From an optimization exercise on the open Yosys and OpenROAD flow, aimed at small area and a short achievable clock period; shortcuts taken in it are not production practice.
Where RTL was checked, it was by simulation tests only, not by an equivalence proof against the original.
The series may have gaps, and a smaller design here may also do less where the tests do not look.
No functional check of the RTL was part of runs 2 to 4, 6, 8 and 9.
Power is estimated from default activity; no workload was simulated.

<file path="design.v">
module axi_addr #(
        parameter AW = 32,
        parameter DW = 32
    )(
    input  [AW-1 : 0] i_last_addr,
    input  [2 : 0]    i_size,
    input  [1 : 0]    i_burst,
    input  [7 : 0]    i_len,
    output reg [AW-1 : 0] o_next_addr
    );
    localparam DSZ = $clog2(DW) - 3;  
    localparam FIXED     = 2'b00,
               INCREMENT = 2'b01,
               WRAP      = 2'b10;
    reg [AW-1 : 0] wrap_mask, increment;
    always @(*) begin
        increment = 0;
        if (i_burst != FIXED) begin
            if (DSZ == 0) begin
                increment = 1;
            end
            else if (DSZ == 1) begin
                increment = i_size[0] ? 2 : 1;
            end
            else if (DSZ == 2) begin
                increment = i_size[1] ? 4 : (i_size[0] ? 2 : 1);
            end
            else if (DSZ == 3) begin
                case (i_size[1 : 0])
                    2'b00: increment = 1;
                    2'b01: increment = 2;
                    2'b10: increment = 4;
                    2'b11: increment = 8;
                endcase
            end
            else begin
                increment = (1 << i_size);
            end
        end
    end
    always @(*) begin
        wrap_mask = 'b0;
        if (i_burst == WRAP) begin
            if (i_len == 1) begin
                wrap_mask = (1 << (i_size + 1));
            end
            else if (i_len == 3) begin
                wrap_mask = (1 << (i_size + 2));
            end
            else if (i_len == 7) begin
                wrap_mask = (1 << (i_size + 3));
            end
            else if (i_len == 15) begin
                wrap_mask = (1 << (i_size + 4));
            end
            wrap_mask = wrap_mask - 1;
            if (AW > 12) begin
                wrap_mask[(AW-1) : ((AW >12) ? 12 : (AW-1))] = 'b0;
            end
        end
    end
    always @(*) begin
        o_next_addr = i_last_addr + increment;
        if (i_burst != FIXED) begin
            if (DSZ < 2) begin
                o_next_addr = i_size[0];
            end
            else if (DSZ < 4) begin
                case(i_size[1 : 0]) 
                    2'b00: o_next_addr        = o_next_addr;
                    2'b01: o_next_addr[0]     = 1'b0;
                    2'b10: o_next_addr[1 : 0] = 'b0;
                    2'b11: o_next_addr[2 : 0] = 'b0;
                endcase
            end
            else begin
                case(i_size) 
                    3'b000: o_next_addr        = o_next_addr;
                    3'b001: o_next_addr[0]     = 1'b0;
                    3'b010: o_next_addr[1 : 0] = 'b0;
                    3'b011: o_next_addr[2 : 0] = 'b0;
                    3'b100: o_next_addr[3 : 0] = 'b0;
                    3'b101: o_next_addr[4 : 0] = 'b0;
                    3'b110: o_next_addr[5 : 0] = 'b0;
                    3'b111: o_next_addr[6 : 0] = 'b0;
                endcase
            end
        end
        if (i_burst[1]) begin
            o_next_addr = (i_last_addr & ~wrap_mask) | (o_next_addr & wrap_mask);
        end
        if (AW > 12) begin
            o_next_addr[(AW-1) : ((AW >12) ? 12 : (AW-1))] = i_last_addr[(AW-1) : ((AW >12) ? 12 : (AW-1))];
        end
    end
endmodule
module axi_slave #(
    parameter AXI_ID_WD   = 2,
    parameter AXI_DATA_WD = 32,
    parameter AXI_ADDR_WD = 32,
    parameter AXI_STRB_WD = 4
    )(
    input                      S_AXI_ACLK,
    input                      S_AXI_ARESETN,
    input  [AXI_ADDR_WD-1 : 0] S_AXI_AWADDR,
    input  [AXI_ID_WD-1   : 0] S_AXI_AWID,
    input  [1 : 0]             S_AXI_AWBURST,
    input  [2 : 0]             S_AXI_AWSIZE,
    input  [7 : 0]             S_AXI_AWLEN,
    input                      S_AXI_AWVALID,
    output                     S_AXI_AWREADY,
    input  [AXI_DATA_WD-1 : 0] S_AXI_WDATA,
    input  [AXI_STRB_WD-1 : 0] S_AXI_WSTRB,
    input                      S_AXI_WLAST,
    input                      S_AXI_WVALID,
    output                     S_AXI_WREADY,
    output [AXI_ID_WD-1   : 0] S_AXI_BID,
    output [1 : 0]             S_AXI_BRESP,
    output                     S_AXI_BVALID,
    input                      S_AXI_BREADY,
    input  [AXI_ADDR_WD-1 : 0] S_AXI_ARADDR,
    input  [AXI_ID_WD-1   : 0] S_AXI_ARID,
    input  [1 : 0]             S_AXI_ARBURST,
    input  [2 : 0]             S_AXI_ARSIZE,
    input  [7 : 0]             S_AXI_ARLEN,
    input                      S_AXI_ARVALID,
    output                     S_AXI_ARREADY,
    output [AXI_DATA_WD-1 : 0] S_AXI_RDATA,
    output                     S_AXI_RLAST,
    output [AXI_ID_WD-1   : 0] S_AXI_RID,
    output [1 : 0]             S_AXI_RRESP,
    output                     S_AXI_RVALID,
    input                      S_AXI_RREADY
    );
    localparam IW = AXI_ID_WD,
               DW = AXI_DATA_WD,
               AW = AXI_ADDR_WD,
               SW = AXI_STRB_WD;
    localparam DW_BYTE = DW >> 3;
    localparam DEPTH   = 1 << 8;
    reg [7 : 0] bank0 [63 : 0];
    reg [7 : 0] bank1 [63 : 0];
    reg [7 : 0] bank2 [63 : 0];
    reg [7 : 0] bank3 [63 : 0];
    reg [AW-1 : 0] awaddr;
    reg [IW-1 : 0] awid;
    reg [1 : 0]    awburst;
    reg [2 : 0]    awsize;
    reg [7 : 0]    awlen;
    reg [AW-1 : 0] araddr;
    reg [IW-1 : 0] arid;
    reg [1 : 0]    arburst;
    reg [2 : 0]    arsize;
    reg [7 : 0]    arlen;
    reg            axi_awready;
    reg            axi_wready;
    reg [IW-1 : 0] axi_bid;
    reg            axi_bvalid;
    reg            axi_arready;
    reg [DW-1 : 0] axi_rdata;
    reg            axi_rlast;
    reg [IW-1 : 0] axi_rid;
    reg            axi_rvalid;
    reg         bvalid_r;
    reg [7 : 0] cur_rlen;
    wire [AW-1 : 0] next_wr_addr;
    wire [AW-1 : 0] next_rd_addr;
    wire awfire = S_AXI_AWVALID  && S_AXI_AWREADY;
    wire wfire  = S_AXI_WVALID   && S_AXI_WREADY;
    wire arfire = S_AXI_ARVALID  && S_AXI_ARREADY;
    wire rfire  = S_AXI_RVALID   && S_AXI_RREADY;
    wire b_pend = S_AXI_BVALID   && !S_AXI_BREADY;
    wire r_pend = S_AXI_RVALID   && !S_AXI_RREADY;
    always @(posedge S_AXI_ACLK) begin
        if (S_AXI_AWREADY) begin
            awaddr  <= S_AXI_AWADDR;
            awid    <= S_AXI_AWID;
            awburst <= S_AXI_AWBURST;
            awlen   <= S_AXI_AWLEN;
            awsize  <= S_AXI_AWSIZE;
        end
        else if (wfire) begin
            awaddr <= next_wr_addr;
        end
    end
    always @(posedge S_AXI_ACLK) begin
        if (!S_AXI_ARESETN) begin
            axi_awready <= 1'b1;
            axi_wready  <= 1'b0;
        end
        else if (awfire) begin
            axi_awready <= 1'b0;
            axi_wready  <= 1'b1;
        end
        else if (wfire) begin
            axi_awready <= S_AXI_WLAST && !b_pend;
            axi_wready  <= !S_AXI_WLAST;
        end
        else if (!S_AXI_AWREADY) begin
            if (axi_wready) begin
                axi_awready <= 1'b0;
            end
            else if (b_pend) begin
                axi_awready <= 1'b0;
            end
            else begin
                axi_awready <= 1'b1;
            end
        end
    end
    always @(posedge S_AXI_ACLK) begin
        if (!b_pend) begin
            axi_bid <= awid;
        end
    end
    always @(posedge S_AXI_ACLK) begin
        if (!S_AXI_ARESETN) begin
            axi_bvalid <= 1'b0;
        end
        else if (wfire && S_AXI_WLAST) begin
            axi_bvalid <= 1'b1;
        end
        else if (S_AXI_BREADY) begin
            axi_bvalid <= bvalid_r;
        end
    end
    always @(posedge S_AXI_ACLK) begin
        if (!S_AXI_ARESETN) begin
            bvalid_r <= 1'b0;
        end
        else if (b_pend && wfire && S_AXI_WLAST) begin
            bvalid_r <= 1'b1;
        end
        else if (S_AXI_BREADY) begin
            bvalid_r <= 1'b0;
        end
    end
    wire [1 : 0] wl0 = 2'd0 - awaddr[1 : 0];
    wire [1 : 0] wl1 = 2'd1 - awaddr[1 : 0];
    wire [1 : 0] wl2 = 2'd2 - awaddr[1 : 0];
    wire [1 : 0] wl3 = 2'd3 - awaddr[1 : 0];
    wire [5 : 0] wrow = awaddr[7 : 2];
    wire [5 : 0] wr0 = wrow + (awaddr[1 : 0] > 2'd0);
    wire [5 : 0] wr1 = wrow + (awaddr[1 : 0] > 2'd1);
    wire [5 : 0] wr2 = wrow + (awaddr[1 : 0] > 2'd2);
    wire [5 : 0] wr3 = wrow;
    always @(posedge S_AXI_ACLK) begin
        if (wfire && S_AXI_WSTRB[wl0]) bank0[wr0] <= S_AXI_WDATA[{wl0, 3'b000} +: 8];
        if (wfire && S_AXI_WSTRB[wl1]) bank1[wr1] <= S_AXI_WDATA[{wl1, 3'b000} +: 8];
        if (wfire && S_AXI_WSTRB[wl2]) bank2[wr2] <= S_AXI_WDATA[{wl2, 3'b000} +: 8];
        if (wfire && S_AXI_WSTRB[wl3]) bank3[wr3] <= S_AXI_WDATA[{wl3, 3'b000} +: 8];
    end
    axi_addr #( 
        .AW(AW),
        .DW(DW)
    ) get_next_wr_addr(
        .i_last_addr(awaddr),
        .i_burst(awburst),
        .i_size(awsize),
        .i_len(awlen),
        .o_next_addr(next_wr_addr)
    );
    assign S_AXI_AWREADY = axi_awready;
    assign S_AXI_WREADY  = axi_wready;
    assign S_AXI_BRESP   = 2'b00;
    assign S_AXI_BVALID  = axi_bvalid;
    assign S_AXI_BID     = axi_bid;
    always @(posedge S_AXI_ACLK) begin
        if (arfire) begin
            araddr  <= S_AXI_ARADDR;
            arid    <= S_AXI_ARID;
            arburst <= S_AXI_ARBURST;
            arlen   <= S_AXI_ARLEN;
            arsize  <= S_AXI_ARSIZE;
        end
        else if (rfire) begin
            araddr <= next_rd_addr;
        end
    end
    always @(posedge S_AXI_ACLK) begin
        if (!S_AXI_ARESETN) begin
            cur_rlen <= 'b0;
        end
        else if (arfire) begin
            cur_rlen <= S_AXI_ARLEN;
        end
        else if (rfire) begin
            cur_rlen <= cur_rlen - 1'b1;
        end
    end
    always @(posedge S_AXI_ACLK) begin
        if (!S_AXI_ARESETN) begin
            axi_arready <= 1'b1;
        end
        else if (arfire) begin
            axi_arready <= 1'b0;
        end
        else if (rfire) begin
            axi_arready <= (cur_rlen == 0);
        end
    end
    always @(posedge S_AXI_ACLK) begin
        if (!S_AXI_ARESETN) begin
            axi_rvalid <= 1'b0;
        end
        else if (arfire) begin
            axi_rvalid <= 1'b1;
        end
        else if (rfire) begin
            axi_rvalid <= (cur_rlen > 0);
        end
    end
    always @(posedge S_AXI_ACLK) begin
        if (!S_AXI_ARESETN) begin
            axi_rlast <= 1'b0;
        end
        else if (arfire) begin
            axi_rlast <= (S_AXI_ARLEN == 'b0);
        end
        else if (rfire) begin
            axi_rlast <= (cur_rlen == 'b1);
        end
    end
    always @(posedge S_AXI_ACLK) begin
        if (arfire) begin
            axi_rid <= S_AXI_ARID;
        end
    end
    axi_addr #( 
        .AW(AW),
        .DW(DW)
    ) get_next_rd_addr(
        .i_last_addr(araddr),
        .i_burst(arburst),
        .i_size(arsize),
        .i_len(arlen),
        .o_next_addr(next_rd_addr)
    );
    wire [5 : 0] rrow = araddr[7 : 2];
    wire [7 : 0] rb0 = bank0[rrow + (araddr[1 : 0] > 2'd0)];
    wire [7 : 0] rb1 = bank1[rrow + (araddr[1 : 0] > 2'd1)];
    wire [7 : 0] rb2 = bank2[rrow + (araddr[1 : 0] > 2'd2)];
    wire [7 : 0] rb3 = bank3[rrow];
    wire [31 : 0] rall = {rb3, rb2, rb1, rb0};
    wire [63 : 0] rdup = {rall, rall};
    always @(*) begin
        axi_rdata = rdup[{araddr[1 : 0], 3'b000} +: 32];
    end
    assign S_AXI_ARREADY = axi_arready;
    assign S_AXI_RVALID  = axi_rvalid;
    assign S_AXI_RDATA   = axi_rdata;
    assign S_AXI_RLAST   = axi_rlast;
    assign S_AXI_RID     = axi_rid;
    assign S_AXI_RRESP   = 2'b00;
endmodule
</file>
<file path="run.sh">
#!/bin/bash
# synth_recipe.tcl (not shown) runs the flow's synth.tcl, then flattens the netlist and writes it again
# the make line also repeats each setting of config.mk as NAME=value (left out here)
make -C /OpenROAD-flow-scripts/flow DESIGN_CONFIG=/design/flow/config.mk WORK_HOME=/design/flow/orfs CLKGATE_MAP_FILE= SYNTH_SCRIPT=/design/flow/synth_recipe.tcl finish
</file>
<file path="config.mk">
export PLATFORM = sky130hd
export DESIGN_NAME = axi_slave
export DESIGN_NICKNAME = axi_slave
export VERILOG_FILES = /design/flow/design.v
export SDC_FILE = /design/flow/constraint.sdc
export NUM_CORES = 4
export LEC_CHECK = 0
export CAP_MARGIN = 20
export CELL_PAD_IN_SITES_DETAIL_PLACEMENT = 2
export CELL_PAD_IN_SITES_GLOBAL_PLACEMENT = 4
export CORE_MARGIN = 2
export CORE_UTILIZATION = 30
export PLACE_DENSITY = 0.5
export SLEW_MARGIN = 20
</file>
<file path="constraint.sdc">
create_clock -name core_clock -period 10.0 [get_ports {S_AXI_ACLK}]
set_input_delay 2.0000 -clock core_clock [delete_from_list [all_inputs] [get_ports {S_AXI_ACLK}]]
set_output_delay 2.0000 -clock core_clock [all_outputs]
set_load 0.01 [all_outputs]
</file>
Figure 1. Metal 4 (run 1).
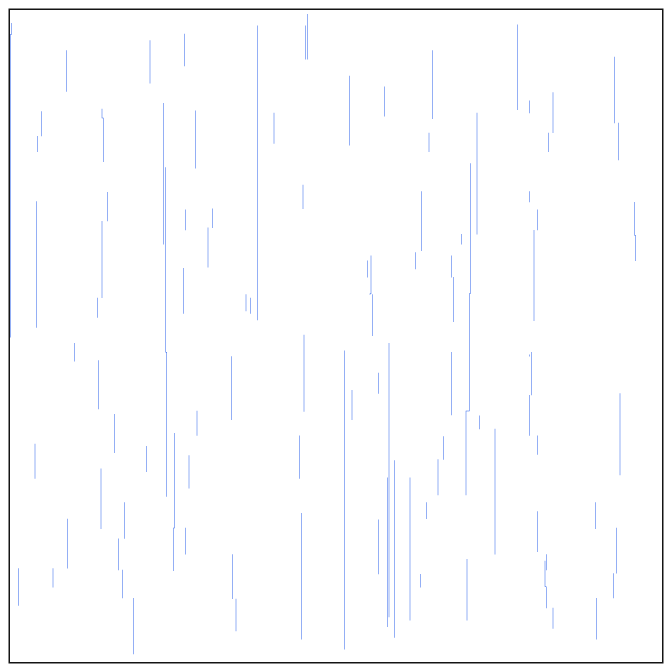
wire length on this layer	5160 um
main direction	vertical
longest straight run	250 um
vias after detailed routing: 40990
Total Routed Length: 264.2 mm

Figure 2. Placed cells, one colour a class (run 1).
Scale bar: 200 um. Fill, decap, tap and diode cells in grey.
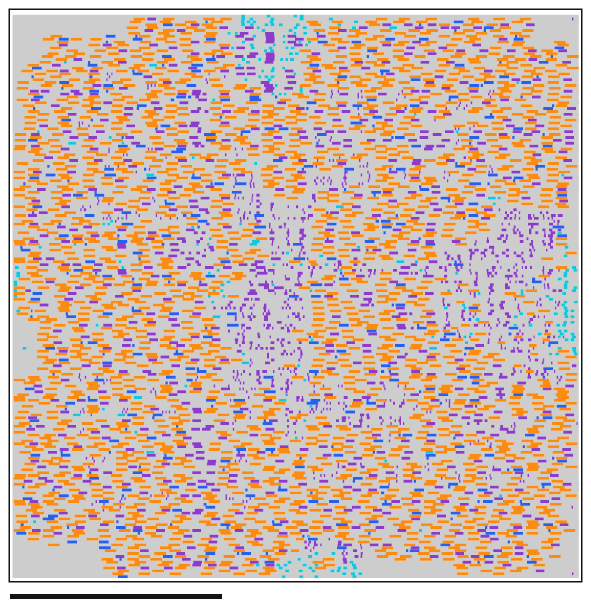
class	colour	cells	share of their area
flip-flops	orange	2117	67%
clock drivers and dummy loads	blue	447	8.0%
other buffers and delay cells	cyan	254	2.6%
all other logic	purple	1677	23%
Layout Cell Area excl Fill: 0.09948 mm^2
area of the placeable core: 0.2828 mm^2
core utilization of the finished layout: 0.3518
share of the final layout cell area in sequential cells: 0.6371
Placement Rows: 195

Figure 3. PDN straps and rails (run 1).
Scale bar: 200 um. Pins as bars on the die edge. Tap cells in grey.
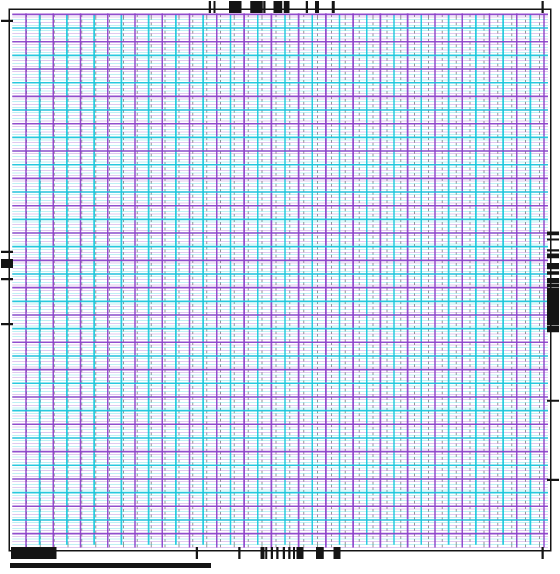
net	colour
VDD	cyan
VSS	purple
signal pins	184
rows	195
met5 straps	39
met1 rails	196
tap cells	3743
Max VDD drop: 0.1307 mV
Die Span Y: 537.5 um
Horiz. Die Dim: 537.5 um

Figure 4. Routing congestion map (run 1).
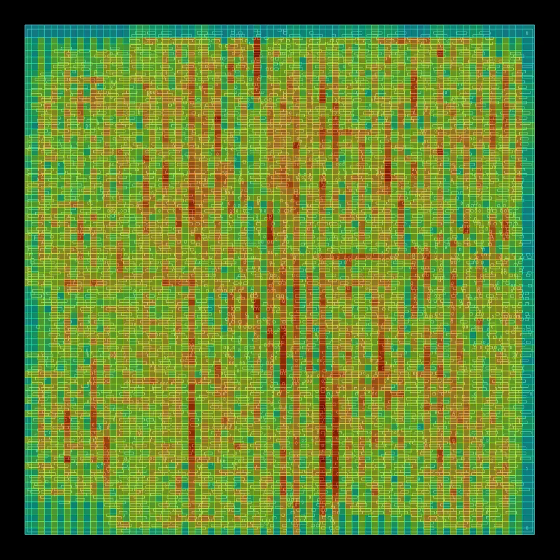
Overall Global Routing Usage: 0.1836
layer with the highest usage: met2

[run 1: flip-flops by register name, summed over array words and instances, names as in the netlist, 3 cells and up, named ones only]
register and count:
araddr 6, arlen 8, arsize 3, awlen 8, awsize 3, bank0 512, bank1 512, bank2 512
bank3 512, cur_rlen 8
[run 1: logic make-up (layout without fill, tap and decap cells)]
| family | count (synthesis) | in the layout | synth area share |
|---|---|---|---|
| fa+ha+maj | 34 | 34 | 0.005158 |
| compound gates | 181 | 181 | 0.01401 |
| xor+xnor | 48 | 48 | 0.004924 |
| other cells | 1 | 7 | 0.00004392 |
| mux | 762 | 762 | 0.1904 |
| simple gates | 612 | 612 | 0.03196 |
| flops | 2117 | 2117 | 0.7421 |
| buf+inv | 242 | 737 | 0.01149 |
[run 1: per-stage QoR]
step	setup slack, ns	hold slack, ns	utilization	cells	instance area (um^2)
2_1_floorplan	4.027	0.4003	-	4000	85400
4_1_cts	1.165	0.4246	0.3517	8238	99460
5_1_grt	1.083	0.4371	0.3518	8240	99470
3_3_place_gp	2.154	0.4022	0.3249	7791	91870
3_5_place_dp	2.176	0.4061	0.3249	7791	91880
6_report	1.208	0.4218	0.3518	8241	99480
[run 1: worst reg2reg max path: stages, from the launching register on]
cell and delay, ns:
edfxtp_1 0.32, buf_4 0.53, inv_1 0.12, ha_1 0.97
o211ai_1 0.45, nor2_1 0.38, nand3_1 0.78, nor2_1 1.04
[run 1: final cells by class]
class                   count  area share
clock buffers             314     0.06423
well taps                3743     0.04708
diodes                      3  0.00007547
clock inverters           133     0.01196
flip-flops and latches   2117      0.6371
inverters                  36    0.001358
multi-input cells        1641      0.2135
repair buffers            254     0.02473
[run 1: layer usage]
layer  routed length [um]  part of all wire
met5                   13          0.000049
met4                 5163             0.020
met3                 7524             0.028
met2               130200              0.49
met1               121300              0.46
[run 1: worst paths after layout]
path,from,to
max,register,S_AXI_RDATA[25]
min,awid[1]$_DFFE_PP_,axi_bid[1]$_DFFE_PN_
max reg2reg,register,bank2[58][1]$_DFFE_PP_
min reg2reg,awid[1]$_DFFE_PP_,axi_bid[1]$_DFFE_PN_
[run 1: power groups by stage]
stage	registers [mW]	clock network [mW]	logic [mW]
after floorplan	10.5	0	2.82
after global placement	10.5	0	5.23
after detailed placement	10.5	0	5.29
after CTS	10.4	8.97	5.29
after global routing	10.4	9.29	5.41
final	10.4	8.67	5.07
==> flow_summary.toml, run 1 <==
[synthesis]
dominantRegCellSynth = "edfxtp_1"
synth_seq_area_share = 0.7421
synth_top_area_share = 0.7371
synth_top_cell_by_area = "edfxtp_1"
synth_area_mm2 = 0.08538
synth.top_cells.by_area = "edfxtp_1 74%, mux4_2 18%, nor2_1 1.5%"
cells_after_synth = 3997
yosysUniqueCellTypes = 74
postSynthRegisterBits = 2117
ys.warnings.count = 2
syn_avg_cell_area_um2 = 21.36
count_leader_synth = "edfxtp_1"
synth_commonest_cells = "2096 x edfxtp_1, 688 x mux4_2, 339 x nor2_1"
synth_enable_flop_cells = 2096
postSynth.asyncResetShare = 0

[global_route]
initial_antenna_violation_count = 21
pin_count_of_the_biggest_net_entering_global_routing = 65
gr-usage-met1 = 0.2578
global_route.usage.met3 = 0.02143
grt_pass1_vias = 45400
grt.overflow.total = 0
global_route.usage.met2 = 0.3066
grt_pass1_wl_mm = 372.7

[timing]
timing.max_slew.rel_slack = 0.2554
timing.final.setup_violations = 0
report.final.hold_viol_count = 0
timing_max_transition_violations_final = 0
fin_setup_tns_ns = 0
grt_setup_unrepaired = "no"
period_share = 0.8792
timing_worst_slew_pin_value_ns = 1.113
final_period_minus_worst_setup_slack_ns = 8.792
finalClockSkew_ns = 0.02506
timing.fmax_ghz = 0.1137

[worst_setup_path]
cp_slowest_cell = "mux2i_1"
worst_ep_arrival_time_ns = 6.79
timing.reg2reg.setup_slack_ns = 5.02
slowest_cell_delay_on_critical_path_ns = 0.81
critPathTopFamily = "multiplexers"
worst-setup-path-type = "register to output port"
path_cells = "buf_4, inv_2, buf_4, nor2_1, ha_4, buf_12, buf_12, mux4_2, mux4_2, mux4_2, mux2i_1, a21oi_1, clkdlybuf4s50_1"
crit_path_end_kind = "output port"
worstPathBufferInverterCount = 6
r2r_cells = 7
critPathLaunchType = "register"
cp_common_cell = "mux4_2"
critPathMaxFanout = 33
critical_path_required_ns = 8.00
timing.critical_path.depth = 13

[clock_network]
holdBufCountCts = 0
worstSkewPairLatency_ns = 0.90
clk_pin_slew_ns = 0.06
max-clock-path-buffers = 4
cts_tree = "yes"
number_of_clock_buffers_inserted_by_tritoncts = 245
ctsResizeCount = 0
clock_sink_count = 2117
clk_root_buffer_cell = "clkbuf_16"
htree_levels = 4
post-cts-setup-buffers = 0

[power_and_ir_drop]
power_frac_clock = 0.360
power_report.internal_total_mw = 17.25
p_seq_frac = 0.430
switching_share = 0.2844
combPwrFrac = 0.210
p_sw_mw = 6.853
power.leakage_nw = 30.44
power-per-cell-area_mw_per_mm2 = 242.2
report.power.total_mw = 24.10

[final_layout]
area.growth.synth_to_final_pct = 16.50
mostFrequentLayoutCell = "edfxtp_1"
register_area_mm2 = 0.06337
n_fill_cell = 27090
net_total_in_the_final_layout = 4467
multi_input_combinational_cell_area_mm2 = 0.02124
layout_cells_sized_above_1 = 0.2647
layout.cells.most_common_list = "2096 x edfxtp_1, 688 x mux4_2, 337 x nor2_1"

[placed_design]
numPortBuffers = 131
place_hpwl_mm = 170.6
routabilityCongestion = 0.7212

[detailed_routing]
detail_route.wl_per_cell_um = 32.06
drt-initial-drc-count = 3126
detailedRoute.firstPassIterationCount = 5
drtAntennaViolNets = 0
drt-vias-per-instance = 4.974
total_drc_errors_in_the_routed_layout = 0

[min_path]
holdPathStages = 0
min-delay-path-class = "register to register"

[floorplanning]
initial_core_util = 0.3019
full_die_area_mm2 = 0.2889
boundaryPins = 184

[outcome]
run_status = "no timing/DRC/antenna violations"

[job]
maxCapViolCount = 0
## Run 2: files that changed since run 1, shown whole
==> design.v <==
module axi_addr (
    input      [7 : 0] i_last_addr,
    input      [2 : 0] i_size,
    input      [1 : 0] i_burst,
    input      [7 : 0] i_len,
    output reg [7 : 0] o_next_addr
    );
    localparam FIXED = 2'b00,
               WRAP  = 2'b10;
    reg [7 : 0] wrap_mask, increment;
    always @(*) begin
        increment = 8'd0;
        if (i_burst != FIXED)
            increment = i_size[1] ? 8'd4 : (i_size[0] ? 8'd2 : 8'd1);
    end
    always @(*) begin
        wrap_mask = 8'd0;
        if (i_burst == WRAP) begin
            if (i_len == 1)       wrap_mask = (1 << (i_size + 1));
            else if (i_len == 3)  wrap_mask = (1 << (i_size + 2));
            else if (i_len == 7)  wrap_mask = (1 << (i_size + 3));
            else if (i_len == 15) wrap_mask = (1 << (i_size + 4));
            wrap_mask = wrap_mask - 1'b1;
        end
    end
    always @(*) begin
        o_next_addr = i_last_addr + increment;
        if (i_burst != FIXED) begin
            case (i_size[1 : 0])
                2'b00: o_next_addr        = o_next_addr;
                2'b01: o_next_addr[0]     = 1'b0;
                2'b10: o_next_addr[1 : 0] = 2'b0;
                2'b11: o_next_addr[2 : 0] = 3'b0;
            endcase
        end
        if (i_burst[1])
            o_next_addr = (i_last_addr & ~wrap_mask) | (o_next_addr & wrap_mask);
    end
endmodule
module axi_slave #(
    parameter AXI_ID_WD   = 2,
    parameter AXI_DATA_WD = 32,
    parameter AXI_ADDR_WD = 32,
    parameter AXI_STRB_WD = 4
    )(
    input                      S_AXI_ACLK,
    input                      S_AXI_ARESETN,
    input  [AXI_ADDR_WD-1 : 0] S_AXI_AWADDR,
    input  [AXI_ID_WD-1   : 0] S_AXI_AWID,
    input  [1 : 0]             S_AXI_AWBURST,
    input  [2 : 0]             S_AXI_AWSIZE,
    input  [7 : 0]             S_AXI_AWLEN,
    input                      S_AXI_AWVALID,
    output                     S_AXI_AWREADY,
    input  [AXI_DATA_WD-1 : 0] S_AXI_WDATA,
    input  [AXI_STRB_WD-1 : 0] S_AXI_WSTRB,
    input                      S_AXI_WLAST,
    input                      S_AXI_WVALID,
    output                     S_AXI_WREADY,
    output [AXI_ID_WD-1   : 0] S_AXI_BID,
    output [1 : 0]             S_AXI_BRESP,
    output                     S_AXI_BVALID,
    input                      S_AXI_BREADY,
    input  [AXI_ADDR_WD-1 : 0] S_AXI_ARADDR,
    input  [AXI_ID_WD-1   : 0] S_AXI_ARID,
    input  [1 : 0]             S_AXI_ARBURST,
    input  [2 : 0]             S_AXI_ARSIZE,
    input  [7 : 0]             S_AXI_ARLEN,
    input                      S_AXI_ARVALID,
    output                     S_AXI_ARREADY,
    output [AXI_DATA_WD-1 : 0] S_AXI_RDATA,
    output                     S_AXI_RLAST,
    output [AXI_ID_WD-1   : 0] S_AXI_RID,
    output [1 : 0]             S_AXI_RRESP,
    output                     S_AXI_RVALID,
    input                      S_AXI_RREADY
    );
    localparam IW = AXI_ID_WD;
    reg [7 : 0] awaddr;
    reg [IW-1 : 0] awid;
    reg [1 : 0] awburst;
    reg [2 : 0] awsize;
    reg [7 : 0] awlen;
    reg [7 : 0] araddr;
    reg [1 : 0] arburst;
    reg [2 : 0] arsize;
    reg [7 : 0] arlen;
    reg            axi_awready;
    reg            axi_wready;
    reg [IW-1 : 0] axi_bid;
    reg            axi_bvalid;
    reg            bvalid_r;
    reg            axi_arready;
    reg [31 : 0]   axi_rdata;
    reg            axi_rlast;
    reg [IW-1 : 0] axi_rid;
    reg            axi_rvalid;
    reg [7 : 0]    cur_rlen;
    wire [7 : 0] next_wr_addr;
    wire [7 : 0] next_rd_addr;
    wire awfire = S_AXI_AWVALID && axi_awready;
    wire wfire  = S_AXI_WVALID  && axi_wready;
    wire arfire = S_AXI_ARVALID && axi_arready;
    wire rfire  = axi_rvalid    && S_AXI_RREADY;
    wire b_pend = axi_bvalid    && !S_AXI_BREADY;
    always @(posedge S_AXI_ACLK) begin
        if (axi_awready) begin
            awaddr  <= S_AXI_AWADDR[7 : 0];
            awid    <= S_AXI_AWID;
            awburst <= S_AXI_AWBURST;
            awlen   <= S_AXI_AWLEN;
            awsize  <= S_AXI_AWSIZE;
        end
        else if (wfire) begin
            awaddr <= next_wr_addr;
        end
    end
    always @(posedge S_AXI_ACLK) begin
        if (!S_AXI_ARESETN) begin
            axi_awready <= 1'b1;
            axi_wready  <= 1'b0;
        end
        else if (awfire) begin
            axi_awready <= 1'b0;
            axi_wready  <= 1'b1;
        end
        else if (wfire) begin
            axi_awready <= S_AXI_WLAST && !b_pend;
            axi_wready  <= !S_AXI_WLAST;
        end
        else if (!axi_awready) begin
            axi_awready <= !axi_wready && !b_pend;
        end
    end
    always @(posedge S_AXI_ACLK) begin
        if (!b_pend)
            axi_bid <= awid;
    end
    always @(posedge S_AXI_ACLK) begin
        if (!S_AXI_ARESETN)
            axi_bvalid <= 1'b0;
        else if (wfire && S_AXI_WLAST)
            axi_bvalid <= 1'b1;
        else if (S_AXI_BREADY)
            axi_bvalid <= bvalid_r;
    end
    always @(posedge S_AXI_ACLK) begin
        if (!S_AXI_ARESETN)
            bvalid_r <= 1'b0;
        else if (b_pend && wfire && S_AXI_WLAST)
            bvalid_r <= 1'b1;
        else if (S_AXI_BREADY)
            bvalid_r <= 1'b0;
    end
    axi_addr get_next_wr_addr (
        .i_last_addr(awaddr),
        .i_burst(awburst),
        .i_size(awsize),
        .i_len(awlen),
        .o_next_addr(next_wr_addr)
    );
    assign S_AXI_AWREADY = axi_awready;
    assign S_AXI_WREADY  = axi_wready;
    assign S_AXI_BRESP   = 2'b00;
    assign S_AXI_BVALID  = axi_bvalid;
    assign S_AXI_BID     = axi_bid;
    always @(posedge S_AXI_ACLK) begin
        if (arfire) begin
            arburst <= S_AXI_ARBURST;
            arlen   <= S_AXI_ARLEN;
            arsize  <= S_AXI_ARSIZE;
        end
    end
    always @(posedge S_AXI_ACLK) begin
        if (arfire)
            axi_rid <= S_AXI_ARID;
    end
    always @(posedge S_AXI_ACLK) begin
        if (!S_AXI_ARESETN)
            cur_rlen <= 8'd0;
        else if (arfire)
            cur_rlen <= S_AXI_ARLEN;
        else if (rfire)
            cur_rlen <= cur_rlen - 1'b1;
    end
    always @(posedge S_AXI_ACLK) begin
        if (!S_AXI_ARESETN)
            axi_arready <= 1'b1;
        else if (arfire)
            axi_arready <= 1'b0;
        else if (rfire)
            axi_arready <= (cur_rlen == 8'd0);
    end
    always @(posedge S_AXI_ACLK) begin
        if (!S_AXI_ARESETN)
            axi_rvalid <= 1'b0;
        else if (arfire)
            axi_rvalid <= 1'b1;
        else if (rfire)
            axi_rvalid <= (cur_rlen != 8'd0);
    end
    always @(posedge S_AXI_ACLK) begin
        if (!S_AXI_ARESETN)
            axi_rlast <= 1'b0;
        else if (arfire)
            axi_rlast <= (S_AXI_ARLEN == 8'd0);
        else if (rfire)
            axi_rlast <= (cur_rlen == 8'd1);
    end
    axi_addr get_next_rd_addr (
        .i_last_addr(araddr),
        .i_burst(arburst),
        .i_size(arsize),
        .i_len(arlen),
        .o_next_addr(next_rd_addr)
    );
    wire [7 : 0] araddr_nx = arfire ? S_AXI_ARADDR[7 : 0] :
                             rfire  ? next_rd_addr : araddr;
    always @(posedge S_AXI_ACLK) begin
        araddr <= araddr_nx;
    end
    wire [5 : 0] ar_row_in  = S_AXI_ARADDR[7 : 2];
    wire [5 : 0] ar_row_in1 = S_AXI_ARADDR[7 : 2] + 1'b1;
    wire [7 : 0] ar_int     = rfire ? next_rd_addr : araddr;
    wire [5 : 0] ar_row_int1 = ar_int[7 : 2] + 1'b1;
    wire [31 : 0] bank_nx;
    genvar b, r;
    generate
        for (b = 0; b < 4; b = b + 1) begin : g_bank
            wire [1 : 0] wl   = b - awaddr[1 : 0];
            wire [5 : 0] wrow = awaddr[7 : 2] + (awaddr[1 : 0] > b);
            wire         wen  = wfire && S_AXI_WSTRB[wl];
            wire [7 : 0] wdat = S_AXI_WDATA[{wl, 3'b000} +: 8];
            wire [5 : 0] rrow = arfire ? ((S_AXI_ARADDR[1 : 0] > b) ? ar_row_in1 : ar_row_in)
                                       : ((ar_int[1 : 0] > b) ? ar_row_int1 : ar_int[7 : 2]);
            wire [511 : 0] q;
            reg  [7 : 0]   rd;
            integer k;
            for (r = 0; r < 64; r = r + 1) begin : g_row
                reg [7 : 0] m;
                always @(posedge S_AXI_ACLK) begin
                    if (wen && wrow == r)
                        m <= wdat;
                end
                assign q[r*8 +: 8] = m;
            end
            always @(*) begin
                rd = 8'd0;
                for (k = 0; k < 64; k = k + 1)
                    rd = rd | (q[k*8 +: 8] & {8{rrow == k}});
            end
            assign bank_nx[b*8 +: 8] = (wen && wrow == rrow) ? wdat : rd;
        end
    endgenerate
    wire [1 : 0]  rsh  = araddr_nx[1 : 0];
    wire [63 : 0] bdup = {bank_nx, bank_nx};
    always @(posedge S_AXI_ACLK) begin
        axi_rdata <= bdup[{rsh, 3'b000} +: 32];
    end
    assign S_AXI_ARREADY = axi_arready;
    assign S_AXI_RVALID  = axi_rvalid;
    assign S_AXI_RDATA   = axi_rdata;
    assign S_AXI_RLAST   = axi_rlast;
    assign S_AXI_RID     = axi_rid;
    assign S_AXI_RRESP   = 2'b00;
endmodule
Figure 5. Routing congestion map (run 2).
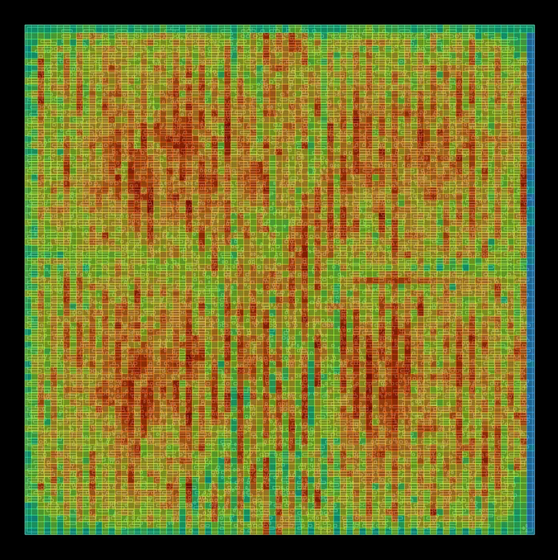
core utilization of the finished layout: 0.3583
Routed WL per cell: 40.65 um

Figure 6. PDN straps and rails (run 2).
Scale bar: 200 um. Pins as bars on the die edge. Tap cells in grey.
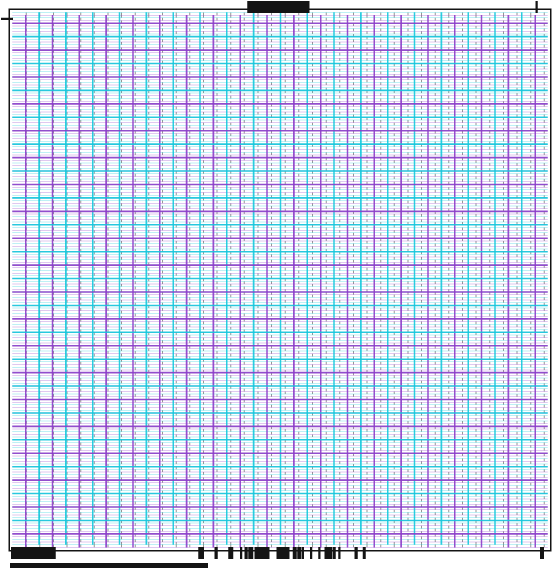
area of the placeable core: 0.2933 mm^2
Horiz. Die Dim: 546.5 um

==> flow_summary.toml, run 2 <==
[detailed_routing]
drt-initial-drc-count = 6150
highest-signal-layer = "met4"
detailedRoute.firstPassIterationCount = 9
wl_met1_mm = 188.8
total_drc_errors_in_the_routed_layout = 0
drt-vias-per-instance = 5.795
wl_met3_mm = 17.16
detailroute.wirelength.met2_mm = 212.4
routed-via-count = 61200
drt_wl_total_mm = 429.3
drtAntennaViolNets = 0

[timing]
period_share = 0.8895
timing.final.setup_violations = 0
timing_max_transition_violations_final = 0
timing_worst_slew_pin_value_ns = 1.181
report.final.hold_viol_count = 0
timing.max_slew.rel_slack = 0.2119
final_period_minus_worst_setup_slack_ns = 8.895
timing.fmax_ghz = 0.1124
fin_setup_tns_ns = 0
grt_setup_unrepaired = "no"
finalClockSkew_ns = 0.06196

[final_layout]
mostFrequentLayoutCell = "edfxtp_1"
net_total_in_the_final_layout = 6607
fin_area_mm2 = 0.1051
layout.cells.most_common_list = "2088 x edfxtp_1, 435 x buf_4, 423 x nand2_1"
biggestRegsByFlops = "g_bank.g_row.m x2048, axi_rdata x32"
largest_register = "g_bank.g_row.m"
multi_input_combinational_cell_area_mm2 = 0.02374
area.growth.synth_to_final_pct = 19.02
register_area_mm2 = 0.06380
n_fill_cell = 29640
largest_register_ffs = 2048
layout_cells_sized_above_1 = 0.1608

[global_route]
initial_antenna_violation_count = 18
grt_pass1_vias = 63510
grt.overflow.total = 0
overall_global_routing_usage = 0.2813
pin_count_of_the_biggest_net_entering_global_routing = 68
grt_pass1_wl_mm = 579.6

[floorplanning]
initial_core_util = 0.3010
boundaryPins = 184
full_die_area_mm2 = 0.2987
std_cell_rows = 199

[clock_network]
clk_pin_slew_ns = 0.06
worstSkewPairLatency_ns = 0.93
max-clock-path-buffers = 4
post-cts-setup-buffers = 0
ctsResizeCount = 0
clock_sink_count = 2143
htree_levels = 4
cts_tree = "yes"
number_of_clock_buffers_inserted_by_tritoncts = 245
clk_root_buffer_cell = "clkbuf_16"
holdBufCountCts = 0

[placed_design]
place_hpwl_mm = 287.9
routabilityCongestion = 0.8404
numPortBuffers = 131
dpl-instance-area_mm2 = 0.09750

[synthesis]
postSynthRegisterBits = 2143
yosysUniqueCellTypes = 119
synth_top_area_share = 0.7102
postSynth.asyncResetShare = 0
dominantRegCellSynth = "edfxtp_1"
ys.warnings.count = 2
synth_enable_flop_cells = 2088
count_leader_synth = "edfxtp_1"
synth_commonest_cells = "2088 x edfxtp_1, 470 x nor2_1, 424 x nand2_1"
synth.top_cells.by_area = "edfxtp_1 71%, a22oi_1 2.5%, nor2_1 2.0%"
synth_seq_area_share = 0.7226
syn_avg_cell_area_um2 = 14.77
synth_area_mm2 = 0.08829
synth_top_cell_by_area = "edfxtp_1"
cells_after_synth = 5977

[worst_setup_path]
cp_common_cell = "buf_4"
cp_slowest_cell = "a2111oi_0"
timing.reg2reg.setup_slack_ns = 1.10
critPathLaunchType = "register"
worst_ep_arrival_time_ns = 9.66
worstPathBufferInverterCount = 4
critical_path_required_ns = 10.77
r2r_cells = 26
worst-setup-path-type = "register to register"
critPathTopFamily = "compound AO/OA/AOI/OAI gates"
timing.rr.start = "arsize[1]$_DFFE_PP_"
crit_path_end_kind = "register"
critPathMaxFanout = 14
r2r-end = "axi_rdata[18]$_DFF_P_"
slowest_cell_delay_on_critical_path_ns = 0.77

[job]
maxCapViolCount = 0

[power_and_ir_drop]
power-per-cell-area_mw_per_mm2 = 238.9
power.ir.vdd_worst_mv = 0.1642
power.leakage_nw = 32.91

[min_path]
hold-path-endpoint = "axi_bid[0]$_DFFE_PN_"
holdPathStages = 0
min-delay-path-class = "register to register"
min_from = "awid[0]$_DFFE_PP_"

[outcome]
run_status = "no timing/DRC/antenna violations"
[run 2: cell families (layout without fill, tap and decap cells)]
logic type / Yosys count / count (layout) / synth area share
and+or+nand+nor: 1581 / 1581 / 0.08540
DFF: 2143 / 2143 / 0.7226
xor gates and xnor gates: 100 / 100 / 0.01026
other: 1 / 10 / 0.00004247
adders and majority gates: 32 / 32 / 0.004705
buffers and inverters: 417 / 1072 / 0.01953
AOI/OAI and AO/OA: 1572 / 1572 / 0.1375
muxes: 131 / 131 / 0.01998
[run 2: report_power, final]
group | internal [mW] | switching, mW | total [mW]
Sequential | 10.4 | 0.0754 | 10.5
Clock | 4.92 | 3.85 | 8.77
Combinational | 1.49 | 4.34 | 5.83
Total | 16.8 | 8.27 | 25.1
[run 2: how the worst max path moves through the flow]
stage                        start                     to  slack (ns)  depth (start not counted)
2_1_floorplan         S_AXI_RREADY  axi_rdata[25]$_DFF_P_        3.24                         25
3_3_place_gp          S_AXI_RREADY  axi_rdata[12]$_DFF_P_        0.69                         16
3_5_place_dp          S_AXI_RREADY  axi_rdata[12]$_DFF_P_        0.67                         16
4_1_cts        arsize[1]$_DFFE_PP_  axi_rdata[26]$_DFF_P_        1.12                         25
5_1_grt        arsize[1]$_DFFE_PP_  axi_rdata[17]$_DFF_P_        0.64                         31
6_report       arsize[1]$_DFFE_PP_  axi_rdata[18]$_DFF_P_        1.10                         26
[run 2: cell type report]
cell class                 instances  share of cell area
tap                             3919             0.04666
antenna                            6           0.0001429
clock buffer                     307             0.06096
sequential                      2143              0.6072
multi-input combinational       3420              0.2260
inverter                          43            0.001560
timing repair buffer             584             0.04682
clock inverter                   138             0.01072
[run 2: per-layer routing]
layer | GRT usage | up-vias
met5 | 0 | -
met4 | 0.06865 | 0
met3 | 0.02502 | 442
met2 | 0.4831 | 1683
met1 | 0.3824 | 33780
li1 | - | 25290
[run 2: metrics by stage]
| stage | worst slack (ns) | power, mW | instances | hold WS [ns] |
|---|---|---|---|---|
| floorplan | 3.237 | 13.09 | 5980 | 0.4003 |
| global placement | 0.6889 | 16.48 | 10110 | 0.4024 |
| detailed placement | 0.6689 | 16.53 | 10110 | 0.4052 |
| CTS | 1.124 | 25.31 | 10550 | 0.4225 |
| global route | 0.6373 | 25.78 | 10560 | 0.4258 |
| finish | 1.105 | 25.10 | 10560 | 0.4216 |
==> run 3: a larger rewrite; changed files in full <==
==> design.v <==
module axi_addr_mask (
    input      [2 : 0] i_size,
    input      [1 : 0] i_burst,
    input      [7 : 0] i_len,
    output             o_nf,
    output     [1 : 0] o_sz,
    output reg [7 : 0] o_mask
    );
    reg [7 : 0] wrap_mask;
    always @(*) begin
        wrap_mask = 8'd0;
        if (i_len == 1)       wrap_mask = (1 << (i_size + 1));
        else if (i_len == 3)  wrap_mask = (1 << (i_size + 2));
        else if (i_len == 7)  wrap_mask = (1 << (i_size + 3));
        else if (i_len == 15) wrap_mask = (1 << (i_size + 4));
        wrap_mask = wrap_mask - 1'b1;
    end
    always @(*) begin
        case (i_burst)
            2'b10:   o_mask = wrap_mask;
            2'b11:   o_mask = 8'h00;
            default: o_mask = 8'hff;
        endcase
    end
    assign o_nf = (i_burst != 2'b00);
    assign o_sz = i_size[1 : 0];
endmodule
module axi_addr (
    input      [7 : 0] i_last_addr,
    input              i_nf,
    input      [1 : 0] i_sz,
    input      [7 : 0] i_mask,
    output     [7 : 0] o_next_addr
    );
    wire [7 : 0] inc = !i_nf ? 8'd0 : i_sz[1] ? 8'd4 : i_sz[0] ? 8'd2 : 8'd1;
    reg  [7 : 0] sum;
    always @(*) begin
        sum = i_last_addr + inc;
        if (i_nf) begin
            case (i_sz)
                2'b00: sum        = sum;
                2'b01: sum[0]     = 1'b0;
                2'b10: sum[1 : 0] = 2'b0;
                2'b11: sum[2 : 0] = 3'b0;
            endcase
        end
    end
    assign o_next_addr = (i_last_addr & ~i_mask) | (sum & i_mask);
endmodule
module axi_slave #(
    parameter AXI_ID_WD   = 2,
    parameter AXI_DATA_WD = 32,
    parameter AXI_ADDR_WD = 32,
    parameter AXI_STRB_WD = 4
    )(
    input                      S_AXI_ACLK,
    input                      S_AXI_ARESETN,
    input  [AXI_ADDR_WD-1 : 0] S_AXI_AWADDR,
    input  [AXI_ID_WD-1   : 0] S_AXI_AWID,
    input  [1 : 0]             S_AXI_AWBURST,
    input  [2 : 0]             S_AXI_AWSIZE,
    input  [7 : 0]             S_AXI_AWLEN,
    input                      S_AXI_AWVALID,
    output                     S_AXI_AWREADY,
    input  [AXI_DATA_WD-1 : 0] S_AXI_WDATA,
    input  [AXI_STRB_WD-1 : 0] S_AXI_WSTRB,
    input                      S_AXI_WLAST,
    input                      S_AXI_WVALID,
    output                     S_AXI_WREADY,
    output [AXI_ID_WD-1   : 0] S_AXI_BID,
    output [1 : 0]             S_AXI_BRESP,
    output                     S_AXI_BVALID,
    input                      S_AXI_BREADY,
    input  [AXI_ADDR_WD-1 : 0] S_AXI_ARADDR,
    input  [AXI_ID_WD-1   : 0] S_AXI_ARID,
    input  [1 : 0]             S_AXI_ARBURST,
    input  [2 : 0]             S_AXI_ARSIZE,
    input  [7 : 0]             S_AXI_ARLEN,
    input                      S_AXI_ARVALID,
    output                     S_AXI_ARREADY,
    output [AXI_DATA_WD-1 : 0] S_AXI_RDATA,
    output                     S_AXI_RLAST,
    output [AXI_ID_WD-1   : 0] S_AXI_RID,
    output [1 : 0]             S_AXI_RRESP,
    output                     S_AXI_RVALID,
    input                      S_AXI_RREADY
    );
    localparam IW = AXI_ID_WD;
    reg            axi_awready;
    reg            axi_wready;
    reg [IW-1 : 0] axi_bid;
    reg            axi_bvalid;
    reg            bvalid_r;
    reg            axi_arready;
    reg [31 : 0]   axi_rdata;
    reg            axi_rlast;
    reg [IW-1 : 0] axi_rid;
    reg            axi_rvalid;
    reg [7 : 0]    cur_rlen;
    wire awfire = S_AXI_AWVALID && axi_awready;
    wire wfire  = S_AXI_WVALID  && axi_wready;
    wire arfire = S_AXI_ARVALID && axi_arready;
    wire rfire  = axi_rvalid    && S_AXI_RREADY;
    wire b_pend = axi_bvalid    && !S_AXI_BREADY;
    reg [7 : 0]    awaddr;
    reg [IW-1 : 0] awid;
    reg            aw_nf;
    reg [1 : 0]    aw_sz;
    reg [7 : 0]    aw_mask;
    wire           aw_nf_in;
    wire [1 : 0]   aw_sz_in;
    wire [7 : 0]   aw_mask_in;
    wire [7 : 0]   next_wr_addr;
    axi_addr_mask get_wr_mask (
        .i_size(S_AXI_AWSIZE),
        .i_burst(S_AXI_AWBURST),
        .i_len(S_AXI_AWLEN),
        .o_nf(aw_nf_in),
        .o_sz(aw_sz_in),
        .o_mask(aw_mask_in)
    );
    axi_addr get_next_wr_addr (
        .i_last_addr(awaddr),
        .i_nf(aw_nf),
        .i_sz(aw_sz),
        .i_mask(aw_mask),
        .o_next_addr(next_wr_addr)
    );
    always @(posedge S_AXI_ACLK) begin
        if (axi_awready) begin
            awaddr  <= S_AXI_AWADDR[7 : 0];
            awid    <= S_AXI_AWID;
            aw_nf   <= aw_nf_in;
            aw_sz   <= aw_sz_in;
            aw_mask <= aw_mask_in;
        end
        else if (wfire) begin
            awaddr <= next_wr_addr;
        end
    end
    always @(posedge S_AXI_ACLK) begin
        if (!S_AXI_ARESETN) begin
            axi_awready <= 1'b1;
            axi_wready  <= 1'b0;
        end
        else if (awfire) begin
            axi_awready <= 1'b0;
            axi_wready  <= 1'b1;
        end
        else if (wfire) begin
            axi_awready <= S_AXI_WLAST && !b_pend;
            axi_wready  <= !S_AXI_WLAST;
        end
        else if (!axi_awready) begin
            axi_awready <= !axi_wready && !b_pend;
        end
    end
    always @(posedge S_AXI_ACLK) begin
        if (!b_pend)
            axi_bid <= awid;
    end
    always @(posedge S_AXI_ACLK) begin
        if (!S_AXI_ARESETN)
            axi_bvalid <= 1'b0;
        else if (wfire && S_AXI_WLAST)
            axi_bvalid <= 1'b1;
        else if (S_AXI_BREADY)
            axi_bvalid <= bvalid_r;
    end
    always @(posedge S_AXI_ACLK) begin
        if (!S_AXI_ARESETN)
            bvalid_r <= 1'b0;
        else if (b_pend && wfire && S_AXI_WLAST)
            bvalid_r <= 1'b1;
        else if (S_AXI_BREADY)
            bvalid_r <= 1'b0;
    end
    assign S_AXI_AWREADY = axi_awready;
    assign S_AXI_WREADY  = axi_wready;
    assign S_AXI_BRESP   = 2'b00;
    assign S_AXI_BVALID  = axi_bvalid;
    assign S_AXI_BID     = axi_bid;
    reg [7 : 0]  araddr;
    reg [7 : 0]  rnext;
    reg          ar_nf;
    reg [1 : 0]  ar_sz;
    reg [7 : 0]  ar_mask;
    wire         ar_nf_in;
    wire [1 : 0] ar_sz_in;
    wire [7 : 0] ar_mask_in;
    wire [7 : 0] rnext_in;
    wire [7 : 0] rnext_nx;
    axi_addr_mask get_rd_mask (
        .i_size(S_AXI_ARSIZE),
        .i_burst(S_AXI_ARBURST),
        .i_len(S_AXI_ARLEN),
        .o_nf(ar_nf_in),
        .o_sz(ar_sz_in),
        .o_mask(ar_mask_in)
    );
    axi_addr get_next_rd_addr_in (
        .i_last_addr(S_AXI_ARADDR[7 : 0]),
        .i_nf(ar_nf_in),
        .i_sz(ar_sz_in),
        .i_mask(ar_mask_in),
        .o_next_addr(rnext_in)
    );
    axi_addr get_next_rd_addr (
        .i_last_addr(rnext),
        .i_nf(ar_nf),
        .i_sz(ar_sz),
        .i_mask(ar_mask),
        .o_next_addr(rnext_nx)
    );
    always @(posedge S_AXI_ACLK) begin
        if (arfire) begin
            ar_nf   <= ar_nf_in;
            ar_sz   <= ar_sz_in;
            ar_mask <= ar_mask_in;
            axi_rid <= S_AXI_ARID;
        end
    end
    always @(posedge S_AXI_ACLK) begin
        if (arfire) begin
            araddr <= S_AXI_ARADDR[7 : 0];
            rnext  <= rnext_in;
        end
        else if (rfire) begin
            araddr <= rnext;
            rnext  <= rnext_nx;
        end
    end
    always @(posedge S_AXI_ACLK) begin
        if (!S_AXI_ARESETN)
            cur_rlen <= 8'd0;
        else if (arfire)
            cur_rlen <= S_AXI_ARLEN;
        else if (rfire)
            cur_rlen <= cur_rlen - 1'b1;
    end
    always @(posedge S_AXI_ACLK) begin
        if (!S_AXI_ARESETN)
            axi_arready <= 1'b1;
        else if (arfire)
            axi_arready <= 1'b0;
        else if (rfire)
            axi_arready <= (cur_rlen == 8'd0);
    end
    always @(posedge S_AXI_ACLK) begin
        if (!S_AXI_ARESETN)
            axi_rvalid <= 1'b0;
        else if (arfire)
            axi_rvalid <= 1'b1;
        else if (rfire)
            axi_rvalid <= (cur_rlen != 8'd0);
    end
    always @(posedge S_AXI_ACLK) begin
        if (!S_AXI_ARESETN)
            axi_rlast <= 1'b0;
        else if (arfire)
            axi_rlast <= (S_AXI_ARLEN == 8'd0);
        else if (rfire)
            axi_rlast <= (cur_rlen == 8'd1);
    end
    wire [5 : 0] row_in  = S_AXI_ARADDR[7 : 2];
    wire [5 : 0] row_in1 = S_AXI_ARADDR[7 : 2] + 1'b1;
    wire [5 : 0] row_a   = araddr[7 : 2];
    wire [5 : 0] row_a1  = araddr[7 : 2] + 1'b1;
    wire [5 : 0] row_n   = rnext[7 : 2];
    wire [5 : 0] row_n1  = rnext[7 : 2] + 1'b1;
    wire [1 : 0] rsh = arfire ? S_AXI_ARADDR[1 : 0] : rfire ? rnext[1 : 0] : araddr[1 : 0];
    wire [31 : 0] bank_nx;
    genvar b, r, j;
    generate
        for (b = 0; b < 4; b = b + 1) begin : g_bank
            wire [1 : 0] wl   = b - awaddr[1 : 0];
            wire [5 : 0] wrow = awaddr[7 : 2] + (awaddr[1 : 0] > b);
            wire         wen  = wfire && S_AXI_WSTRB[wl];
            wire [7 : 0] wdat = S_AXI_WDATA[{wl, 3'b000} +: 8];
            wire [5 : 0] rrow = arfire ? ((S_AXI_ARADDR[1 : 0] > b) ? row_in1 : row_in)
                              : rfire  ? ((rnext[1 : 0] > b) ? row_n1 : row_n)
                                       : ((araddr[1 : 0] > b) ? row_a1 : row_a);
            wire [7 : 0] whi = 8'd1 << wrow[5 : 3];
            wire [7 : 0] wlo = 8'd1 << wrow[2 : 0];
            wire [7 : 0] rhi = 8'd1 << rrow[5 : 3];
            wire [7 : 0] rlo = 8'd1 << rrow[2 : 0];
            wire [63 : 0] rsel;
            wire [511 : 0] q;
            for (r = 0; r < 64; r = r + 1) begin : g_row
                reg [7 : 0] m;
                always @(posedge S_AXI_ACLK) begin
                    if (wen && whi[r / 8] && wlo[r % 8])
                        m <= wdat;
                end
                assign q[r*8 +: 8] = m;
                assign rsel[r] = rhi[r / 8] & rlo[r % 8];
            end
            wire [7 : 0] rd;
            for (j = 0; j < 8; j = j + 1) begin : g_bit
                wire [63 : 0] col;
                for (r = 0; r < 64; r = r + 1) begin : g_col
                    assign col[r] = q[r*8 + j];
                end
                mux64_oh u_mux (.d(col), .s(rsel), .y(rd[j]));
            end
            wire hit = wen && (wrow == rrow);
            assign bank_nx[b*8 +: 8] = hit ? wdat : rd;
        end
    endgenerate
    wire [63 : 0] bdup = {bank_nx, bank_nx};
    always @(posedge S_AXI_ACLK) begin
        axi_rdata <= bdup[{rsh, 3'b000} +: 32];
    end
    assign S_AXI_ARREADY = axi_arready;
    assign S_AXI_RVALID  = axi_rvalid;
    assign S_AXI_RDATA   = axi_rdata;
    assign S_AXI_RLAST   = axi_rlast;
    assign S_AXI_RID     = axi_rid;
    assign S_AXI_RRESP   = 2'b00;
endmodule
module mux64_oh (
    input  [63 : 0] d,
    input  [63 : 0] s,
    output          y
    );
    wire [21 : 0] g;
    genvar i;
    generate
        for (i = 0; i < 21; i = i + 1) begin : g_aoi
            aoi222 u (.a(d[3*i +: 3]), .s(s[3*i +: 3]), .y(g[i]));
        end
    endgenerate
    nand2_c u_l (.a(d[63]), .b(s[63]), .y(g[21]));
    wire [5 : 0] h;
    nand4_c u_h0 (.a(g[3 : 0]),   .y(h[0]));
    nand4_c u_h1 (.a(g[7 : 4]),   .y(h[1]));
    nand4_c u_h2 (.a(g[11 : 8]),  .y(h[2]));
    nand4_c u_h3 (.a(g[15 : 12]), .y(h[3]));
    nand4_c u_h4 (.a(g[19 : 16]), .y(h[4]));
    nand2_c u_h5 (.a(g[20]), .b(g[21]), .y(h[5]));
    wire [1 : 0] k;
    nor3_c u_k0 (.a(h[2 : 0]), .y(k[0]));
    nor3_c u_k1 (.a(h[5 : 3]), .y(k[1]));
    nand2_c u_y (.a(k[0]), .b(k[1]), .y(y));
endmodule
module aoi222 (
    input  [2 : 0] a,
    input  [2 : 0] s,
    output         y
    );
    assign y = !((a[0] & s[0]) | (a[1] & s[1]) | (a[2] & s[2]));
endmodule
module nand2_c (
    input  a,
    input  b,
    output y
    );
    assign y = !(a & b);
endmodule
module nand4_c (
    input  [3 : 0] a,
    output         y
    );
    assign y = !(&a);
endmodule
module nor3_c (
    input  [2 : 0] a,
    output         y
    );
    assign y = !(|a);
endmodule
==> config.mk <==
export PLATFORM = sky130hd
export DESIGN_NAME = axi_slave
export DESIGN_NICKNAME = axi_slave
export VERILOG_FILES = /design/flow/design.v
export SDC_FILE = /design/flow/constraint.sdc
export NUM_CORES = 4
export LEC_CHECK = 0
export CAP_MARGIN = 20
export CELL_PAD_IN_SITES_DETAIL_PLACEMENT = 2
export CELL_PAD_IN_SITES_GLOBAL_PLACEMENT = 4
export CORE_MARGIN = 2
export CORE_UTILIZATION = 40
export PLACE_DENSITY = 0.6
export SETUP_SLACK_MARGIN = 5
export SLEW_MARGIN = 20
export SYNTH_HIERARCHICAL = 1
export SYNTH_MINIMUM_KEEP_SIZE = 0
Figure 7. PDN straps and rails (run 3).
Scale bar: 100 um. Pins as bars on the die edge. Tap cells in grey.
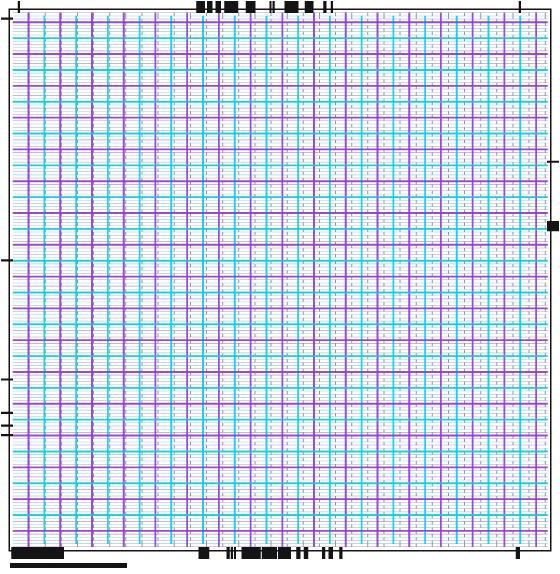
net	colour
VDD	cyan
VSS	purple
rows	168
tap cells	2805
met4 straps	33
signal pins	184
met5 straps	33
area of the placeable core: 0.2092 mm^2
Max VDD drop: 0.1954 mV
Horiz. Die Dim: 462.0 um
Die Span Y: 462.0 um

Figure 8. CTS result over the die (run 3).
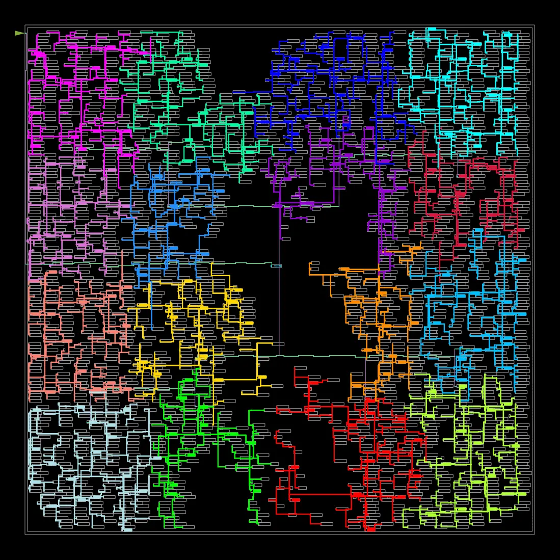
number of H-tree levels: 4
cell at the root of the clock tree: clkbuf_16
Clock Sinks: 2147
sequential cell count: 2147

==> flow_summary.toml, run 3 <==
[outcome]
run_status = "no timing/DRC/antenna violations"

[worst_setup_path]
critPathTopFamily = "simple AND/OR/NAND/NOR gates"
path_cells = "clkdlybuf4s15_1, buf_6, nand2_4, or4_4, nand3_4, nand3_4, and2_4, nand2b_4, nor2_4, a222oi_1, nand4_1, nor3_4, nand2_2, nand2b_1, o221ai_1, o22ai_1"
worstPathBufferInverterCount = 2
crit_path_end_kind = "register"
worst-setup-path-type = "primary input to register"
critPathMaxFanout = 7
critPathLaunchType = "primary input"
slowest_cell_delay_on_critical_path_ns = 0.58
cp_common_cell = "nand3_4"
cp_slowest_cell = "a222oi_1"

[timing]
timing_max_transition_violations_final = 0
timing_worst_slew_pin_value_ns = 1.121
report.final.hold_viol_count = 0
timing.fmax_ghz = 0.1929
grt_setup_unrepaired = "yes"
timing.final.setup_violations = 0
finalClockSkew_ns = 0.05067
timing.max_slew.rel_slack = 0.2503
layout_setup_ws_ns = 4.817
fin_setup_tns_ns = 0

[synthesis]
cells_after_synth = 5009
ys.warnings.count = 9
synth.top_cells.by_area = "edfxtp_1 75%, a222oi_1 8.0%, nor2_1 2.8%"
synth_seq_area_share = 0.7627
count_leader_synth = "edfxtp_1"
synth_commonest_cells = "2100 x edfxtp_1, 672 x a222oi_1, 634 x nor2_1"
synth_top_area_share = 0.7515
synth_enable_flop_cells = 2100
synth_area_mm2 = 0.08391

[power_and_ir_drop]
power-per-cell-area_mw_per_mm2 = 233.1
power.leakage_nw = 31.26

[final_layout]
net_total_in_the_final_layout = 5646
layout.cells.most_common_list = "2100 x edfxtp_1, 672 x a222oi_1, 444 x nor2_1"
biggestRegsByFlops = "g_bank.g_row.m x2048, axi_rdata x32"
stdcell_count = 8475
largest_register_ffs = 2048
layout_cells_sized_above_1 = 0.1957
largest_register = "g_bank.g_row.m"
fin_area_mm2 = 0.1000
area.growth.synth_to_final_pct = 19.18

[global_route]
grt_pass1_vias = 55510
grt.overflow.total = 0
grt_pass1_wl_mm = 412.5
overall_global_routing_usage = 0.2691
initial_antenna_violation_count = 9
pin_count_of_the_biggest_net_entering_global_routing = 68

[job]
maxCapViolCount = 0

[detailed_routing]
drtAntennaViolNets = 0
total_drc_errors_in_the_routed_layout = 0
routed-via-count = 52880
detailedRoute.firstPassIterationCount = 10
drt-vias-per-instance = 6.239
drt_wl_total_mm = 291.7

[floorplanning]
boundaryPins = 184
initial_core_util = 0.4012
full_die_area_mm2 = 0.2135

[clock_network]
number_of_clock_buffers_inserted_by_tritoncts = 225
max-clock-path-buffers = 3
cts_tree = "yes"
clk_pin_slew_ns = 0.06
holdBufCountCts = 0

[placed_design]
routabilityCongestion = 0.7807
numPortBuffers = 131
dp.cells = 7898

[min_path]
min-delay-path-class = "register to register"
[run 3: worst paths after layout]
check	depth (start not counted)	endpoint	slack, ns	startpoint
hold reg to reg	0	axi_bid[0]$_DFFE_PN_	0.43	awid[0]$_DFFE_PP_
hold / removal	0	axi_bid[0]$_DFFE_PN_	0.43	awid[0]$_DFFE_PP_
setup reg to reg	14	axi_rdata[21]$_DFF_P_	5.12	araddr[4]$_DFFE_PP_
setup / recovery	16	axi_rdata[8]$_DFF_P_	4.82	S_AXI_ARADDR[5]
[run 3: kinds of logic (layout without fill, tap and decap cells)]
family | count (synthesis) | after routing | share of synthesized area
DFF | 2147 | 2147 | 0.7627
and+or+nand+nor | 1522 | 1522 | 0.09042
AOI/OAI and AO/OA | 985 | 985 | 0.1083
buffers and inverters | 160 | 816 | 0.009364
xor gates and xnor gates | 84 | 84 | 0.008947
muxes | 73 | 73 | 0.01436
adders and majority gates | 37 | 37 | 0.005786
other | 1 | 6 | 0.00004469
[run 3: metal layers]
metal,track usage,up-vias,part of all wire
li1,-,22530,-
met1,0.3533,28250,0.40
met2,0.4719,1709,0.51
met3,0.03456,380,0.056
met4,0.06767,6,0.026
met5,0,-,0.00012
[run 3: area by class of cell]
class | count | area, um^2
Fill cell | 19100 | 109100
Sequential cell | 2147 | 64000
Multi-Input combinational cell | 2705 | 21370
Clock buffer | 261 | 5766
Timing Repair Buffer | 350 | 3528
Tap cell | 2805 | 3510
Clock inverter | 163 | 1623
Inverter | 39 | 171.4
Timing Repair inverter | 3 | 26.28
Antenna cell | 2 | 5.005
[run 3: per-module statistics from Yosys, one instance, submodules excluded, excerpt]
module | cell area (um^2) | cells inside | flip-flops and latches | copies in the design
nand4_c | 6.256 | 1 | 0 | 160
axi_addr_mask | 780.7 | 108 | 0 | 2
nor3_c | 10.01 | 1 | 0 | 64
nand2_c | 3.754 | 1 | 0 | 96
axi_addr | 275.3 | 36 | 0 | 3
axi_slave | 72790 | 3693 | 2147 | 1
aoi222 | 10.01 | 1 | 0 | 672
[run 3: what timing repair did]
action,CTS,global route
pin swaps,187,159
gates cloned,6,2
resized for setup,461,195
setup buffers,93,50
endpoints found under the setup margin,68,40
[run 3: power breakdown]
part           internal, mW  switching, mW
clock network          4.74           3.64
logic                  1.16           3.00
registers              10.6          0.197
==> inputs of run 4 (changes only) <==
--- a/config.mk
+++ b/config.mk
@@ -11,7 +11,6 @@
 export CORE_MARGIN = 2
 export CORE_UTILIZATION = 40
 export PLACE_DENSITY = 0.6
-export SETUP_SLACK_MARGIN = 5
 export SLEW_MARGIN = 20
 export SYNTH_HIERARCHICAL = 1
 export SYNTH_MINIMUM_KEEP_SIZE = 0
Figure 9. CTS result over the die (run 4).
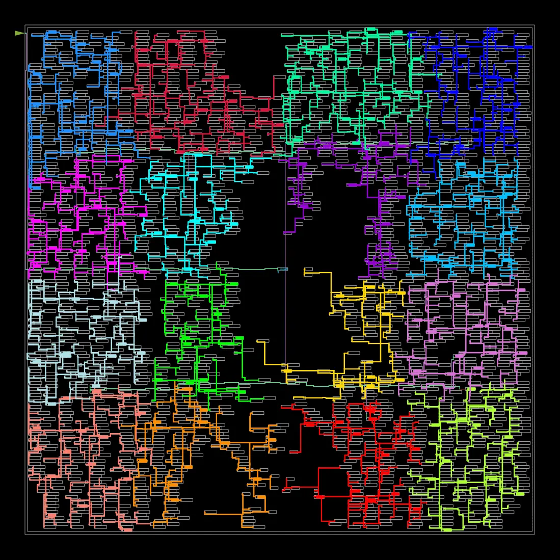
number of clock buffers inserted by TritonCTS: 223

Figure 10. Placed cells, one colour a class (run 4).
Scale bar: 100 um. Fill, decap, tap and diode cells in grey.
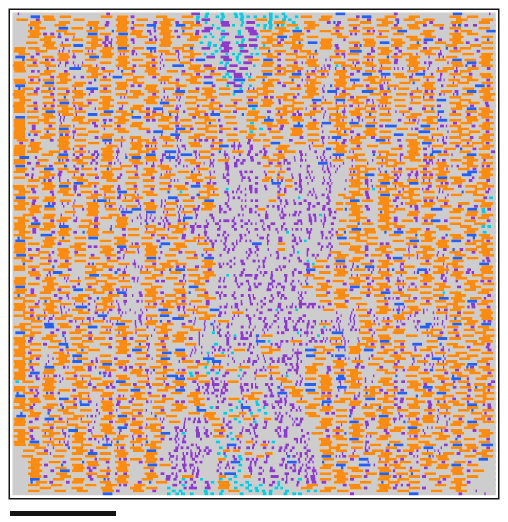
core utilization of the finished layout: 0.4579
share of the final layout cell area in sequential cells: 0.6683
Placement Rows: 168
Layout Cell Area excl Fill: 0.09577 mm^2

==> flow_summary.toml, run 4 <==
[outcome]
run_status = "no timing/DRC/antenna violations"

[worst_setup_path]
cp_common_cell = "nor2_1"
critical_path_required_ns = 10.74
critPathTopFamily = "simple AND/OR/NAND/NOR gates"
critPathLaunchType = "primary input"
crit_path_end_kind = "register"
worst-setup-path-type = "primary input to register"
slowest_cell_delay_on_critical_path_ns = 0.88
critPathMaxFanout = 29
path_cells = "clkdlybuf4s50_1, nand2_2, inv_2, nor2_1, buf_4, a221oi_1, nor2_1, nand2_1, nor2_1, a222oi_1, nand4_1, nor3_2, nand2_1, nor2_1, o31ai_1, o211a_1, mux2_2"
cp_slowest_cell = "a221oi_1"
worst_ep_arrival_time_ns = 8.46
worstPathBufferInverterCount = 3

[clock_network]
ctsResizeCount = 0
holdBufCountCts = 0
worstSkewPairLatency_ns = 0.87
clk_root_buffer_cell = "clkbuf_16"
max-clock-path-buffers = 3
htree_levels = 4
clk_pin_slew_ns = 0.06
clock_sink_count = 2147
post-cts-setup-buffers = 0
cts_tree = "yes"

[detailed_routing]
total_drc_errors_in_the_routed_layout = 0
detailedRoute.firstPassIterationCount = 14
routed-via-count = 51550
drtAntennaViolNets = 0
drt-vias-per-instance = 6.204
drt-initial-drc-count = 6370

[timing]
timing_worst_slew_pin_value_ns = 1.120
report.final.hold_viol_count = 0
final_period_minus_worst_setup_slack_ns = 7.723
whs_ns = 0.4252
timing.final.setup_violations = 0
period_share = 0.7723
timing.fmax_ghz = 0.1295
finalClockSkew_ns = 0.06268
grt_setup_unrepaired = "no"
fin_setup_tns_ns = 0

[synthesis]
synth_compound_gate_area_share = 0.1083
postSynthRegisterBits = 2147
synth_top_area_share = 0.7515
post_synth_and_or_nand_nor_area_fraction = 0.09042
synth_seq_area_share = 0.7627
synth.top_cells.by_area = "edfxtp_1 75%, a222oi_1 8.0%, nor2_1 2.8%"
muxShareOfSynthArea = 0.01436
ys.warnings.count = 9
dominantRegCellSynth = "edfxtp_1"
synth_commonest_cells = "2100 x edfxtp_1, 672 x a222oi_1, 634 x nor2_1"
postSynth.asyncResetShare = 0
synth_area_mm2 = 0.08391
synthAdderAreaFrac = 0.005786
synth_top_family_by_area = "compound AO/OA/AOI/OAI gates"
syn_avg_cell_area_um2 = 16.75
cells_after_synth = 5009
count_leader_synth = "edfxtp_1"
synth_xor_area_frac = 0.008947

[placed_design]
place_hpwl_mm = 185.5
dp.cells = 7897
routabilityCongestion = 0.7955
numPortBuffers = 131

[final_layout]
layout.cells.most_common_list = "2100 x edfxtp_1, 672 x a222oi_1, 634 x nor2_1"
largest_register_ffs = 2048
n_fill_cell = 19480
largest_register = "g_bank.g_row.m"
mostFrequentLayoutCell = "edfxtp_1"
stdcell_count = 8309
net_total_in_the_final_layout = 5492
area.growth.synth_to_final_pct = 14.13
biggestRegsByFlops = "g_bank.g_row.m x2048, axi_rdata x32"
layout_cells_sized_above_1 = 0.1005

[floorplanning]
boundaryPins = 184
core-area_mm2 = 0.2092
initial_core_util = 0.4012
full_die_area_mm2 = 0.2135
dieHeight_um = 462.0
die_w_um = 462.0

[global_route]
grt_pass1_wl_mm = 407.5
pin_count_of_the_biggest_net_entering_global_routing = 68
grt.overflow.total = 0

[power_and_ir_drop]
power.ir.vdd_worst_mv = 0.1819
power-per-cell-area_mw_per_mm2 = 235.0
power.leakage_nw = 29.63
run 4: report_power, final:
part           switching [mW]  leakage [nW]  internal [mW]
clock network            3.55          3.46           4.62
registers               0.173          19.3           10.6
logic                    2.76          6.87          0.843
run 4: cells by family after synthesis:
family | Yosys count
adders and majority gates | 37
xor gates and xnor gates | 84
buffers and inverters | 160
muxes | 73
DFF | 2147
and+or+nand+nor | 1522
other | 1
AOI/OAI and AO/OA | 985
run 4: per-module statistics from Yosys (local to each module, per instance), excerpt:
module / cells inside / times used
axi_slave: 3693 / 1
axi_addr_mask: 108 / 2
axi_addr: 36 / 3
aoi222: 1 / 672
nor3_c: 1 / 64
nand4_c: 1 / 160
nand2_c: 1 / 96
run 4: area by class of cell:
class                      instances  area [um^2]  area share
sequential                      2147        64000      0.6683
multi-input combinational       2705        19150      0.2000
clock buffer                     272         5817     0.06074
tap                             2805         3510     0.03665
timing repair buffer             201         1837     0.01918
clock inverter                   137         1295     0.01352
inverter                          39        151.4    0.001581
antenna                            3        7.507  0.00007839
run 4: through the flow:
step / util / setup WS [ns] / area, um^2
3_5_place_dp: 0.4239 / 1.336 / 88650
2_1_floorplan: - / 4.830 / 83920
3_3_place_gp: 0.4239 / 1.444 / 88650
6_report: 0.4579 / 2.277 / 95770
4_1_cts: 0.4579 / 2.204 / 95760
5_1_grt: 0.4579 / 2.011 / 95770
run 4: per-layer routing:
layer	track usage	wire length [um]	vias to the layer above
li1	-	-	22180
met2	0.4692	148100	1483
met5	0	46	-
met1	0.3464	119400	27540
met4	0.06566	6907	8
met3	0.03335	12830	341
run 4: final timing paths:
path | start | to | slack (ns) | cells after the start
worst max-delay path | S_AXI_ARVALID | axi_rdata[5]$_DFF_P_ | 2.28 | 17
worst min-delay path | awid[1]$_DFFE_PP_ | axi_bid[1]$_DFFE_PN_ | 0.43 | 0
worst max register to register | axi_arready$_SDFFE_PN1P_ | axi_rdata[5]$_DFF_P_ | 3.47 | 16
worst min register to register | awid[1]$_DFFE_PP_ | axi_bid[1]$_DFFE_PN_ | 0.43 | 0
==> inputs of run 5 (changes only) <==
--- a/design.v
+++ b/design.v
@@ -6,21 +6,13 @@
     output     [1 : 0] o_sz,
     output reg [7 : 0] o_mask
     );
-    reg [7 : 0] wrap_mask;
+    wire len_ok = (i_len[7 : 4] == 4'd0) && i_len[0] &&
+                  (i_len[1] || !i_len[2]) && (i_len[2] || !i_len[3]);
+    wire [3 : 0] p = i_size + i_len[0] + i_len[1] + i_len[2] + i_len[3];
+    integer i;
     always @(*) begin
-        wrap_mask = 8'd0;
-        if (i_len == 1)       wrap_mask = (1 << (i_size + 1));
-        else if (i_len == 3)  wrap_mask = (1 << (i_size + 2));
-        else if (i_len == 7)  wrap_mask = (1 << (i_size + 3));
-        else if (i_len == 15) wrap_mask = (1 << (i_size + 4));
-        wrap_mask = wrap_mask - 1'b1;
-    end
-    always @(*) begin
-        case (i_burst)
-            2'b10:   o_mask = wrap_mask;
-            2'b11:   o_mask = 8'h00;
-            default: o_mask = 8'hff;
-        endcase
+        for (i = 0; i < 8; i = i + 1)
+            o_mask[i] = (i_burst == 2'b10) ? (!len_ok || p > i) : !i_burst[0] ? 1'b1 : !i_burst[1];
     end
     assign o_nf = (i_burst != 2'b00);
     assign o_sz = i_size[1 : 0];
@@ -213,7 +205,7 @@
         .o_next_addr(rnext_nx)
     );
     always @(posedge S_AXI_ACLK) begin
-        if (arfire) begin
+        if (axi_arready) begin
             ar_nf   <= ar_nf_in;
             ar_sz   <= ar_sz_in;
             ar_mask <= ar_mask_in;
@@ -221,11 +213,11 @@
         end
     end
     always @(posedge S_AXI_ACLK) begin
-        if (arfire) begin
+        if (axi_arready) begin
             araddr <= S_AXI_ARADDR[7 : 0];
             rnext  <= rnext_in;
         end
-        else if (rfire) begin
+        else if (S_AXI_RREADY) begin
             araddr <= rnext;
             rnext  <= rnext_nx;
         end
@@ -233,7 +225,7 @@
     always @(posedge S_AXI_ACLK) begin
         if (!S_AXI_ARESETN)
             cur_rlen <= 8'd0;
-        else if (arfire)
+        else if (axi_arready)
             cur_rlen <= S_AXI_ARLEN;
         else if (rfire)
             cur_rlen <= cur_rlen - 1'b1;
@@ -257,7 +249,7 @@
     always @(posedge S_AXI_ACLK) begin
         if (!S_AXI_ARESETN)
             axi_rlast <= 1'b0;
-        else if (arfire)
+        else if (axi_arready)
             axi_rlast <= (S_AXI_ARLEN == 8'd0);
         else if (rfire)
             axi_rlast <= (cur_rlen == 8'd1);
@@ -268,7 +260,7 @@
     wire [5 : 0] row_a1  = araddr[7 : 2] + 1'b1;
     wire [5 : 0] row_n   = rnext[7 : 2];
     wire [5 : 0] row_n1  = rnext[7 : 2] + 1'b1;
-    wire [1 : 0] rsh = arfire ? S_AXI_ARADDR[1 : 0] : rfire ? rnext[1 : 0] : araddr[1 : 0];
+    wire [1 : 0] rsh = axi_arready ? S_AXI_ARADDR[1 : 0] : S_AXI_RREADY ? rnext[1 : 0] : araddr[1 : 0];
     wire [31 : 0] bank_nx;
     genvar b, r, j;
     generate
@@ -277,8 +269,8 @@
             wire [5 : 0] wrow = awaddr[7 : 2] + (awaddr[1 : 0] > b);
             wire         wen  = wfire && S_AXI_WSTRB[wl];
             wire [7 : 0] wdat = S_AXI_WDATA[{wl, 3'b000} +: 8];
-            wire [5 : 0] rrow = arfire ? ((S_AXI_ARADDR[1 : 0] > b) ? row_in1 : row_in)
-                              : rfire  ? ((rnext[1 : 0] > b) ? row_n1 : row_n)
+            wire [5 : 0] rrow = axi_arready  ? ((S_AXI_ARADDR[1 : 0] > b) ? row_in1 : row_in)
+                              : S_AXI_RREADY ? ((rnext[1 : 0] > b) ? row_n1 : row_n)
                                        : ((araddr[1 : 0] > b) ? row_a1 : row_a);
             wire [7 : 0] whi = 8'd1 << wrow[5 : 3];
             wire [7 : 0] wlo = 8'd1 << wrow[2 : 0];
--- a/config.mk
+++ b/config.mk
@@ -11,6 +11,7 @@
 export CORE_MARGIN = 2
 export CORE_UTILIZATION = 40
 export PLACE_DENSITY = 0.6
+export SETUP_SLACK_MARGIN = 5
 export SLEW_MARGIN = 20
 export SYNTH_HIERARCHICAL = 1
 export SYNTH_MINIMUM_KEEP_SIZE = 0
Figure 11. CTS result over the die (run 5).
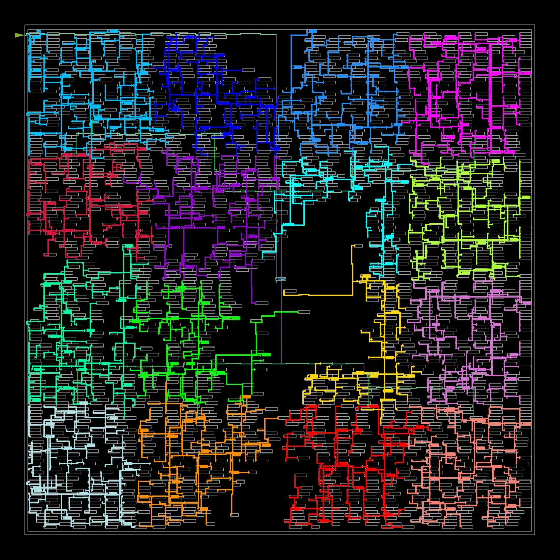
number of clock buffers inserted by TritonCTS: 224

Figure 12. Sequential cells coloured by netlist name (run 5).
Scale bar: 100 um. Other sequential cells in the stronger grey, the rest of the logic in the fainter grey.
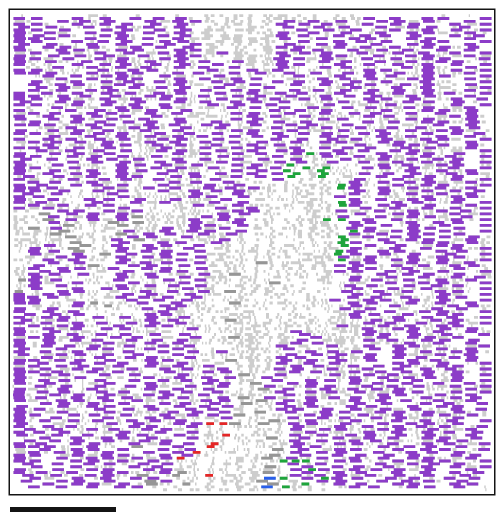
name in the netlist	colour	sequential cells
`axi_rdata`	green	32
`g_bank.g_row.m`	purple	2048
`cur_rlen`	red	8
`ar_sz`	blue	2
not coloured	57
flip-flop and latch area: 0.06401 mm^2
share of the final layout cell area in sequential cells: 0.6513
core utilization of the finished layout: 0.4799

==> flow_summary.toml, run 5 <==
[outcome]
run_status = "no timing/DRC/antenna violations"

[clock_network]
clock_sink_count = 2147
worstSkewPairLatency_ns = 0.86
cts_tree = "yes"
max-clock-path-buffers = 3
clk_pin_slew_ns = 0.06

[detailed_routing]
drtAntennaViolNets = 0
total_drc_errors_in_the_routed_layout = 0
routed-via-count = 50710
detail_route.wl_per_cell_um = 35.34
detailedRoute.firstPassIterationCount = 13

[floorplanning]
die_w_um = 458.2
core-area_mm2 = 0.2048
dieHeight_um = 458.2

[timing]
report.final.hold_viol_count = 0
whs_ns = 0.4324
timing.max_slew.rel_slack = 0.2160
layout_setup_ws_ns = 4.619
timing.final.setup_violations = 0
timing_worst_slew_pin_value_ns = 1.173

[worst_setup_path]
r2r_cells = 15
critPathMaxFanout = 5
worst-setup-path-type = "primary input to register"
crit_path_end_kind = "register"
critical_path_required_ns = 10.72

[final_layout]
largest_register_ffs = 2048
multi_input_combinational_cell_area_mm2 = 0.02003
net_total_in_the_final_layout = 5432
stdcell_count = 8143
n_fill_cell = 18680

[synthesis]
synth_commonest_cells = "2100 x edfxtp_1, 674 x a222oi_1, 575 x nor2_1"
synth_top_cell_by_area = "edfxtp_1"
synth_enable_flop_cells = 2100
syn_avg_cell_area_um2 = 17.32
ys.warnings.count = 9
dominantRegCellSynth = "edfxtp_1"

[placed_design]
numPortBuffers = 131
placement.setup.worst_slack_ns = 1.858
routabilityCongestion = 0.7903
dp.cells = 7551

[global_route]
grt_pass1_wl_mm = 404.3
grt_pass1_vias = 53690
grt.overflow.total = 0
initial_antenna_violation_count = 8
pin_count_of_the_biggest_net_entering_global_routing = 78

[min_path]
holdPathStages = 0
run 5: modules after synthesis, one instance, submodules excluded, excerpt:
module         flip-flops and latches  area [um^2]  times used  cells
nor3_c                              0        10.01          64      1
nand2_c                             0        3.754          96      1
axi_addr                            0        275.3           3     36
axi_addr_mask                       0        272.8           2     36
axi_slave                        2147        72440           1   3592
nand4_c                             0        6.256         160      1
aoi222                              0        10.01         672      1
run 5: logic make-up (layout without fill, tap and decap cells):
group	count (synthesis)	after routing	share of synthesized area
flops	2147	2147	0.7754
simple gates	1282	1282	0.07578
compound gates	952	952	0.1067
buf+inv	159	840	0.008959
mux	114	114	0.01921
xor+xnor	76	76	0.008065
fa+ha+maj	33	33	0.005821
other cells	1	11	0.00004544
run 5: layout make-up:
cell class,count,share of cell area
sequential,2147,0.6513
multi-input combinational,2461,0.2039
clock buffer,291,0.06084
timing repair buffer,368,0.03686
tap,2688,0.03422
clock inverter,122,0.01033
inverter,59,0.002381
antenna,7,0.0001783
run 5: timing repair:
action,CTS,global route
endpoints found under the setup margin,32,32
hold buffers,0,0
cloned,2,0
buffers inserted,113,55
pin swaps,207,111
resized for setup,514,139
hold endpoints to repair,0,0
run 5: final timing paths:
kind,startpoint,to,slack (ns)
setup / recovery,S_AXI_ARADDR[2],axi_rdata[29]$_DFF_P_,4.62
hold / removal,awid[1]$_DFFE_PP_,axi_bid[1]$_DFFE_PN_,0.43
setup reg to reg,rnext[4]$_DFFE_PP_,axi_rdata[29]$_DFF_P_,4.70
hold reg to reg,awid[1]$_DFFE_PP_,axi_bid[1]$_DFFE_PN_,0.43
run 5: power by group:
group,switching [mW],internal [mW],total (mW)
sequential,0.183,10.6,10.8
combinational,2.96,1.16,4.13
clock,3.55,4.49,8.03
run 5: worst max-delay path, cell delays in order:
cell and delay, ns:
buf_8 0.07, buf_12 0.12, nand3_4 0.13, nor3_4 0.16, mux2i_2 0.30, a211oi_4 0.08
buf_12 0.16, buf_6 0.12, or3b_4 0.33, nor2_4 0.09, a222oi_1 0.57, nand4_1 0.47
nor3_4 0.52, nand2_2 0.14, o31a_1 0.21, o311a_1 0.33, a221o_1 0.27
run 5: routing by layer:
metal	global-route usage	up-vias	share of wire
met2	0.4713	1578	0.51
li1	-	21590	-
met1	0.3516	27210	0.41
met4	0.07601	0	0.028
met3	0.02946	331	0.045
met5	0	-	0
==> inputs of run 6 (changes only) <==
--- a/design.v
+++ b/design.v
@@ -254,28 +254,34 @@
         else if (rfire)
             axi_rlast <= (cur_rlen == 8'd1);
     end
-    wire [5 : 0] row_in  = S_AXI_ARADDR[7 : 2];
-    wire [5 : 0] row_in1 = S_AXI_ARADDR[7 : 2] + 1'b1;
-    wire [5 : 0] row_a   = araddr[7 : 2];
-    wire [5 : 0] row_a1  = araddr[7 : 2] + 1'b1;
-    wire [5 : 0] row_n   = rnext[7 : 2];
-    wire [5 : 0] row_n1  = rnext[7 : 2] + 1'b1;
-    wire [1 : 0] rsh = axi_arready ? S_AXI_ARADDR[1 : 0] : S_AXI_RREADY ? rnext[1 : 0] : araddr[1 : 0];
-    wire [31 : 0] bank_nx;
-    genvar b, r, j;
+    wire [3 : 0] sh_in, sh_a, sh_n;
+    wire [3 : 0] sh = axi_arready ? sh_in : S_AXI_RREADY ? sh_n : sh_a;
+    assign sh_in = 4'd1 << S_AXI_ARADDR[1 : 0];
+    assign sh_a  = 4'd1 << araddr[1 : 0];
+    assign sh_n  = 4'd1 << rnext[1 : 0];
+    wire [31 : 0] rd_all;
+    wire [3 : 0]  hit;
+    wire [31 : 0] wdat_all;
+    wire [31 : 0] i_hi, i_lo;
+    row_dec u_idec (.a(S_AXI_ARADDR[7 : 0]), .hi(i_hi), .lo(i_lo));
+    wire [23 : 0] w_rows, a_rows, n_rows;
+    bank_rows u_wrows (.a(awaddr), .rows(w_rows));
+    bank_rows u_arows (.a(araddr), .rows(a_rows));
+    bank_rows u_nrows (.a(rnext),  .rows(n_rows));
+    genvar b, r, j, i;
     generate
         for (b = 0; b < 4; b = b + 1) begin : g_bank
             wire [1 : 0] wl   = b - awaddr[1 : 0];
-            wire [5 : 0] wrow = awaddr[7 : 2] + (awaddr[1 : 0] > b);
             wire         wen  = wfire && S_AXI_WSTRB[wl];
             wire [7 : 0] wdat = S_AXI_WDATA[{wl, 3'b000} +: 8];
-            wire [5 : 0] rrow = axi_arready  ? ((S_AXI_ARADDR[1 : 0] > b) ? row_in1 : row_in)
-                              : S_AXI_RREADY ? ((rnext[1 : 0] > b) ? row_n1 : row_n)
-                                       : ((araddr[1 : 0] > b) ? row_a1 : row_a);
-            wire [7 : 0] whi = 8'd1 << wrow[5 : 3];
-            wire [7 : 0] wlo = 8'd1 << wrow[2 : 0];
-            wire [7 : 0] rhi = 8'd1 << rrow[5 : 3];
-            wire [7 : 0] rlo = 8'd1 << rrow[2 : 0];
+            wire [5 : 0] wrow  = w_rows[b*6 +: 6];
+            wire [5 : 0] irow  = S_AXI_RREADY ? n_rows[b*6 +: 6] : a_rows[b*6 +: 6];
+            wire [7 : 0] whi   = 8'd1 << wrow[5 : 3];
+            wire [7 : 0] wlo   = 8'd1 << wrow[2 : 0];
+            wire [7 : 0] hi_r  = 8'd1 << irow[5 : 3];
+            wire [7 : 0] lo_r  = 8'd1 << irow[2 : 0];
+            wire [7 : 0] rhi = axi_arready ? i_hi[b*8 +: 8] : hi_r;
+            wire [7 : 0] rlo = axi_arready ? i_lo[b*8 +: 8] : lo_r;
             wire [63 : 0] rsel;
             wire [511 : 0] q;
             for (r = 0; r < 64; r = r + 1) begin : g_row
@@ -287,22 +293,34 @@
                 assign q[r*8 +: 8] = m;
                 assign rsel[r] = rhi[r / 8] & rlo[r % 8];
             end
-            wire [7 : 0] rd;
             for (j = 0; j < 8; j = j + 1) begin : g_bit
                 wire [63 : 0] col;
                 for (r = 0; r < 64; r = r + 1) begin : g_col
                     assign col[r] = q[r*8 + j];
                 end
-                mux64_oh u_mux (.d(col), .s(rsel), .y(rd[j]));
+                mux64_oh u_mux (.d(col), .s(rsel), .y(rd_all[b*8 + j]));
+            end
+            assign hit[b] = wen && (|(whi & rhi)) && (|(wlo & rlo));
+            assign wdat_all[b*8 +: 8] = wdat;
+        end
+        for (i = 0; i < 4; i = i + 1) begin : g_lane
+            wire [3 : 0] rot;
+            for (b = 0; b < 4; b = b + 1) begin : g_rot
+                assign rot[b] = sh[(b - i) & 3];
+            end
+            wire [3 : 0] gm = rot & ~hit;
+            wire [3 : 0] gw = rot & hit;
+            for (j = 0; j < 8; j = j + 1) begin : g_bit
+                wire wb = |(gw & {wdat_all[24 + j], wdat_all[16 + j], wdat_all[8 + j], wdat_all[j]});
+                wire y;
+                lane_sel u_sel (.g(gm), .d({rd_all[24 + j], rd_all[16 + j], rd_all[8 + j], rd_all[j]}),
+                                .wb_n(!wb), .y(y));
+                always @(posedge S_AXI_ACLK) begin
+                    axi_rdata[i*8 + j] <= y;
+                end
             end
-            wire hit = wen && (wrow == rrow);
-            assign bank_nx[b*8 +: 8] = hit ? wdat : rd;
         end
     endgenerate
-    wire [63 : 0] bdup = {bank_nx, bank_nx};
-    always @(posedge S_AXI_ACLK) begin
-        axi_rdata <= bdup[{rsh, 3'b000} +: 32];
-    end
     assign S_AXI_ARREADY = axi_arready;
     assign S_AXI_RVALID  = axi_rvalid;
     assign S_AXI_RDATA   = axi_rdata;
@@ -310,6 +328,60 @@
     assign S_AXI_RID     = axi_rid;
     assign S_AXI_RRESP   = 2'b00;
 endmodule
+module row_dec (
+    input  [7 : 0]  a,
+    output [31 : 0] hi,
+    output [31 : 0] lo
+    );
+    wire [7 : 0] lo0 = 8'd1 << a[4 : 2];
+    wire [7 : 0] hi0 = 8'd1 << a[7 : 5];
+    wire [7 : 0] lo1 = {lo0[6 : 0], lo0[7]};
+    wire [7 : 0] hi1 = {hi0[6 : 0], hi0[7]};
+    genvar b;
+    generate
+        for (b = 0; b < 4; b = b + 1) begin : g_b
+            wire c     = (a[1 : 0] > b);
+            wire carry = c && lo0[7];
+            assign lo[b*8 +: 8] = c     ? lo1 : lo0;
+            assign hi[b*8 +: 8] = carry ? hi1 : hi0;
+        end
+    endgenerate
+endmodule
+module bank_rows (
+    input  [7 : 0]  a,
+    output [23 : 0] rows
+    );
+    genvar b;
+    generate
+        for (b = 0; b < 4; b = b + 1) begin : g_b
+            assign rows[b*6 +: 6] = a[7 : 2] + (a[1 : 0] > b);
+        end
+    endgenerate
+endmodule
+module lane_sel (
+    input  [3 : 0] g,
+    input  [3 : 0] d,
+    input          wb_n,
+    output         y
+    );
+    wire n0, n1;
+    aoi22 u0 (.a(d[1 : 0]), .s(g[1 : 0]), .y(n0));
+    aoi22 u1 (.a(d[3 : 2]), .s(g[3 : 2]), .y(n1));
+    nand3_c u2 (.a({n0, n1, wb_n}), .y(y));
+endmodule
+module aoi22 (
+    input  [1 : 0] a,
+    input  [1 : 0] s,
+    output         y
+    );
+    assign y = !((a[0] & s[0]) | (a[1] & s[1]));
+endmodule
+module nand3_c (
+    input  [2 : 0] a,
+    output         y
+    );
+    assign y = !(&a);
+endmodule
 module mux64_oh (
     input  [63 : 0] d,
     input  [63 : 0] s,
==> flow/run.sh (new file) <==
#!/bin/bash
set -euo pipefail
bash standard.sh SETUP_SLACK_MARGIN=6.5 finish > flow_make.log 2>&1
==> standard.sh (new file) <==
#!/bin/bash
# synth_recipe.tcl (not shown) runs the flow's synth.tcl, then flattens the netlist and writes it again
# the make line also repeats each setting of config.mk as NAME=value (left out here)
make -C /OpenROAD-flow-scripts/flow DESIGN_CONFIG=/design/flow/config.mk WORK_HOME=/design/flow/orfs CLKGATE_MAP_FILE= SYNTH_SCRIPT=/design/flow/synth_recipe.tcl "${@:-finish}"
removed: run.sh
Figure 13. PDN straps and rails (run 6).
Scale bar: 100 um. Pins as bars on the die edge. Tap cells in grey.
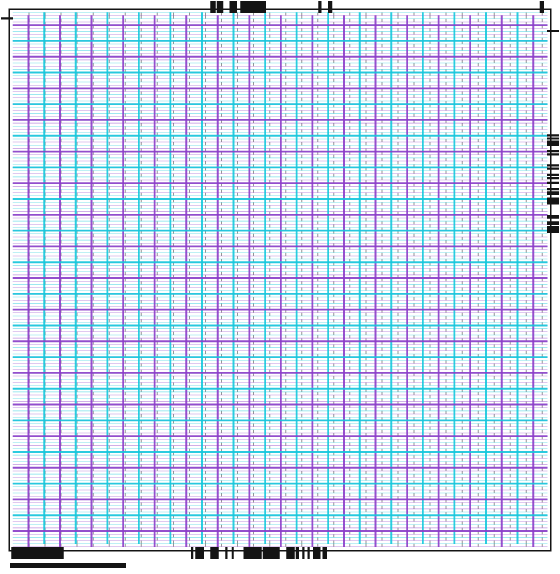
net	colour
VSS	purple
VDD	cyan
tap cells	2821
met5 straps	33
Horiz. Die Dim: 464.5 um
Max VDD drop: 0.1907 mV

Figure 14. Sequential cells coloured by netlist name (run 6).
Scale bar: 100 um. Other sequential cells in the stronger grey, the rest of the logic in the fainter grey.
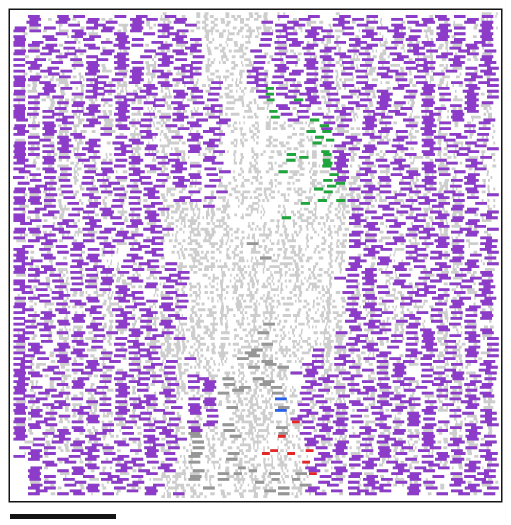
flip-flop and latch area: 0.06411 mm^2
Seq group: 10.7 mW
core utilization of the finished layout: 0.4973

==> flow_summary.toml, run 6 <==
[placed_design]
dpl-instance-area_mm2 = 0.09102
place_hpwl_mm = 195.3
placement.setup.worst_slack_ns = 2.230
numPortBuffers = 131
routabilityCongestion = 0.8003

[power_and_ir_drop]
power_report.internal_total_mw = 15.96
p_sw_mw = 6.752
combPwrFrac = 0.181
p_seq_frac = 0.470
power.leakage_nw = 32.83
power-per-cell-area_mw_per_mm2 = 216.0
power_frac_clock = 0.349
switching_share = 0.2973

[synthesis]
count_leader_synth = "edfxtp_1"
ys.warnings.count = 9
synth_top_cell_by_area = "edfxtp_1"
synth_enable_flop_cells = 2100
cells_after_synth = 5120
synth_top_area_share = 0.7435
postSynth.asyncResetShare = 0
yosysUniqueCellTypes = 107
synth_commonest_cells = "2100 x edfxtp_1, 672 x a222oi_1, 606 x nor2_1"
synth.top_cells.by_area = "edfxtp_1 74%, a222oi_1 7.9%, nor2_1 2.7%"
dominantRegCellSynth = "edfxtp_1"
postSynthRegisterBits = 2147
synth_area_mm2 = 0.08482
syn_avg_cell_area_um2 = 16.57
synth_seq_area_share = 0.7545

[detailed_routing]
total_drc_errors_in_the_routed_layout = 0
highest-signal-layer = "met4"
drt_wl_total_mm = 310.2
drt-vias-per-instance = 6.270
drtAntennaViolNets = 0
detailroute.wirelength.met2_mm = 156.6
detailedRoute.firstPassIterationCount = 10
routed-via-count = 55100
wl_met3_mm = 16.64
wl_met1_mm = 130.2
detail_route.wl_per_cell_um = 35.30
drt-initial-drc-count = 7399

[worst_setup_path]
critical_path_required_ns = 10.68
timing.reg2reg.setup_slack_ns = 5.52
critPathLaunchType = "primary input"
crit_path_end_kind = "register"
slowest_cell_delay_on_critical_path_ns = 0.57
worst_ep_arrival_time_ns = 5.29
timing.rr.start = "rnext[1]$_DFFE_PP_"
path_cells = "buf_12, buf_12, o2111ai_4, xor2_2, buf_4, nor2_4, a22oi_2, buf_6, nor2_2, a222oi_1, nand4_1, nor3_4, nand2_4, a22oi_2, nand3_2"
critPathMaxFanout = 8
r2r_cells = 17
r2r-end = "axi_rdata[21]$_DFF_P_"
worstPathBufferInverterCount = 4
worst-setup-path-type = "primary input to register"
critPathTopFamily = "compound AO/OA/AOI/OAI gates"
cp_slowest_cell = "a222oi_1"

[min_path]
min-delay-path-class = "register to register"
min_from = "awid[1]$_DFFE_PP_"
hold-path-endpoint = "axi_bid[1]$_DFFE_PN_"
holdPathStages = 0

[final_layout]
n_fill_cell = 19100
fin_area_mm2 = 0.1051
layout.cells.most_common_list = "2100 x edfxtp_1, 672 x a222oi_1, 278 x nor2_4"
largest_register_ffs = 2048
largest_register = "g_bank.g_row.m"
multi_input_combinational_cell_area_mm2 = 0.02424
layout_cells_sized_above_1 = 0.2937
area.growth.synth_to_final_pct = 23.96
biggestRegsByFlops = "g_bank.g_row.m x2048, axi_rdata x32"
net_total_in_the_final_layout = 5955
mostFrequentLayoutCell = "edfxtp_1"

[timing]
layout_setup_ws_ns = 5.393
fin_setup_tns_ns = 0
final_period_minus_worst_setup_slack_ns = 4.607
timing.fmax_ghz = 0.2171
timing_worst_slew_pin_value_ns = 1.361
grt_setup_unrepaired = "yes"
report.final.hold_viol_count = 0
timing.final.setup_violations = 0
timing_max_transition_violations_final = 0
period_share = 0.4607
timing.max_slew.rel_slack = 0.09066
finalClockSkew_ns = 0.06569

[clock_network]
clk_pin_slew_ns = 0.06
htree_levels = 4
clk_root_buffer_cell = "clkbuf_16"
worstSkewPairLatency_ns = 0.87
cts_tree = "yes"
max-clock-path-buffers = 3
clock_sink_count = 2147
holdBufCountCts = 0
number_of_clock_buffers_inserted_by_tritoncts = 223

[outcome]
run_status = "no timing/DRC/antenna violations"

[global_route]
pin_count_of_the_biggest_net_entering_global_routing = 112
grt_pass1_wl_mm = 440.7
overall_global_routing_usage = 0.2828
initial_antenna_violation_count = 13
grt_pass1_vias = 58060
grt.overflow.total = 0

[floorplanning]
initial_core_util = 0.4011
std_cell_rows = 169
core-area_mm2 = 0.2115
boundaryPins = 184
full_die_area_mm2 = 0.2158

[job]
maxCapViolCount = 0
run 6: worst max path at each step:
stage	cells past startpoint	slack, ns	start	to
2_1_floorplan	13	5.48	S_AXI_RREADY	axi_rdata[24]$_DFF_P_
3_3_place_gp	14	2.33	S_AXI_ARADDR[7]	axi_rdata[21]$_DFF_P_
3_5_place_dp	14	2.23	S_AXI_ARADDR[7]	axi_rdata[21]$_DFF_P_
4_1_cts	14	5.51	S_AXI_ARADDR[1]	axi_rdata[21]$_DFF_P_
5_1_grt	14	5.37	S_AXI_ARADDR[1]	axi_rdata[21]$_DFF_P_
6_report	15	5.39	S_AXI_ARADDR[1]	axi_rdata[21]$_DFF_P_
run 6: final cells by class:
cell class,instances,area share
clock buffer,284,0.05602
timing repair buffer,565,0.05703
tap,2821,0.03357
clock inverter,126,0.008925
multi-input combinational,2743,0.2305
antenna,5,0.0001190
inverter,97,0.004082
sequential,2147,0.6097
run 6: power by group through the flow:
stage,sequential (mW),clock [mW],combinational [mW]
2_1_floorplan,10.7,0,1.72
3_3_place_gp,10.8,0,3.41
3_5_place_dp,10.8,0,3.51
4_1_cts,10.7,8.06,4.05
5_1_grt,10.7,8.38,4.31
6_report,10.7,7.92,4.11
run 6: cells by family after synthesis:
kind of cell               share of synthesized area
other                                     0.00004421
buffers and inverters                        0.01338
xor gates and xnor gates                    0.008983
adders and majority gates                   0.006697
and+or+nand+nor                              0.08157
AOI/OAI and AO/OA                             0.1189
muxes                                        0.01587
DFF                                           0.7545
run 6: through the flow:
stage          power, mW  cells  hold slack [ns]
2_1_floorplan      12.46   5123           0.4003
3_3_place_gp       14.24   8050           0.4004
3_5_place_dp       14.35   8051           0.4129
4_1_cts            22.77   8731           0.4340
5_1_grt            23.35   8788           0.4490
6_report           22.71   8788           0.4323
run 6: per-layer routing:
metal / up-vias / global-route usage
met1: 29530 / 0.3873
met4: 0 / 0.06011
met3: 377 / 0.03241
met5: - / 0
li1: 23290 / -
met2: 1903 / 0.4858
run 6: timing repair:
item                                     CTS  global route
gates cloned                              11             1
endpoints found under the setup margin  2415          1409
gates resized for setup                 1094           120
setup buffers                            259            49
pin swaps                                349           138
==> inputs of run 7 (changes only) <==
--- a/design.v
+++ b/design.v
@@ -282,7 +282,6 @@
             wire [7 : 0] lo_r  = 8'd1 << irow[2 : 0];
             wire [7 : 0] rhi = axi_arready ? i_hi[b*8 +: 8] : hi_r;
             wire [7 : 0] rlo = axi_arready ? i_lo[b*8 +: 8] : lo_r;
-            wire [63 : 0] rsel;
             wire [511 : 0] q;
             for (r = 0; r < 64; r = r + 1) begin : g_row
                 reg [7 : 0] m;
@@ -291,14 +290,13 @@
                         m <= wdat;
                 end
                 assign q[r*8 +: 8] = m;
-                assign rsel[r] = rhi[r / 8] & rlo[r % 8];
             end
             for (j = 0; j < 8; j = j + 1) begin : g_bit
                 wire [63 : 0] col;
                 for (r = 0; r < 64; r = r + 1) begin : g_col
                     assign col[r] = q[r*8 + j];
                 end
-                mux64_oh u_mux (.d(col), .s(rsel), .y(rd_all[b*8 + j]));
+                mux64_oh u_mux (.d(col), .hi(rhi), .lo(rlo), .y(rd_all[b*8 + j]));
             end
             assign hit[b] = wen && (|(whi & rhi)) && (|(wlo & rlo));
             assign wdat_all[b*8 +: 8] = wdat;
@@ -364,72 +362,27 @@
     input          wb_n,
     output         y
     );
-    wire n0, n1;
-    aoi22 u0 (.a(d[1 : 0]), .s(g[1 : 0]), .y(n0));
-    aoi22 u1 (.a(d[3 : 2]), .s(g[3 : 2]), .y(n1));
-    nand3_c u2 (.a({n0, n1, wb_n}), .y(y));
-endmodule
-module aoi22 (
-    input  [1 : 0] a,
-    input  [1 : 0] s,
-    output         y
-    );
-    assign y = !((a[0] & s[0]) | (a[1] & s[1]));
-endmodule
-module nand3_c (
-    input  [2 : 0] a,
-    output         y
-    );
-    assign y = !(&a);
+    assign y = (|(g & d)) | !wb_n;
 endmodule
 module mux64_oh (
     input  [63 : 0] d,
-    input  [63 : 0] s,
+    input  [7 : 0]  hi,
+    input  [7 : 0]  lo,
     output          y
     );
-    wire [21 : 0] g;
+    wire [7 : 0] g;
     genvar i;
     generate
-        for (i = 0; i < 21; i = i + 1) begin : g_aoi
-            aoi222 u (.a(d[3*i +: 3]), .s(s[3*i +: 3]), .y(g[i]));
+        for (i = 0; i < 8; i = i + 1) begin : g_grp
+            mux8_oh u (.d(d[8*i +: 8]), .s(lo), .y(g[i]));
         end
     endgenerate
-    nand2_c u_l (.a(d[63]), .b(s[63]), .y(g[21]));
-    wire [5 : 0] h;
-    nand4_c u_h0 (.a(g[3 : 0]),   .y(h[0]));
-    nand4_c u_h1 (.a(g[7 : 4]),   .y(h[1]));
-    nand4_c u_h2 (.a(g[11 : 8]),  .y(h[2]));
-    nand4_c u_h3 (.a(g[15 : 12]), .y(h[3]));
-    nand4_c u_h4 (.a(g[19 : 16]), .y(h[4]));
-    nand2_c u_h5 (.a(g[20]), .b(g[21]), .y(h[5]));
-    wire [1 : 0] k;
-    nor3_c u_k0 (.a(h[2 : 0]), .y(k[0]));
-    nor3_c u_k1 (.a(h[5 : 3]), .y(k[1]));
-    nand2_c u_y (.a(k[0]), .b(k[1]), .y(y));
-endmodule
-module aoi222 (
-    input  [2 : 0] a,
-    input  [2 : 0] s,
-    output         y
-    );
-    assign y = !((a[0] & s[0]) | (a[1] & s[1]) | (a[2] & s[2]));
-endmodule
-module nand2_c (
-    input  a,
-    input  b,
-    output y
-    );
-    assign y = !(a & b);
-endmodule
-module nand4_c (
-    input  [3 : 0] a,
-    output         y
-    );
-    assign y = !(&a);
+    mux8_oh u_hi (.d(g), .s(hi), .y(y));
 endmodule
-module nor3_c (
-    input  [2 : 0] a,
+module mux8_oh (
+    input  [7 : 0] d,
+    input  [7 : 0] s,
     output         y
     );
-    assign y = !(|a);
+    assign y = |(d & s);
 endmodule
--- a/config.mk
+++ b/config.mk
@@ -15,3 +15,4 @@
 export SLEW_MARGIN = 20
 export SYNTH_HIERARCHICAL = 1
 export SYNTH_MINIMUM_KEEP_SIZE = 0
+export TNS_END_PERCENT = 20
Figure 15. Placed cells, one colour a class (run 7).
Scale bar: 100 um. Fill, decap, tap and diode cells in grey.
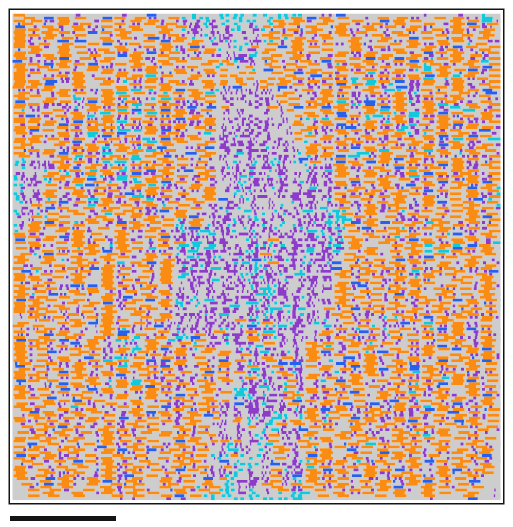
class	colour	cells	share of their area
flip-flops	orange	2147	61%
all other logic	purple	3068	25%
other buffers and delay cells	cyan	602	7.3%
clock drivers and dummy loads	blue	416	6.8%
share of the final layout cell area in sequential cells: 0.5931
Placement Rows: 169
area of the placeable core: 0.2121 mm^2
core utilization of the finished layout: 0.5089

Figure 16. Routing congestion map (run 7).
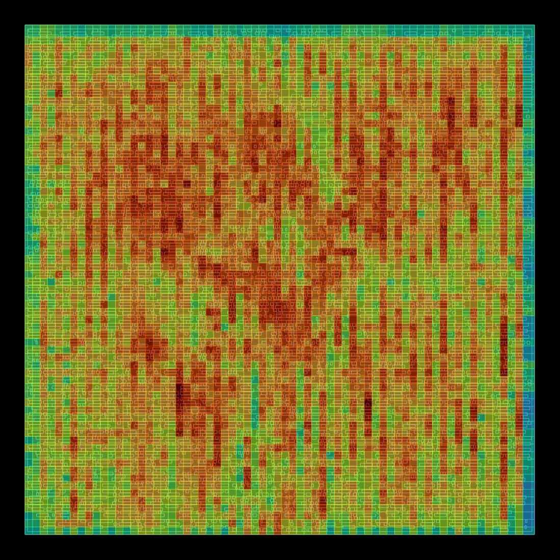
Overall Global Routing Usage: 0.2998
Routed WL per cell: 37.89 um
met3 Use GR: 0.03605
met1 demand-to-capacity share in global routing: 0.3928

==> flow_summary.toml, run 7 <==
[outcome]
run_status = "no timing/DRC/antenna violations"

[worst_setup_path]
critPathLaunchType = "primary input"
r2r_cells = 18
crit_path_start = "S_AXI_ARADDR[3]"
worst_ep_arrival_time_ns = 5.12
critPathTopFamily = "compound AO/OA/AOI/OAI gates"
timing.rr.start = "rnext[1]$_DFFE_PP_"
timing.critical_path.depth = 16
worstPathBufferInverterCount = 6
slowest_cell_delay_on_critical_path_ns = 0.40
critical_path_required_ns = 10.72
cp_slowest_cell = "a222oi_1"
worst-setup-path-type = "primary input to register"
critPathMaxFanout = 14

[job]
maxCapViolCount = 0

[global_route]
grt.overflow.total = 0
grt_pass1_wl_mm = 464.7
pin_count_of_the_biggest_net_entering_global_routing = 69
grt_most_used_layer = "met2"
grt_pass1_vias = 59850
initial_antenna_violation_count = 3
global_route.usage.met2 = 0.5155

[final_layout]
mostFrequentLayoutCell = "edfxtp_1"
fin_area_mm2 = 0.1079
area.growth.synth_to_final_pct = 26.39
largest_register_ffs = 2048
largest_register = "g_bank.g_row.m"
net_total_in_the_final_layout = 6222
layout.cells.most_common_list = "2100 x edfxtp_1, 912 x a22oi_1, 304 x nand4_1"

[synthesis]
synth_enable_flop_cells = 2100
synth_commonest_cells = "2100 x edfxtp_1, 1155 x a22oi_1, 352 x nor2_1"
synth_top_area_share = 0.7385
postSynthRegisterBits = 2147
yosysUniqueCellTypes = 97
ys.warnings.count = 9
synth_area_mm2 = 0.08539
count_leader_synth = "edfxtp_1"
synth_top_cell_by_area = "edfxtp_1"
dominantRegCellSynth = "edfxtp_1"
syn_avg_cell_area_um2 = 15.99
synth.top_cells.by_area = "edfxtp_1 74%, a22oi_1 10%, nand4_1 2.2%"

[clock_network]
holdBufCountCts = 0
clk_pin_slew_ns = 0.06
number_of_clock_buffers_inserted_by_tritoncts = 225
cts_tree = "yes"
clk_root_buffer_cell = "clkbuf_16"
post-cts-setup-buffers = 202
max-clock-path-buffers = 3
ctsResizeCount = 1022
clock_sink_count = 2147
worstSkewPairLatency_ns = 0.88

[floorplanning]
boundaryPins = 184
full_die_area_mm2 = 0.2172
initial_core_util = 0.4026
die_w_um = 466.0

[power_and_ir_drop]
power_frac_clock = 0.344
power.leakage_nw = 33.25
p_sw_mw = 7.463
switching_share = 0.3088
power.ir.vdd_worst_mv = 0.2005
largest_power_group = "sequential cells"
power.combinational.total_mw = 5.30
pwr.group.sequential_mw = 10.6
power.clock.total_mw = 8.30
power-per-cell-area_mw_per_mm2 = 223.9
power_report.internal_total_mw = 16.70
p_seq_frac = 0.437
combPwrFrac = 0.219

[timing]
finalClockSkew_ns = 0.03659
timing_max_transition_violations_final = 0
timing_worst_slew_pin_value_ns = 1.249
timing.max_slew.rel_slack = 0.1675
fin_setup_tns_ns = 0
period_share = 0.4399
report.final.hold_viol_count = 0
grt_setup_unrepaired = "yes"
timing.fmax_ghz = 0.2273
layout_setup_ws_ns = 5.601
final_period_minus_worst_setup_slack_ns = 4.399
timing.final.setup_violations = 0

[detailed_routing]
drt-vias-per-instance = 6.335
routed-via-count = 57390
drtAntennaViolNets = 0
detailedRoute.firstPassIterationCount = 8
drt-initial-drc-count = 5591

[placed_design]
dpl-instance-area_mm2 = 0.09066
placement.setup.worst_slack_ns = 2.591
routabilityCongestion = 0.8200
numPortBuffers = 131
place_hpwl_mm = 187.5

[min_path]
min_from = "awid[0]$_DFFE_PP_"
min-delay-path-class = "register to register"
holdPathStages = 0
[run 7: cell types whose count changed after synthesis, moves of 12 or more]
cell | before | now
a22oi_1 | 51 | 1155
a222oi_1 | 672 | 32
nor2_1 | 606 | 352
nand4_1 | 167 | 304
nor3_2 | 67 | 0
a22oi_2 | 64 | 0
a22o_1 | 6 | 47
nand2_1 | 243 | 217
inv_1 | 88 | 76
mux2i_1 | 60 | 48
or3b_2 | 5 | 17
[run 7: modules after synthesis (local to each module, per instance), a selection]
module,flip-flops and latches,times used
axi_addr_mask,0,2
lane_sel,0,32
axi_slave,2147,1
axi_addr,0,3
row_dec,0,1
mux8_oh,0,288
[run 7: per-stage QoR]
stage | std cells | hold slack (ns) | power, mW | utilization
floorplan | 5344 | 0.4003 | 12.72 | -
global placement | 8267 | 0.4019 | 14.67 | 0.4275
detailed placement | 8267 | 0.4075 | 14.79 | 0.4275
CTS | 8930 | 0.4199 | 23.79 | 0.4943
global route | 9055 | 0.4335 | 24.76 | 0.5088
finish | 9059 | 0.4191 | 24.17 | 0.5089
[run 7: routing by layer]
layer,part of all wire,up-vias
li1,-,23900
met1,0.40,30890
met2,0.50,2040
met3,0.055,557
met4,0.042,0
met5,0,-
[run 7: logic make-up (layout without fill, tap and decap cells)]
family	Yosys count	count (layout)	synth area share
AO/OA/AOI/OAI	1548	1558	0.1363
AND/OR/NAND/NOR	1193	1196	0.07192
other	1	9	0.00004392
flip-flops	2147	2147	0.7495
multiplexers	105	105	0.01446
adder cells (fa/ha/maj)	40	40	0.006652
buffers and inverters	224	1100	0.01254
XOR/XNOR	83	83	0.008513
[run 7: path summary, 6_finish.rpt]
path                     endpoint  slack (ns)
max reg2reg  axi_rdata[2]$_DFF_P_        5.67
min          axi_bid[0]$_DFFE_PN_        0.42
max          axi_rdata[2]$_DFF_P_        5.60
min reg2reg  axi_bid[0]$_DFFE_PN_        0.42
[run 7: cell type report]
| type | instances | area [um^2] |
|---|---|---|
| Antenna cell | 5 | 12.51 |
| Clock buffer | 291 | 5984 |
| Clock inverter | 125 | 1081 |
| Fill cell | 19000 | 104200 |
| Inverter | 82 | 345.3 |
| Multi-Input combinational cell | 2986 | 25360 |
| Sequential cell | 2147 | 64010 |
| Tap cell | 2821 | 3530 |
| Timing Repair Buffer | 602 | 7610 |
==> inputs of run 8 (changes only) <==
--- a/design.v
+++ b/design.v
@@ -172,7 +172,7 @@
     assign S_AXI_BRESP   = 2'b00;
     assign S_AXI_BVALID  = axi_bvalid;
     assign S_AXI_BID     = axi_bid;
-    reg [7 : 0]  araddr;
+    reg [7 : 0]  araddr;    
     reg [7 : 0]  rnext;
     reg          ar_nf;
     reg [1 : 0]  ar_sz;
@@ -212,14 +212,23 @@
             axi_rid <= S_AXI_ARID;
         end
     end
+    wire [23 : 0] in_rows, nin_rows, nnx_rows;
+    reg  [23 : 0] arow, nrow;
+    bank_rows u_in_rows  (.a(S_AXI_ARADDR[7 : 0]), .rows(in_rows));
+    bank_rows u_nin_rows (.a(rnext_in),            .rows(nin_rows));
+    bank_rows u_nnx_rows (.a(rnext_nx),            .rows(nnx_rows));
     always @(posedge S_AXI_ACLK) begin
         if (axi_arready) begin
             araddr <= S_AXI_ARADDR[7 : 0];
             rnext  <= rnext_in;
+            arow   <= in_rows;
+            nrow   <= nin_rows;
         end
         else if (S_AXI_RREADY) begin
             araddr <= rnext;
             rnext  <= rnext_nx;
+            arow   <= nrow;
+            nrow   <= nnx_rows;
         end
     end
     always @(posedge S_AXI_ACLK) begin
@@ -262,12 +271,10 @@
     wire [31 : 0] rd_all;
     wire [3 : 0]  hit;
     wire [31 : 0] wdat_all;
-    wire [31 : 0] i_hi, i_lo;
-    row_dec u_idec (.a(S_AXI_ARADDR[7 : 0]), .hi(i_hi), .lo(i_lo));
-    wire [23 : 0] w_rows, a_rows, n_rows;
+    wire [7 : 0] in_p = axi_arready ? 8'd1 << S_AXI_ARADDR[4 : 2] : 8'd0;
+    wire [7 : 0] in_q = axi_arready ? 8'd1 << S_AXI_ARADDR[7 : 5] : 8'd0;
+    wire [23 : 0] w_rows;
     bank_rows u_wrows (.a(awaddr), .rows(w_rows));
-    bank_rows u_arows (.a(araddr), .rows(a_rows));
-    bank_rows u_nrows (.a(rnext),  .rows(n_rows));
     genvar b, r, j, i;
     generate
         for (b = 0; b < 4; b = b + 1) begin : g_bank
@@ -275,13 +282,16 @@
             wire         wen  = wfire && S_AXI_WSTRB[wl];
             wire [7 : 0] wdat = S_AXI_WDATA[{wl, 3'b000} +: 8];
             wire [5 : 0] wrow  = w_rows[b*6 +: 6];
-            wire [5 : 0] irow  = S_AXI_RREADY ? n_rows[b*6 +: 6] : a_rows[b*6 +: 6];
+            wire [5 : 0] irow  = S_AXI_RREADY ? nrow[b*6 +: 6] : arow[b*6 +: 6];
             wire [7 : 0] whi   = 8'd1 << wrow[5 : 3];
             wire [7 : 0] wlo   = 8'd1 << wrow[2 : 0];
-            wire [7 : 0] hi_r  = 8'd1 << irow[5 : 3];
-            wire [7 : 0] lo_r  = 8'd1 << irow[2 : 0];
-            wire [7 : 0] rhi = axi_arready ? i_hi[b*8 +: 8] : hi_r;
-            wire [7 : 0] rlo = axi_arready ? i_lo[b*8 +: 8] : lo_r;
+            wire [7 : 0] hi_r  = axi_arready ? 8'd0 : 8'd1 << irow[5 : 3];
+            wire [7 : 0] lo_r  = axi_arready ? 8'd0 : 8'd1 << irow[2 : 0];
+            wire [7 : 0] rhi, rlo;
+            line_sel #(.B(b)) u_lines (
+                .a_lo(S_AXI_ARADDR[1 : 0]), .p(in_p), .q(in_q),
+                .lo_r(lo_r), .hi_r(hi_r), .lo(rlo), .hi(rhi)
+            );
             wire [511 : 0] q;
             for (r = 0; r < 64; r = r + 1) begin : g_row
                 reg [7 : 0] m;
@@ -326,25 +336,6 @@
     assign S_AXI_RID     = axi_rid;
     assign S_AXI_RRESP   = 2'b00;
 endmodule
-module row_dec (
-    input  [7 : 0]  a,
-    output [31 : 0] hi,
-    output [31 : 0] lo
-    );
-    wire [7 : 0] lo0 = 8'd1 << a[4 : 2];
-    wire [7 : 0] hi0 = 8'd1 << a[7 : 5];
-    wire [7 : 0] lo1 = {lo0[6 : 0], lo0[7]};
-    wire [7 : 0] hi1 = {hi0[6 : 0], hi0[7]};
-    genvar b;
-    generate
-        for (b = 0; b < 4; b = b + 1) begin : g_b
-            wire c     = (a[1 : 0] > b);
-            wire carry = c && lo0[7];
-            assign lo[b*8 +: 8] = c     ? lo1 : lo0;
-            assign hi[b*8 +: 8] = carry ? hi1 : hi0;
-        end
-    endgenerate
-endmodule
 module bank_rows (
     input  [7 : 0]  a,
     output [23 : 0] rows
@@ -362,7 +353,35 @@
     input          wb_n,
     output         y
     );
-    assign y = (|(g & d)) | !wb_n;
+    wire n0, n1;
+    aoi22 u0 (.a(d[1 : 0]), .s(g[1 : 0]), .y(n0));
+    aoi22 u1 (.a(d[3 : 2]), .s(g[3 : 2]), .y(n1));
+    assign y = !(n0 & n1 & wb_n);
+endmodule
+module aoi22 (
+    input  [1 : 0] a,
+    input  [1 : 0] s,
+    output         y
+    );
+    assign y = !((a[0] & s[0]) | (a[1] & s[1]));
+endmodule
+module line_sel #(
+    parameter B = 0
+    )(
+    input  [1 : 0] a_lo,
+    input  [7 : 0] p,
+    input  [7 : 0] q,
+    input  [7 : 0] lo_r,
+    input  [7 : 0] hi_r,
+    output [7 : 0] lo,
+    output [7 : 0] hi
+    );
+    wire c     = (a_lo > B);
+    wire carry = c && p[7];
+    wire [7 : 0] lo_in = c     ? {p[6 : 0], p[7]} : p;
+    wire [7 : 0] hi_in = carry ? {q[6 : 0], q[7]} : q;
+    assign lo = lo_in | lo_r;
+    assign hi = hi_in | hi_r;
 endmodule
 module mux64_oh (
     input  [63 : 0] d,
Figure 17. CTS result over the die (run 8).
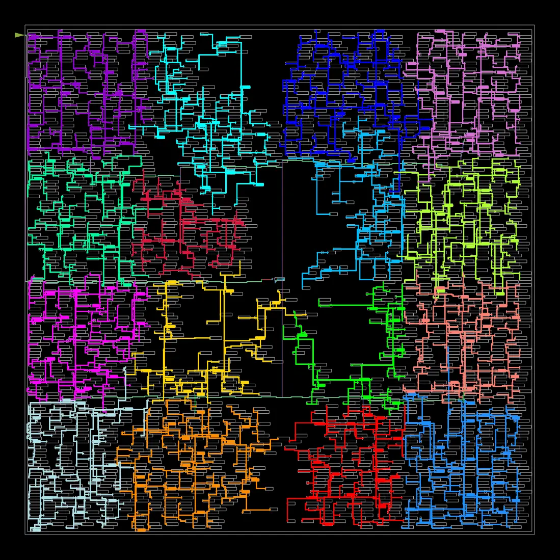
number of clock buffers inserted by TritonCTS: 231
sequential cell count: 2189
Clock Sinks: 2189

Figure 18. Routing congestion map (run 8).
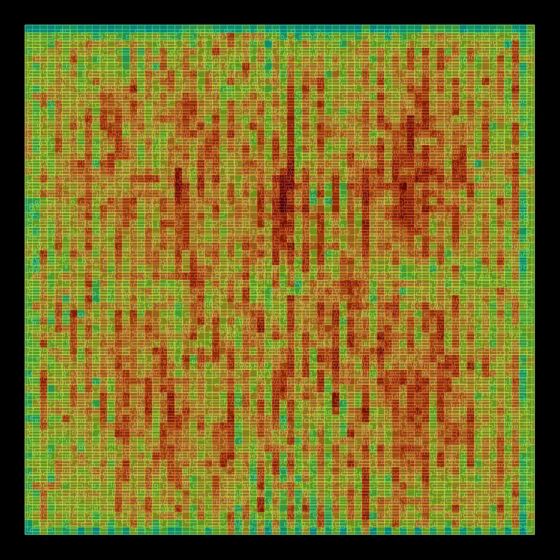
met1 demand-to-capacity share in global routing: 0.3990
core utilization of the finished layout: 0.5189

==> flow_summary.toml, run 8 <==
[worst_setup_path]
worst_ep_arrival_time_ns = 5.20
worst-setup-path-type = "primary input to register"
crit_path_start = "S_AXI_ARSIZE[0]"
slowest_cell_delay_on_critical_path_ns = 0.54
crit_path_end_kind = "register"
path_cells = "buf_12, fa_1, inv_2, fa_2, inv_2, fa_2, xor2_4, nand3_2, a31oi_4, and4_4, o21ai_4, xnor2_4, and3_4, nand3_4, xnor2_2, mux2_4"
critPathLaunchType = "primary input"
cp_slowest_cell = "fa_1"
timing.rr.start = "awaddr[2]$_DFFE_PP_"
critPathMaxFanout = 4
critical_path_required_ns = 10.60

[synthesis]
synth_commonest_cells = "2142 x edfxtp_1, 1155 x a22oi_1, 420 x nor2_1"
cells_after_synth = 5329
postSynth.asyncResetShare = 0
count_leader_synth = "edfxtp_1"
dominantRegCellSynth = "edfxtp_1"
syn_avg_cell_area_um2 = 16.25
synth_seq_area_share = 0.7535
ys.warnings.count = 9
postSynthRegisterBits = 2189
synth_enable_flop_cells = 2142
synth_top_area_share = 0.7426
yosysUniqueCellTypes = 79
synth_top_cell_by_area = "edfxtp_1"
synth.top_cells.by_area = "edfxtp_1 74%, a22oi_1 10%, nand4_1 2.2%"
synth_area_mm2 = 0.08662

[clock_network]
cts_tree = "yes"
clk_pin_slew_ns = 0.07
clk_root_buffer_cell = "clkbuf_16"
max-clock-path-buffers = 3
worstSkewPairLatency_ns = 0.90
htree_levels = 4

[detailed_routing]
routed-via-count = 57560
drt_wl_total_mm = 344.7
drtAntennaViolNets = 0
drt-vias-per-instance = 6.248
total_drc_errors_in_the_routed_layout = 0
drt-initial-drc-count = 5116
detailedRoute.firstPassIterationCount = 5
detail_route.wl_per_cell_um = 37.42

[timing]
fin_setup_tns_ns = 0
timing.fmax_ghz = 0.2176
grt_setup_unrepaired = "yes"
report.final.hold_viol_count = 0
timing_worst_slew_pin_value_ns = 1.126
layout_setup_ws_ns = 5.405
timing.final.setup_violations = 0
finalClockSkew_ns = 0.08065
period_share = 0.4595
timing.max_slew.rel_slack = 0.2492
timing_max_transition_violations_final = 0
final_period_minus_worst_setup_slack_ns = 4.595
whs_ns = 0.4280

[global_route]
overall_global_routing_usage = 0.3026
grt_most_used_layer = "met2"
initial_antenna_violation_count = 7
grt.overflow.total = 0
global_route.usage.met3 = 0.03521
grt_pass1_wl_mm = 477.1
grt_pass1_vias = 60760
global_route.usage.met2 = 0.5261
pin_count_of_the_biggest_net_entering_global_routing = 69

[final_layout]
fin_area_mm2 = 0.1115
layout_cells_sized_above_1 = 0.2978
layout.cells.most_common_list = "2142 x edfxtp_1, 897 x a22oi_1, 322 x a22oi_2"
largest_register = "g_bank.g_row.m"
mostFrequentLayoutCell = "edfxtp_1"
biggestRegsByFlops = "g_bank.g_row.m x2048, axi_rdata x32"
stdcell_count = 9212
net_total_in_the_final_layout = 6355
largest_register_ffs = 2048
area.growth.synth_to_final_pct = 28.69

[placed_design]
dp.cells = 8312
place_hpwl_mm = 190.8
placement.setup.worst_slack_ns = 2.649
numPortBuffers = 131
routabilityCongestion = 0.7962
dpl-instance-area_mm2 = 0.09237

[min_path]
min_from = "awid[0]$_DFFE_PP_"
min-delay-path-class = "register to register"

[floorplanning]
dieHeight_um = 469.3
core-area_mm2 = 0.2148
full_die_area_mm2 = 0.2203
std_cell_rows = 170
boundaryPins = 184
initial_core_util = 0.4032
die_w_um = 469.3

[outcome]
run_status = "no timing/DRC/antenna violations"

[power_and_ir_drop]
p_sw_mw = 7.179
report.power.total_mw = 24.09
combPwrFrac = 0.196
power_frac_clock = 0.352
power.ir.vdd_worst_mv = 0.1842
switching_share = 0.2980
power_report.internal_total_mw = 16.91
power.leakage_nw = 34.92
power-per-cell-area_mw_per_mm2 = 216.1
p_seq_frac = 0.452

[job]
maxCapViolCount = 0
==> run 8: metal layers <==
metal,vias up,part of all wire
met3,463,0.047
met1,31290,0.41
met5,-,0
met2,1781,0.51
met4,0,0.034
li1,24030,-
==> run 8: final timing paths <==
check        cells after the start                    end  slack, ns
max                             16     nrow[17]$_DFFE_PP_       5.40
min                              0   axi_bid[0]$_DFFE_PN_       0.43
max reg2reg                     14  axi_rdata[15]$_DFF_P_       5.68
min reg2reg                      0   axi_bid[0]$_DFFE_PN_       0.43
==> run 8: power by group through the flow <==
stage                     logic, mW  registers (mW)  clock network (mW)
after floorplan                1.78            10.9                   0
after global placement         3.46            11.1                   0
after detailed placement       3.58            11.1                   0
after CTS                      4.43            10.9                8.55
after global routing           4.89            10.9                8.91
final                          4.72            10.9                8.49
==> run 8: repair_timing <==
action                                   CTS  global route
endpoints found under the setup margin  2273          2136
pin swaps                                361           273
gates resized for setup                  988           355
hold endpoints to repair                   0             0
cloned                                    62            13
hold buffers                               0             0
buffers inserted                         297            89
==> run 8: critical path, delay by kind of cell <==
family | cells | cell delay (ns)
mux | 1 | 0.26
simple gates | 4 | 0.68
fa+ha+maj | 3 | 1.12
compound gates | 2 | 0.28
buf+inv | 3 | 0.22
xor+xnor | 3 | 0.63
==> run 8: cells by family after synthesis <==
logic type,share of synthesized area
flops,0.7535
compound gates,0.1334
simple gates,0.06905
buf+inv,0.01167
mux,0.01762
xor+xnor,0.007381
fa+ha+maj,0.007425
other cells,0.00004329
==> run 8: modules after synthesis (local to each module, per instance), excerpt <==
module,flops+latches,times used,cells inside
aoi22,0,64,1
mux8_oh,0,288,5
axi_addr_mask,0,2,36
lane_sel,0,32,1
axi_slave,2189,1,3312
axi_addr,0,3,36
bank_rows,0,4,40
==> run 8: final cells by class <==
class | instances | area [um^2]
Fill cell | 19210 | 103400
Sequential cell | 2189 | 65270
Multi-Input combinational cell | 2951 | 25620
Timing Repair Buffer | 718 | 9380
Clock buffer | 297 | 6151
Tap cell | 2838 | 3551
Clock inverter | 136 | 1187
Inverter | 80 | 300.3
Antenna cell | 3 | 7.507
==> inputs of run 9 (changes only) <==
==> flow/run.sh (replaced) <==
#!/bin/bash
set -euo pipefail
bash standard.sh SETUP_SLACK_MARGIN=6.5 "BUFFER_PORTS_ARGS=-buffer_cell sky130_fd_sc_hd__buf_2" finish > flow_make.log 2>&1
--- a/config.mk
+++ b/config.mk
@@ -10,6 +10,8 @@
 export CELL_PAD_IN_SITES_GLOBAL_PLACEMENT = 4
 export CORE_MARGIN = 2
 export CORE_UTILIZATION = 40
+export CTS_CLUSTER_DIAMETER = 70
+export CTS_CLUSTER_SIZE = 24
 export PLACE_DENSITY = 0.6
 export SETUP_SLACK_MARGIN = 5
 export SLEW_MARGIN = 20
Figure 19. PDN straps and rails (run 9).
Scale bar: 100 um. Pins as bars on the die edge. Tap cells in grey.
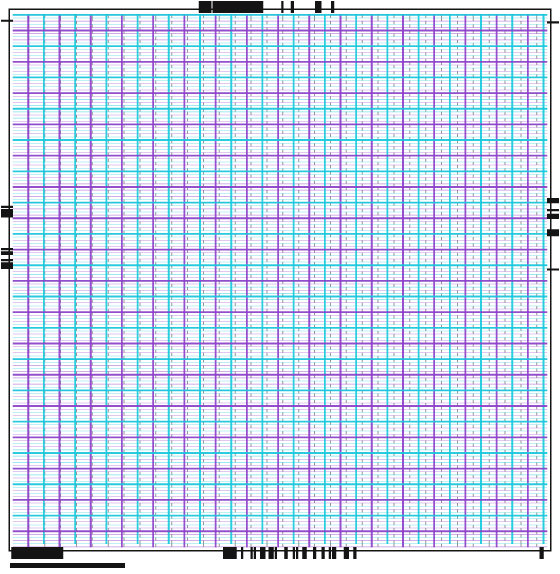
net	colour
VDD	cyan
VSS	purple
signal pins	184
met4 straps	34
rows	170
Horiz. Die Dim: 469.3 um
Max VDD drop: 0.2061 mV
Die Span Y: 469.3 um
area of the placeable core: 0.2148 mm^2

Figure 20. Routing congestion map (run 9).
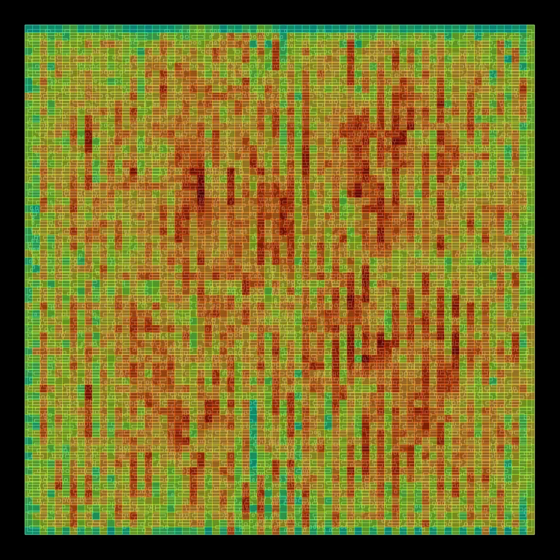
Overall Global Routing Usage: 0.2960
met3 Use GR: 0.03145
met1 demand-to-capacity share in global routing: 0.3929
met2 track demand over resource in global routing: 0.5171
Routed WL per cell: 37.00 um

==> flow_summary.toml, run 9 <==
[worst_setup_path]
critPathLaunchType = "primary input"
timing.critical_path.depth = 17
timing.reg2reg.setup_slack_ns = 5.85
timing.rr.start = "axi_arready$_SDFFE_PN1P_"
slowest_cell_delay_on_critical_path_ns = 0.57
r2r-end = "axi_rdata[20]$_DFF_P_"
crit_path_start = "S_AXI_ARSIZE[0]"
critPathCapture = "nrow[16]$_DFFE_PP_"
r2r_cells = 13
cp_common_cell = "fa_2"
worstPathBufferInverterCount = 3
critPathTopFamily = "adder cells"
worst-setup-path-type = "primary input to register"
path_cells = "buf_12, fa_2, inv_2, fa_2, inv_2, fa_2, xor2_4, nor2_4, a31oi_4, nand2b_1, o22ai_4, and2_4, ha_4, ha_4, nand2_2, xnor2_1, mux2_4"
worst_ep_arrival_time_ns = 5.19
crit_path_end_kind = "register"
cp_slowest_cell = "fa_2"

[global_route]
initial_antenna_violation_count = 15
grt.overflow.total = 0
grt_pass1_wl_mm = 465.7
grt_pass1_vias = 59000

[detailed_routing]
drtAntennaViolNets = 0
routed-via-count = 56000
drt-vias-per-instance = 6.231
highest-signal-layer = "met4"
wl_met3_mm = 15.29
detailedRoute.firstPassIterationCount = 5
drt-initial-drc-count = 5275
detailroute.wirelength.met2_mm = 169.7
wl_met1_mm = 137.9
drt_wl_total_mm = 332.6
total_drc_errors_in_the_routed_layout = 0

[power_and_ir_drop]
p_sw_mw = 6.866
power_report.internal_total_mw = 15.03
combPwrFrac = 0.205
power_frac_clock = 0.298
power.clock.total_mw = 6.52
power-per-cell-area_mw_per_mm2 = 204.9
pwr.group.sequential_mw = 10.9
power.combinational.total_mw = 4.50
power.leakage_nw = 33.27
switching_share = 0.3136
largest_power_group = "sequential cells"
p_seq_frac = 0.497

[timing]
final_period_minus_worst_setup_slack_ns = 4.610
finalClockSkew_ns = 0.04999
layout_setup_ws_ns = 5.390
timing_max_transition_violations_final = 0
fin_setup_tns_ns = 0
report.final.hold_viol_count = 0
period_share = 0.4610
grt_setup_unrepaired = "yes"
timing_worst_slew_pin_value_ns = 1.361
timing.max_slew.rel_slack = 0.09235
timing.final.setup_violations = 0

[synthesis]
yosysUniqueCellTypes = 79
postSynthRegisterBits = 2189
synth_top_area_share = 0.7426
cells_after_synth = 5329
synth.top_cells.by_area = "edfxtp_1 74%, a22oi_1 10%, nand4_1 2.2%"
ys.warnings.count = 9
count_leader_synth = "edfxtp_1"
synth_commonest_cells = "2142 x edfxtp_1, 1155 x a22oi_1, 420 x nor2_1"
syn_avg_cell_area_um2 = 16.25
dominantRegCellSynth = "edfxtp_1"
synth_top_cell_by_area = "edfxtp_1"
synth_area_mm2 = 0.08662
postSynth.asyncResetShare = 0
synth_enable_flop_cells = 2142
synth_seq_area_share = 0.7535

[final_layout]
area.growth.synth_to_final_pct = 23.37
stdcell_count = 8987
fin_area_mm2 = 0.1069
register_area_mm2 = 0.06527
net_total_in_the_final_layout = 6217
layout_cells_sized_above_1 = 0.2894
layout.cells.most_common_list = "2142 x edfxtp_1, 923 x a22oi_1, 299 x nand4_1"
largest_register = "g_bank.g_row.m"
n_fill_cell = 19450
mostFrequentLayoutCell = "edfxtp_1"
largest_register_ffs = 2048

[clock_network]
htree_levels = 4
post-cts-setup-buffers = 275
max-clock-path-buffers = 3
holdBufCountCts = 0
worstSkewPairLatency_ns = 0.86
ctsResizeCount = 865
clk_root_buffer_cell = "clkbuf_16"
clk_pin_slew_ns = 0.07
number_of_clock_buffers_inserted_by_tritoncts = 144

[outcome]
run_status = "no timing/DRC/antenna violations"

[placed_design]
placement.setup.worst_slack_ns = 2.618
dpl-instance-area_mm2 = 0.09164
place_hpwl_mm = 189.7
dp.cells = 8307
numPortBuffers = 131

[floorplanning]
full_die_area_mm2 = 0.2203
initial_core_util = 0.4032
std_cell_rows = 170
boundaryPins = 184

[job]
maxCapViolCount = 0

[min_path]
min-delay-path-class = "register to register"
run 9: cell count changes in the layout (fill, tap and decap cells not counted), moves of 11 or more:
| cell | before | now |
|---|---|---|
| clkbuf_1 | 56 | 7 |
| clkdlybuf4s50_1 | 109 | 0 |
| inv_8 | 0 | 16 |
| a22oi_2 | 322 | 296 |
| nor2_1 | 219 | 274 |
| clkinv_2 | 37 | 10 |
| inv_6 | 4 | 26 |
| buf_4 | 289 | 278 |
| clkbuf_16 | 245 | 148 |
| buf_2 | 4 | 119 |
| a22oi_1 | 897 | 923 |
| clkinv_1 | 66 | 12 |
| nor2_2 | 59 | 14 |
| buf_12 | 127 | 102 |
run 9: layout make-up:
cell class              instances  share of cell area
flip-flops and latches       2189              0.6108
multi-input cells            2959              0.2346
repair buffers                659             0.07308
clock buffers                 154             0.03467
well taps                    2838             0.03323
clock inverters               106             0.01082
inverters                      80            0.002810
diodes                          2          0.00004684
run 9: per-stage QoR:
step / total power, mW / hold slack (ns)
floorplan: 12.72 / 0.4003
detailed placement: 14.55 / 0.4116
global placement: 14.43 / 0.4012
CTS: 21.79 / 0.4337
global route: 22.49 / 0.4486
finish: 21.89 / 0.4331
run 9: how the worst min path moves through the flow:
| stage | from | to | slack [ns] | depth (start not counted) |
|---|---|---|---|---|
| final | awid[1]$_DFFE_PP_ | axi_bid[1]$_DFFE_PN_ | 0.43 | 0 |
| after global routing | awid[1]$_DFFE_PP_ | axi_bid[1]$_DFFE_PN_ | 0.45 | 0 |
| after CTS | awid[1]$_DFFE_PP_ | axi_bid[1]$_DFFE_PN_ | 0.43 | 0 |
| after detailed placement | awid[1]$_DFFE_PP_ | axi_bid[1]$_DFFE_PN_ | 0.41 | 0 |
| after global placement | awid[1]$_DFFE_PP_ | axi_bid[1]$_DFFE_PN_ | 0.40 | 0 |
| after floorplan | awid[0]$_DFFE_PP_ | axi_bid[0]$_DFFE_PN_ | 0.40 | 0 |
run 9: cells by family after synthesis:
family / Yosys count / synth area share
flip-flops: 2189 / 0.7535
AO/OA/AOI/OAI: 1516 / 0.1334
AND/OR/NAND/NOR: 1179 / 0.06905
buffers and inverters: 203 / 0.01167
multiplexers: 122 / 0.01762
XOR/XNOR: 73 / 0.007381
adder cells (fa/ha/maj): 46 / 0.007425
other: 1 / 0.00004329

## re-timing with driven ports
The flow's constraints put no driver on any port. The routed layouts listed below were extracted and timed again, unchanged, in two steps.
Step 1 assumes that a clkbuf_16 drives the clock port and a buf_2 every other input.
Step 2 also shifts input and output timing later by t, the mid clock arrival at the registers, as if the neighbouring blocks saw the same clock.
a / b / c = ideal / step 1 / step 2; a / b = the first two.
| run | t (ns) | setup WS [ns] |
|---|---|---|
| run 1 | 0.979 | 1.208 / 1.120 / 2.099 |
| run 2 | 0.996 | 1.105 / 1.105 / 0.577 |
| run 3 | 0.945 | 4.817 / 4.795 / 3.850 |
| run 4 | 0.930 | 2.277 / 2.187 / 1.257 |
| run 5 | 0.945 | 4.619 / 4.660 / 3.715 |
| run 6 | 0.942 | 5.393 / 5.312 / 4.371 |
| run 7 | 0.970 | 5.601 / 5.415 / 4.445 |
| run 8 | 0.941 | 5.405 / 5.448 / 4.507 |
| run 9 | 0.930 | 5.390 / 5.430 / 4.500 |
After both steps setup and hold are still met in every run listed.
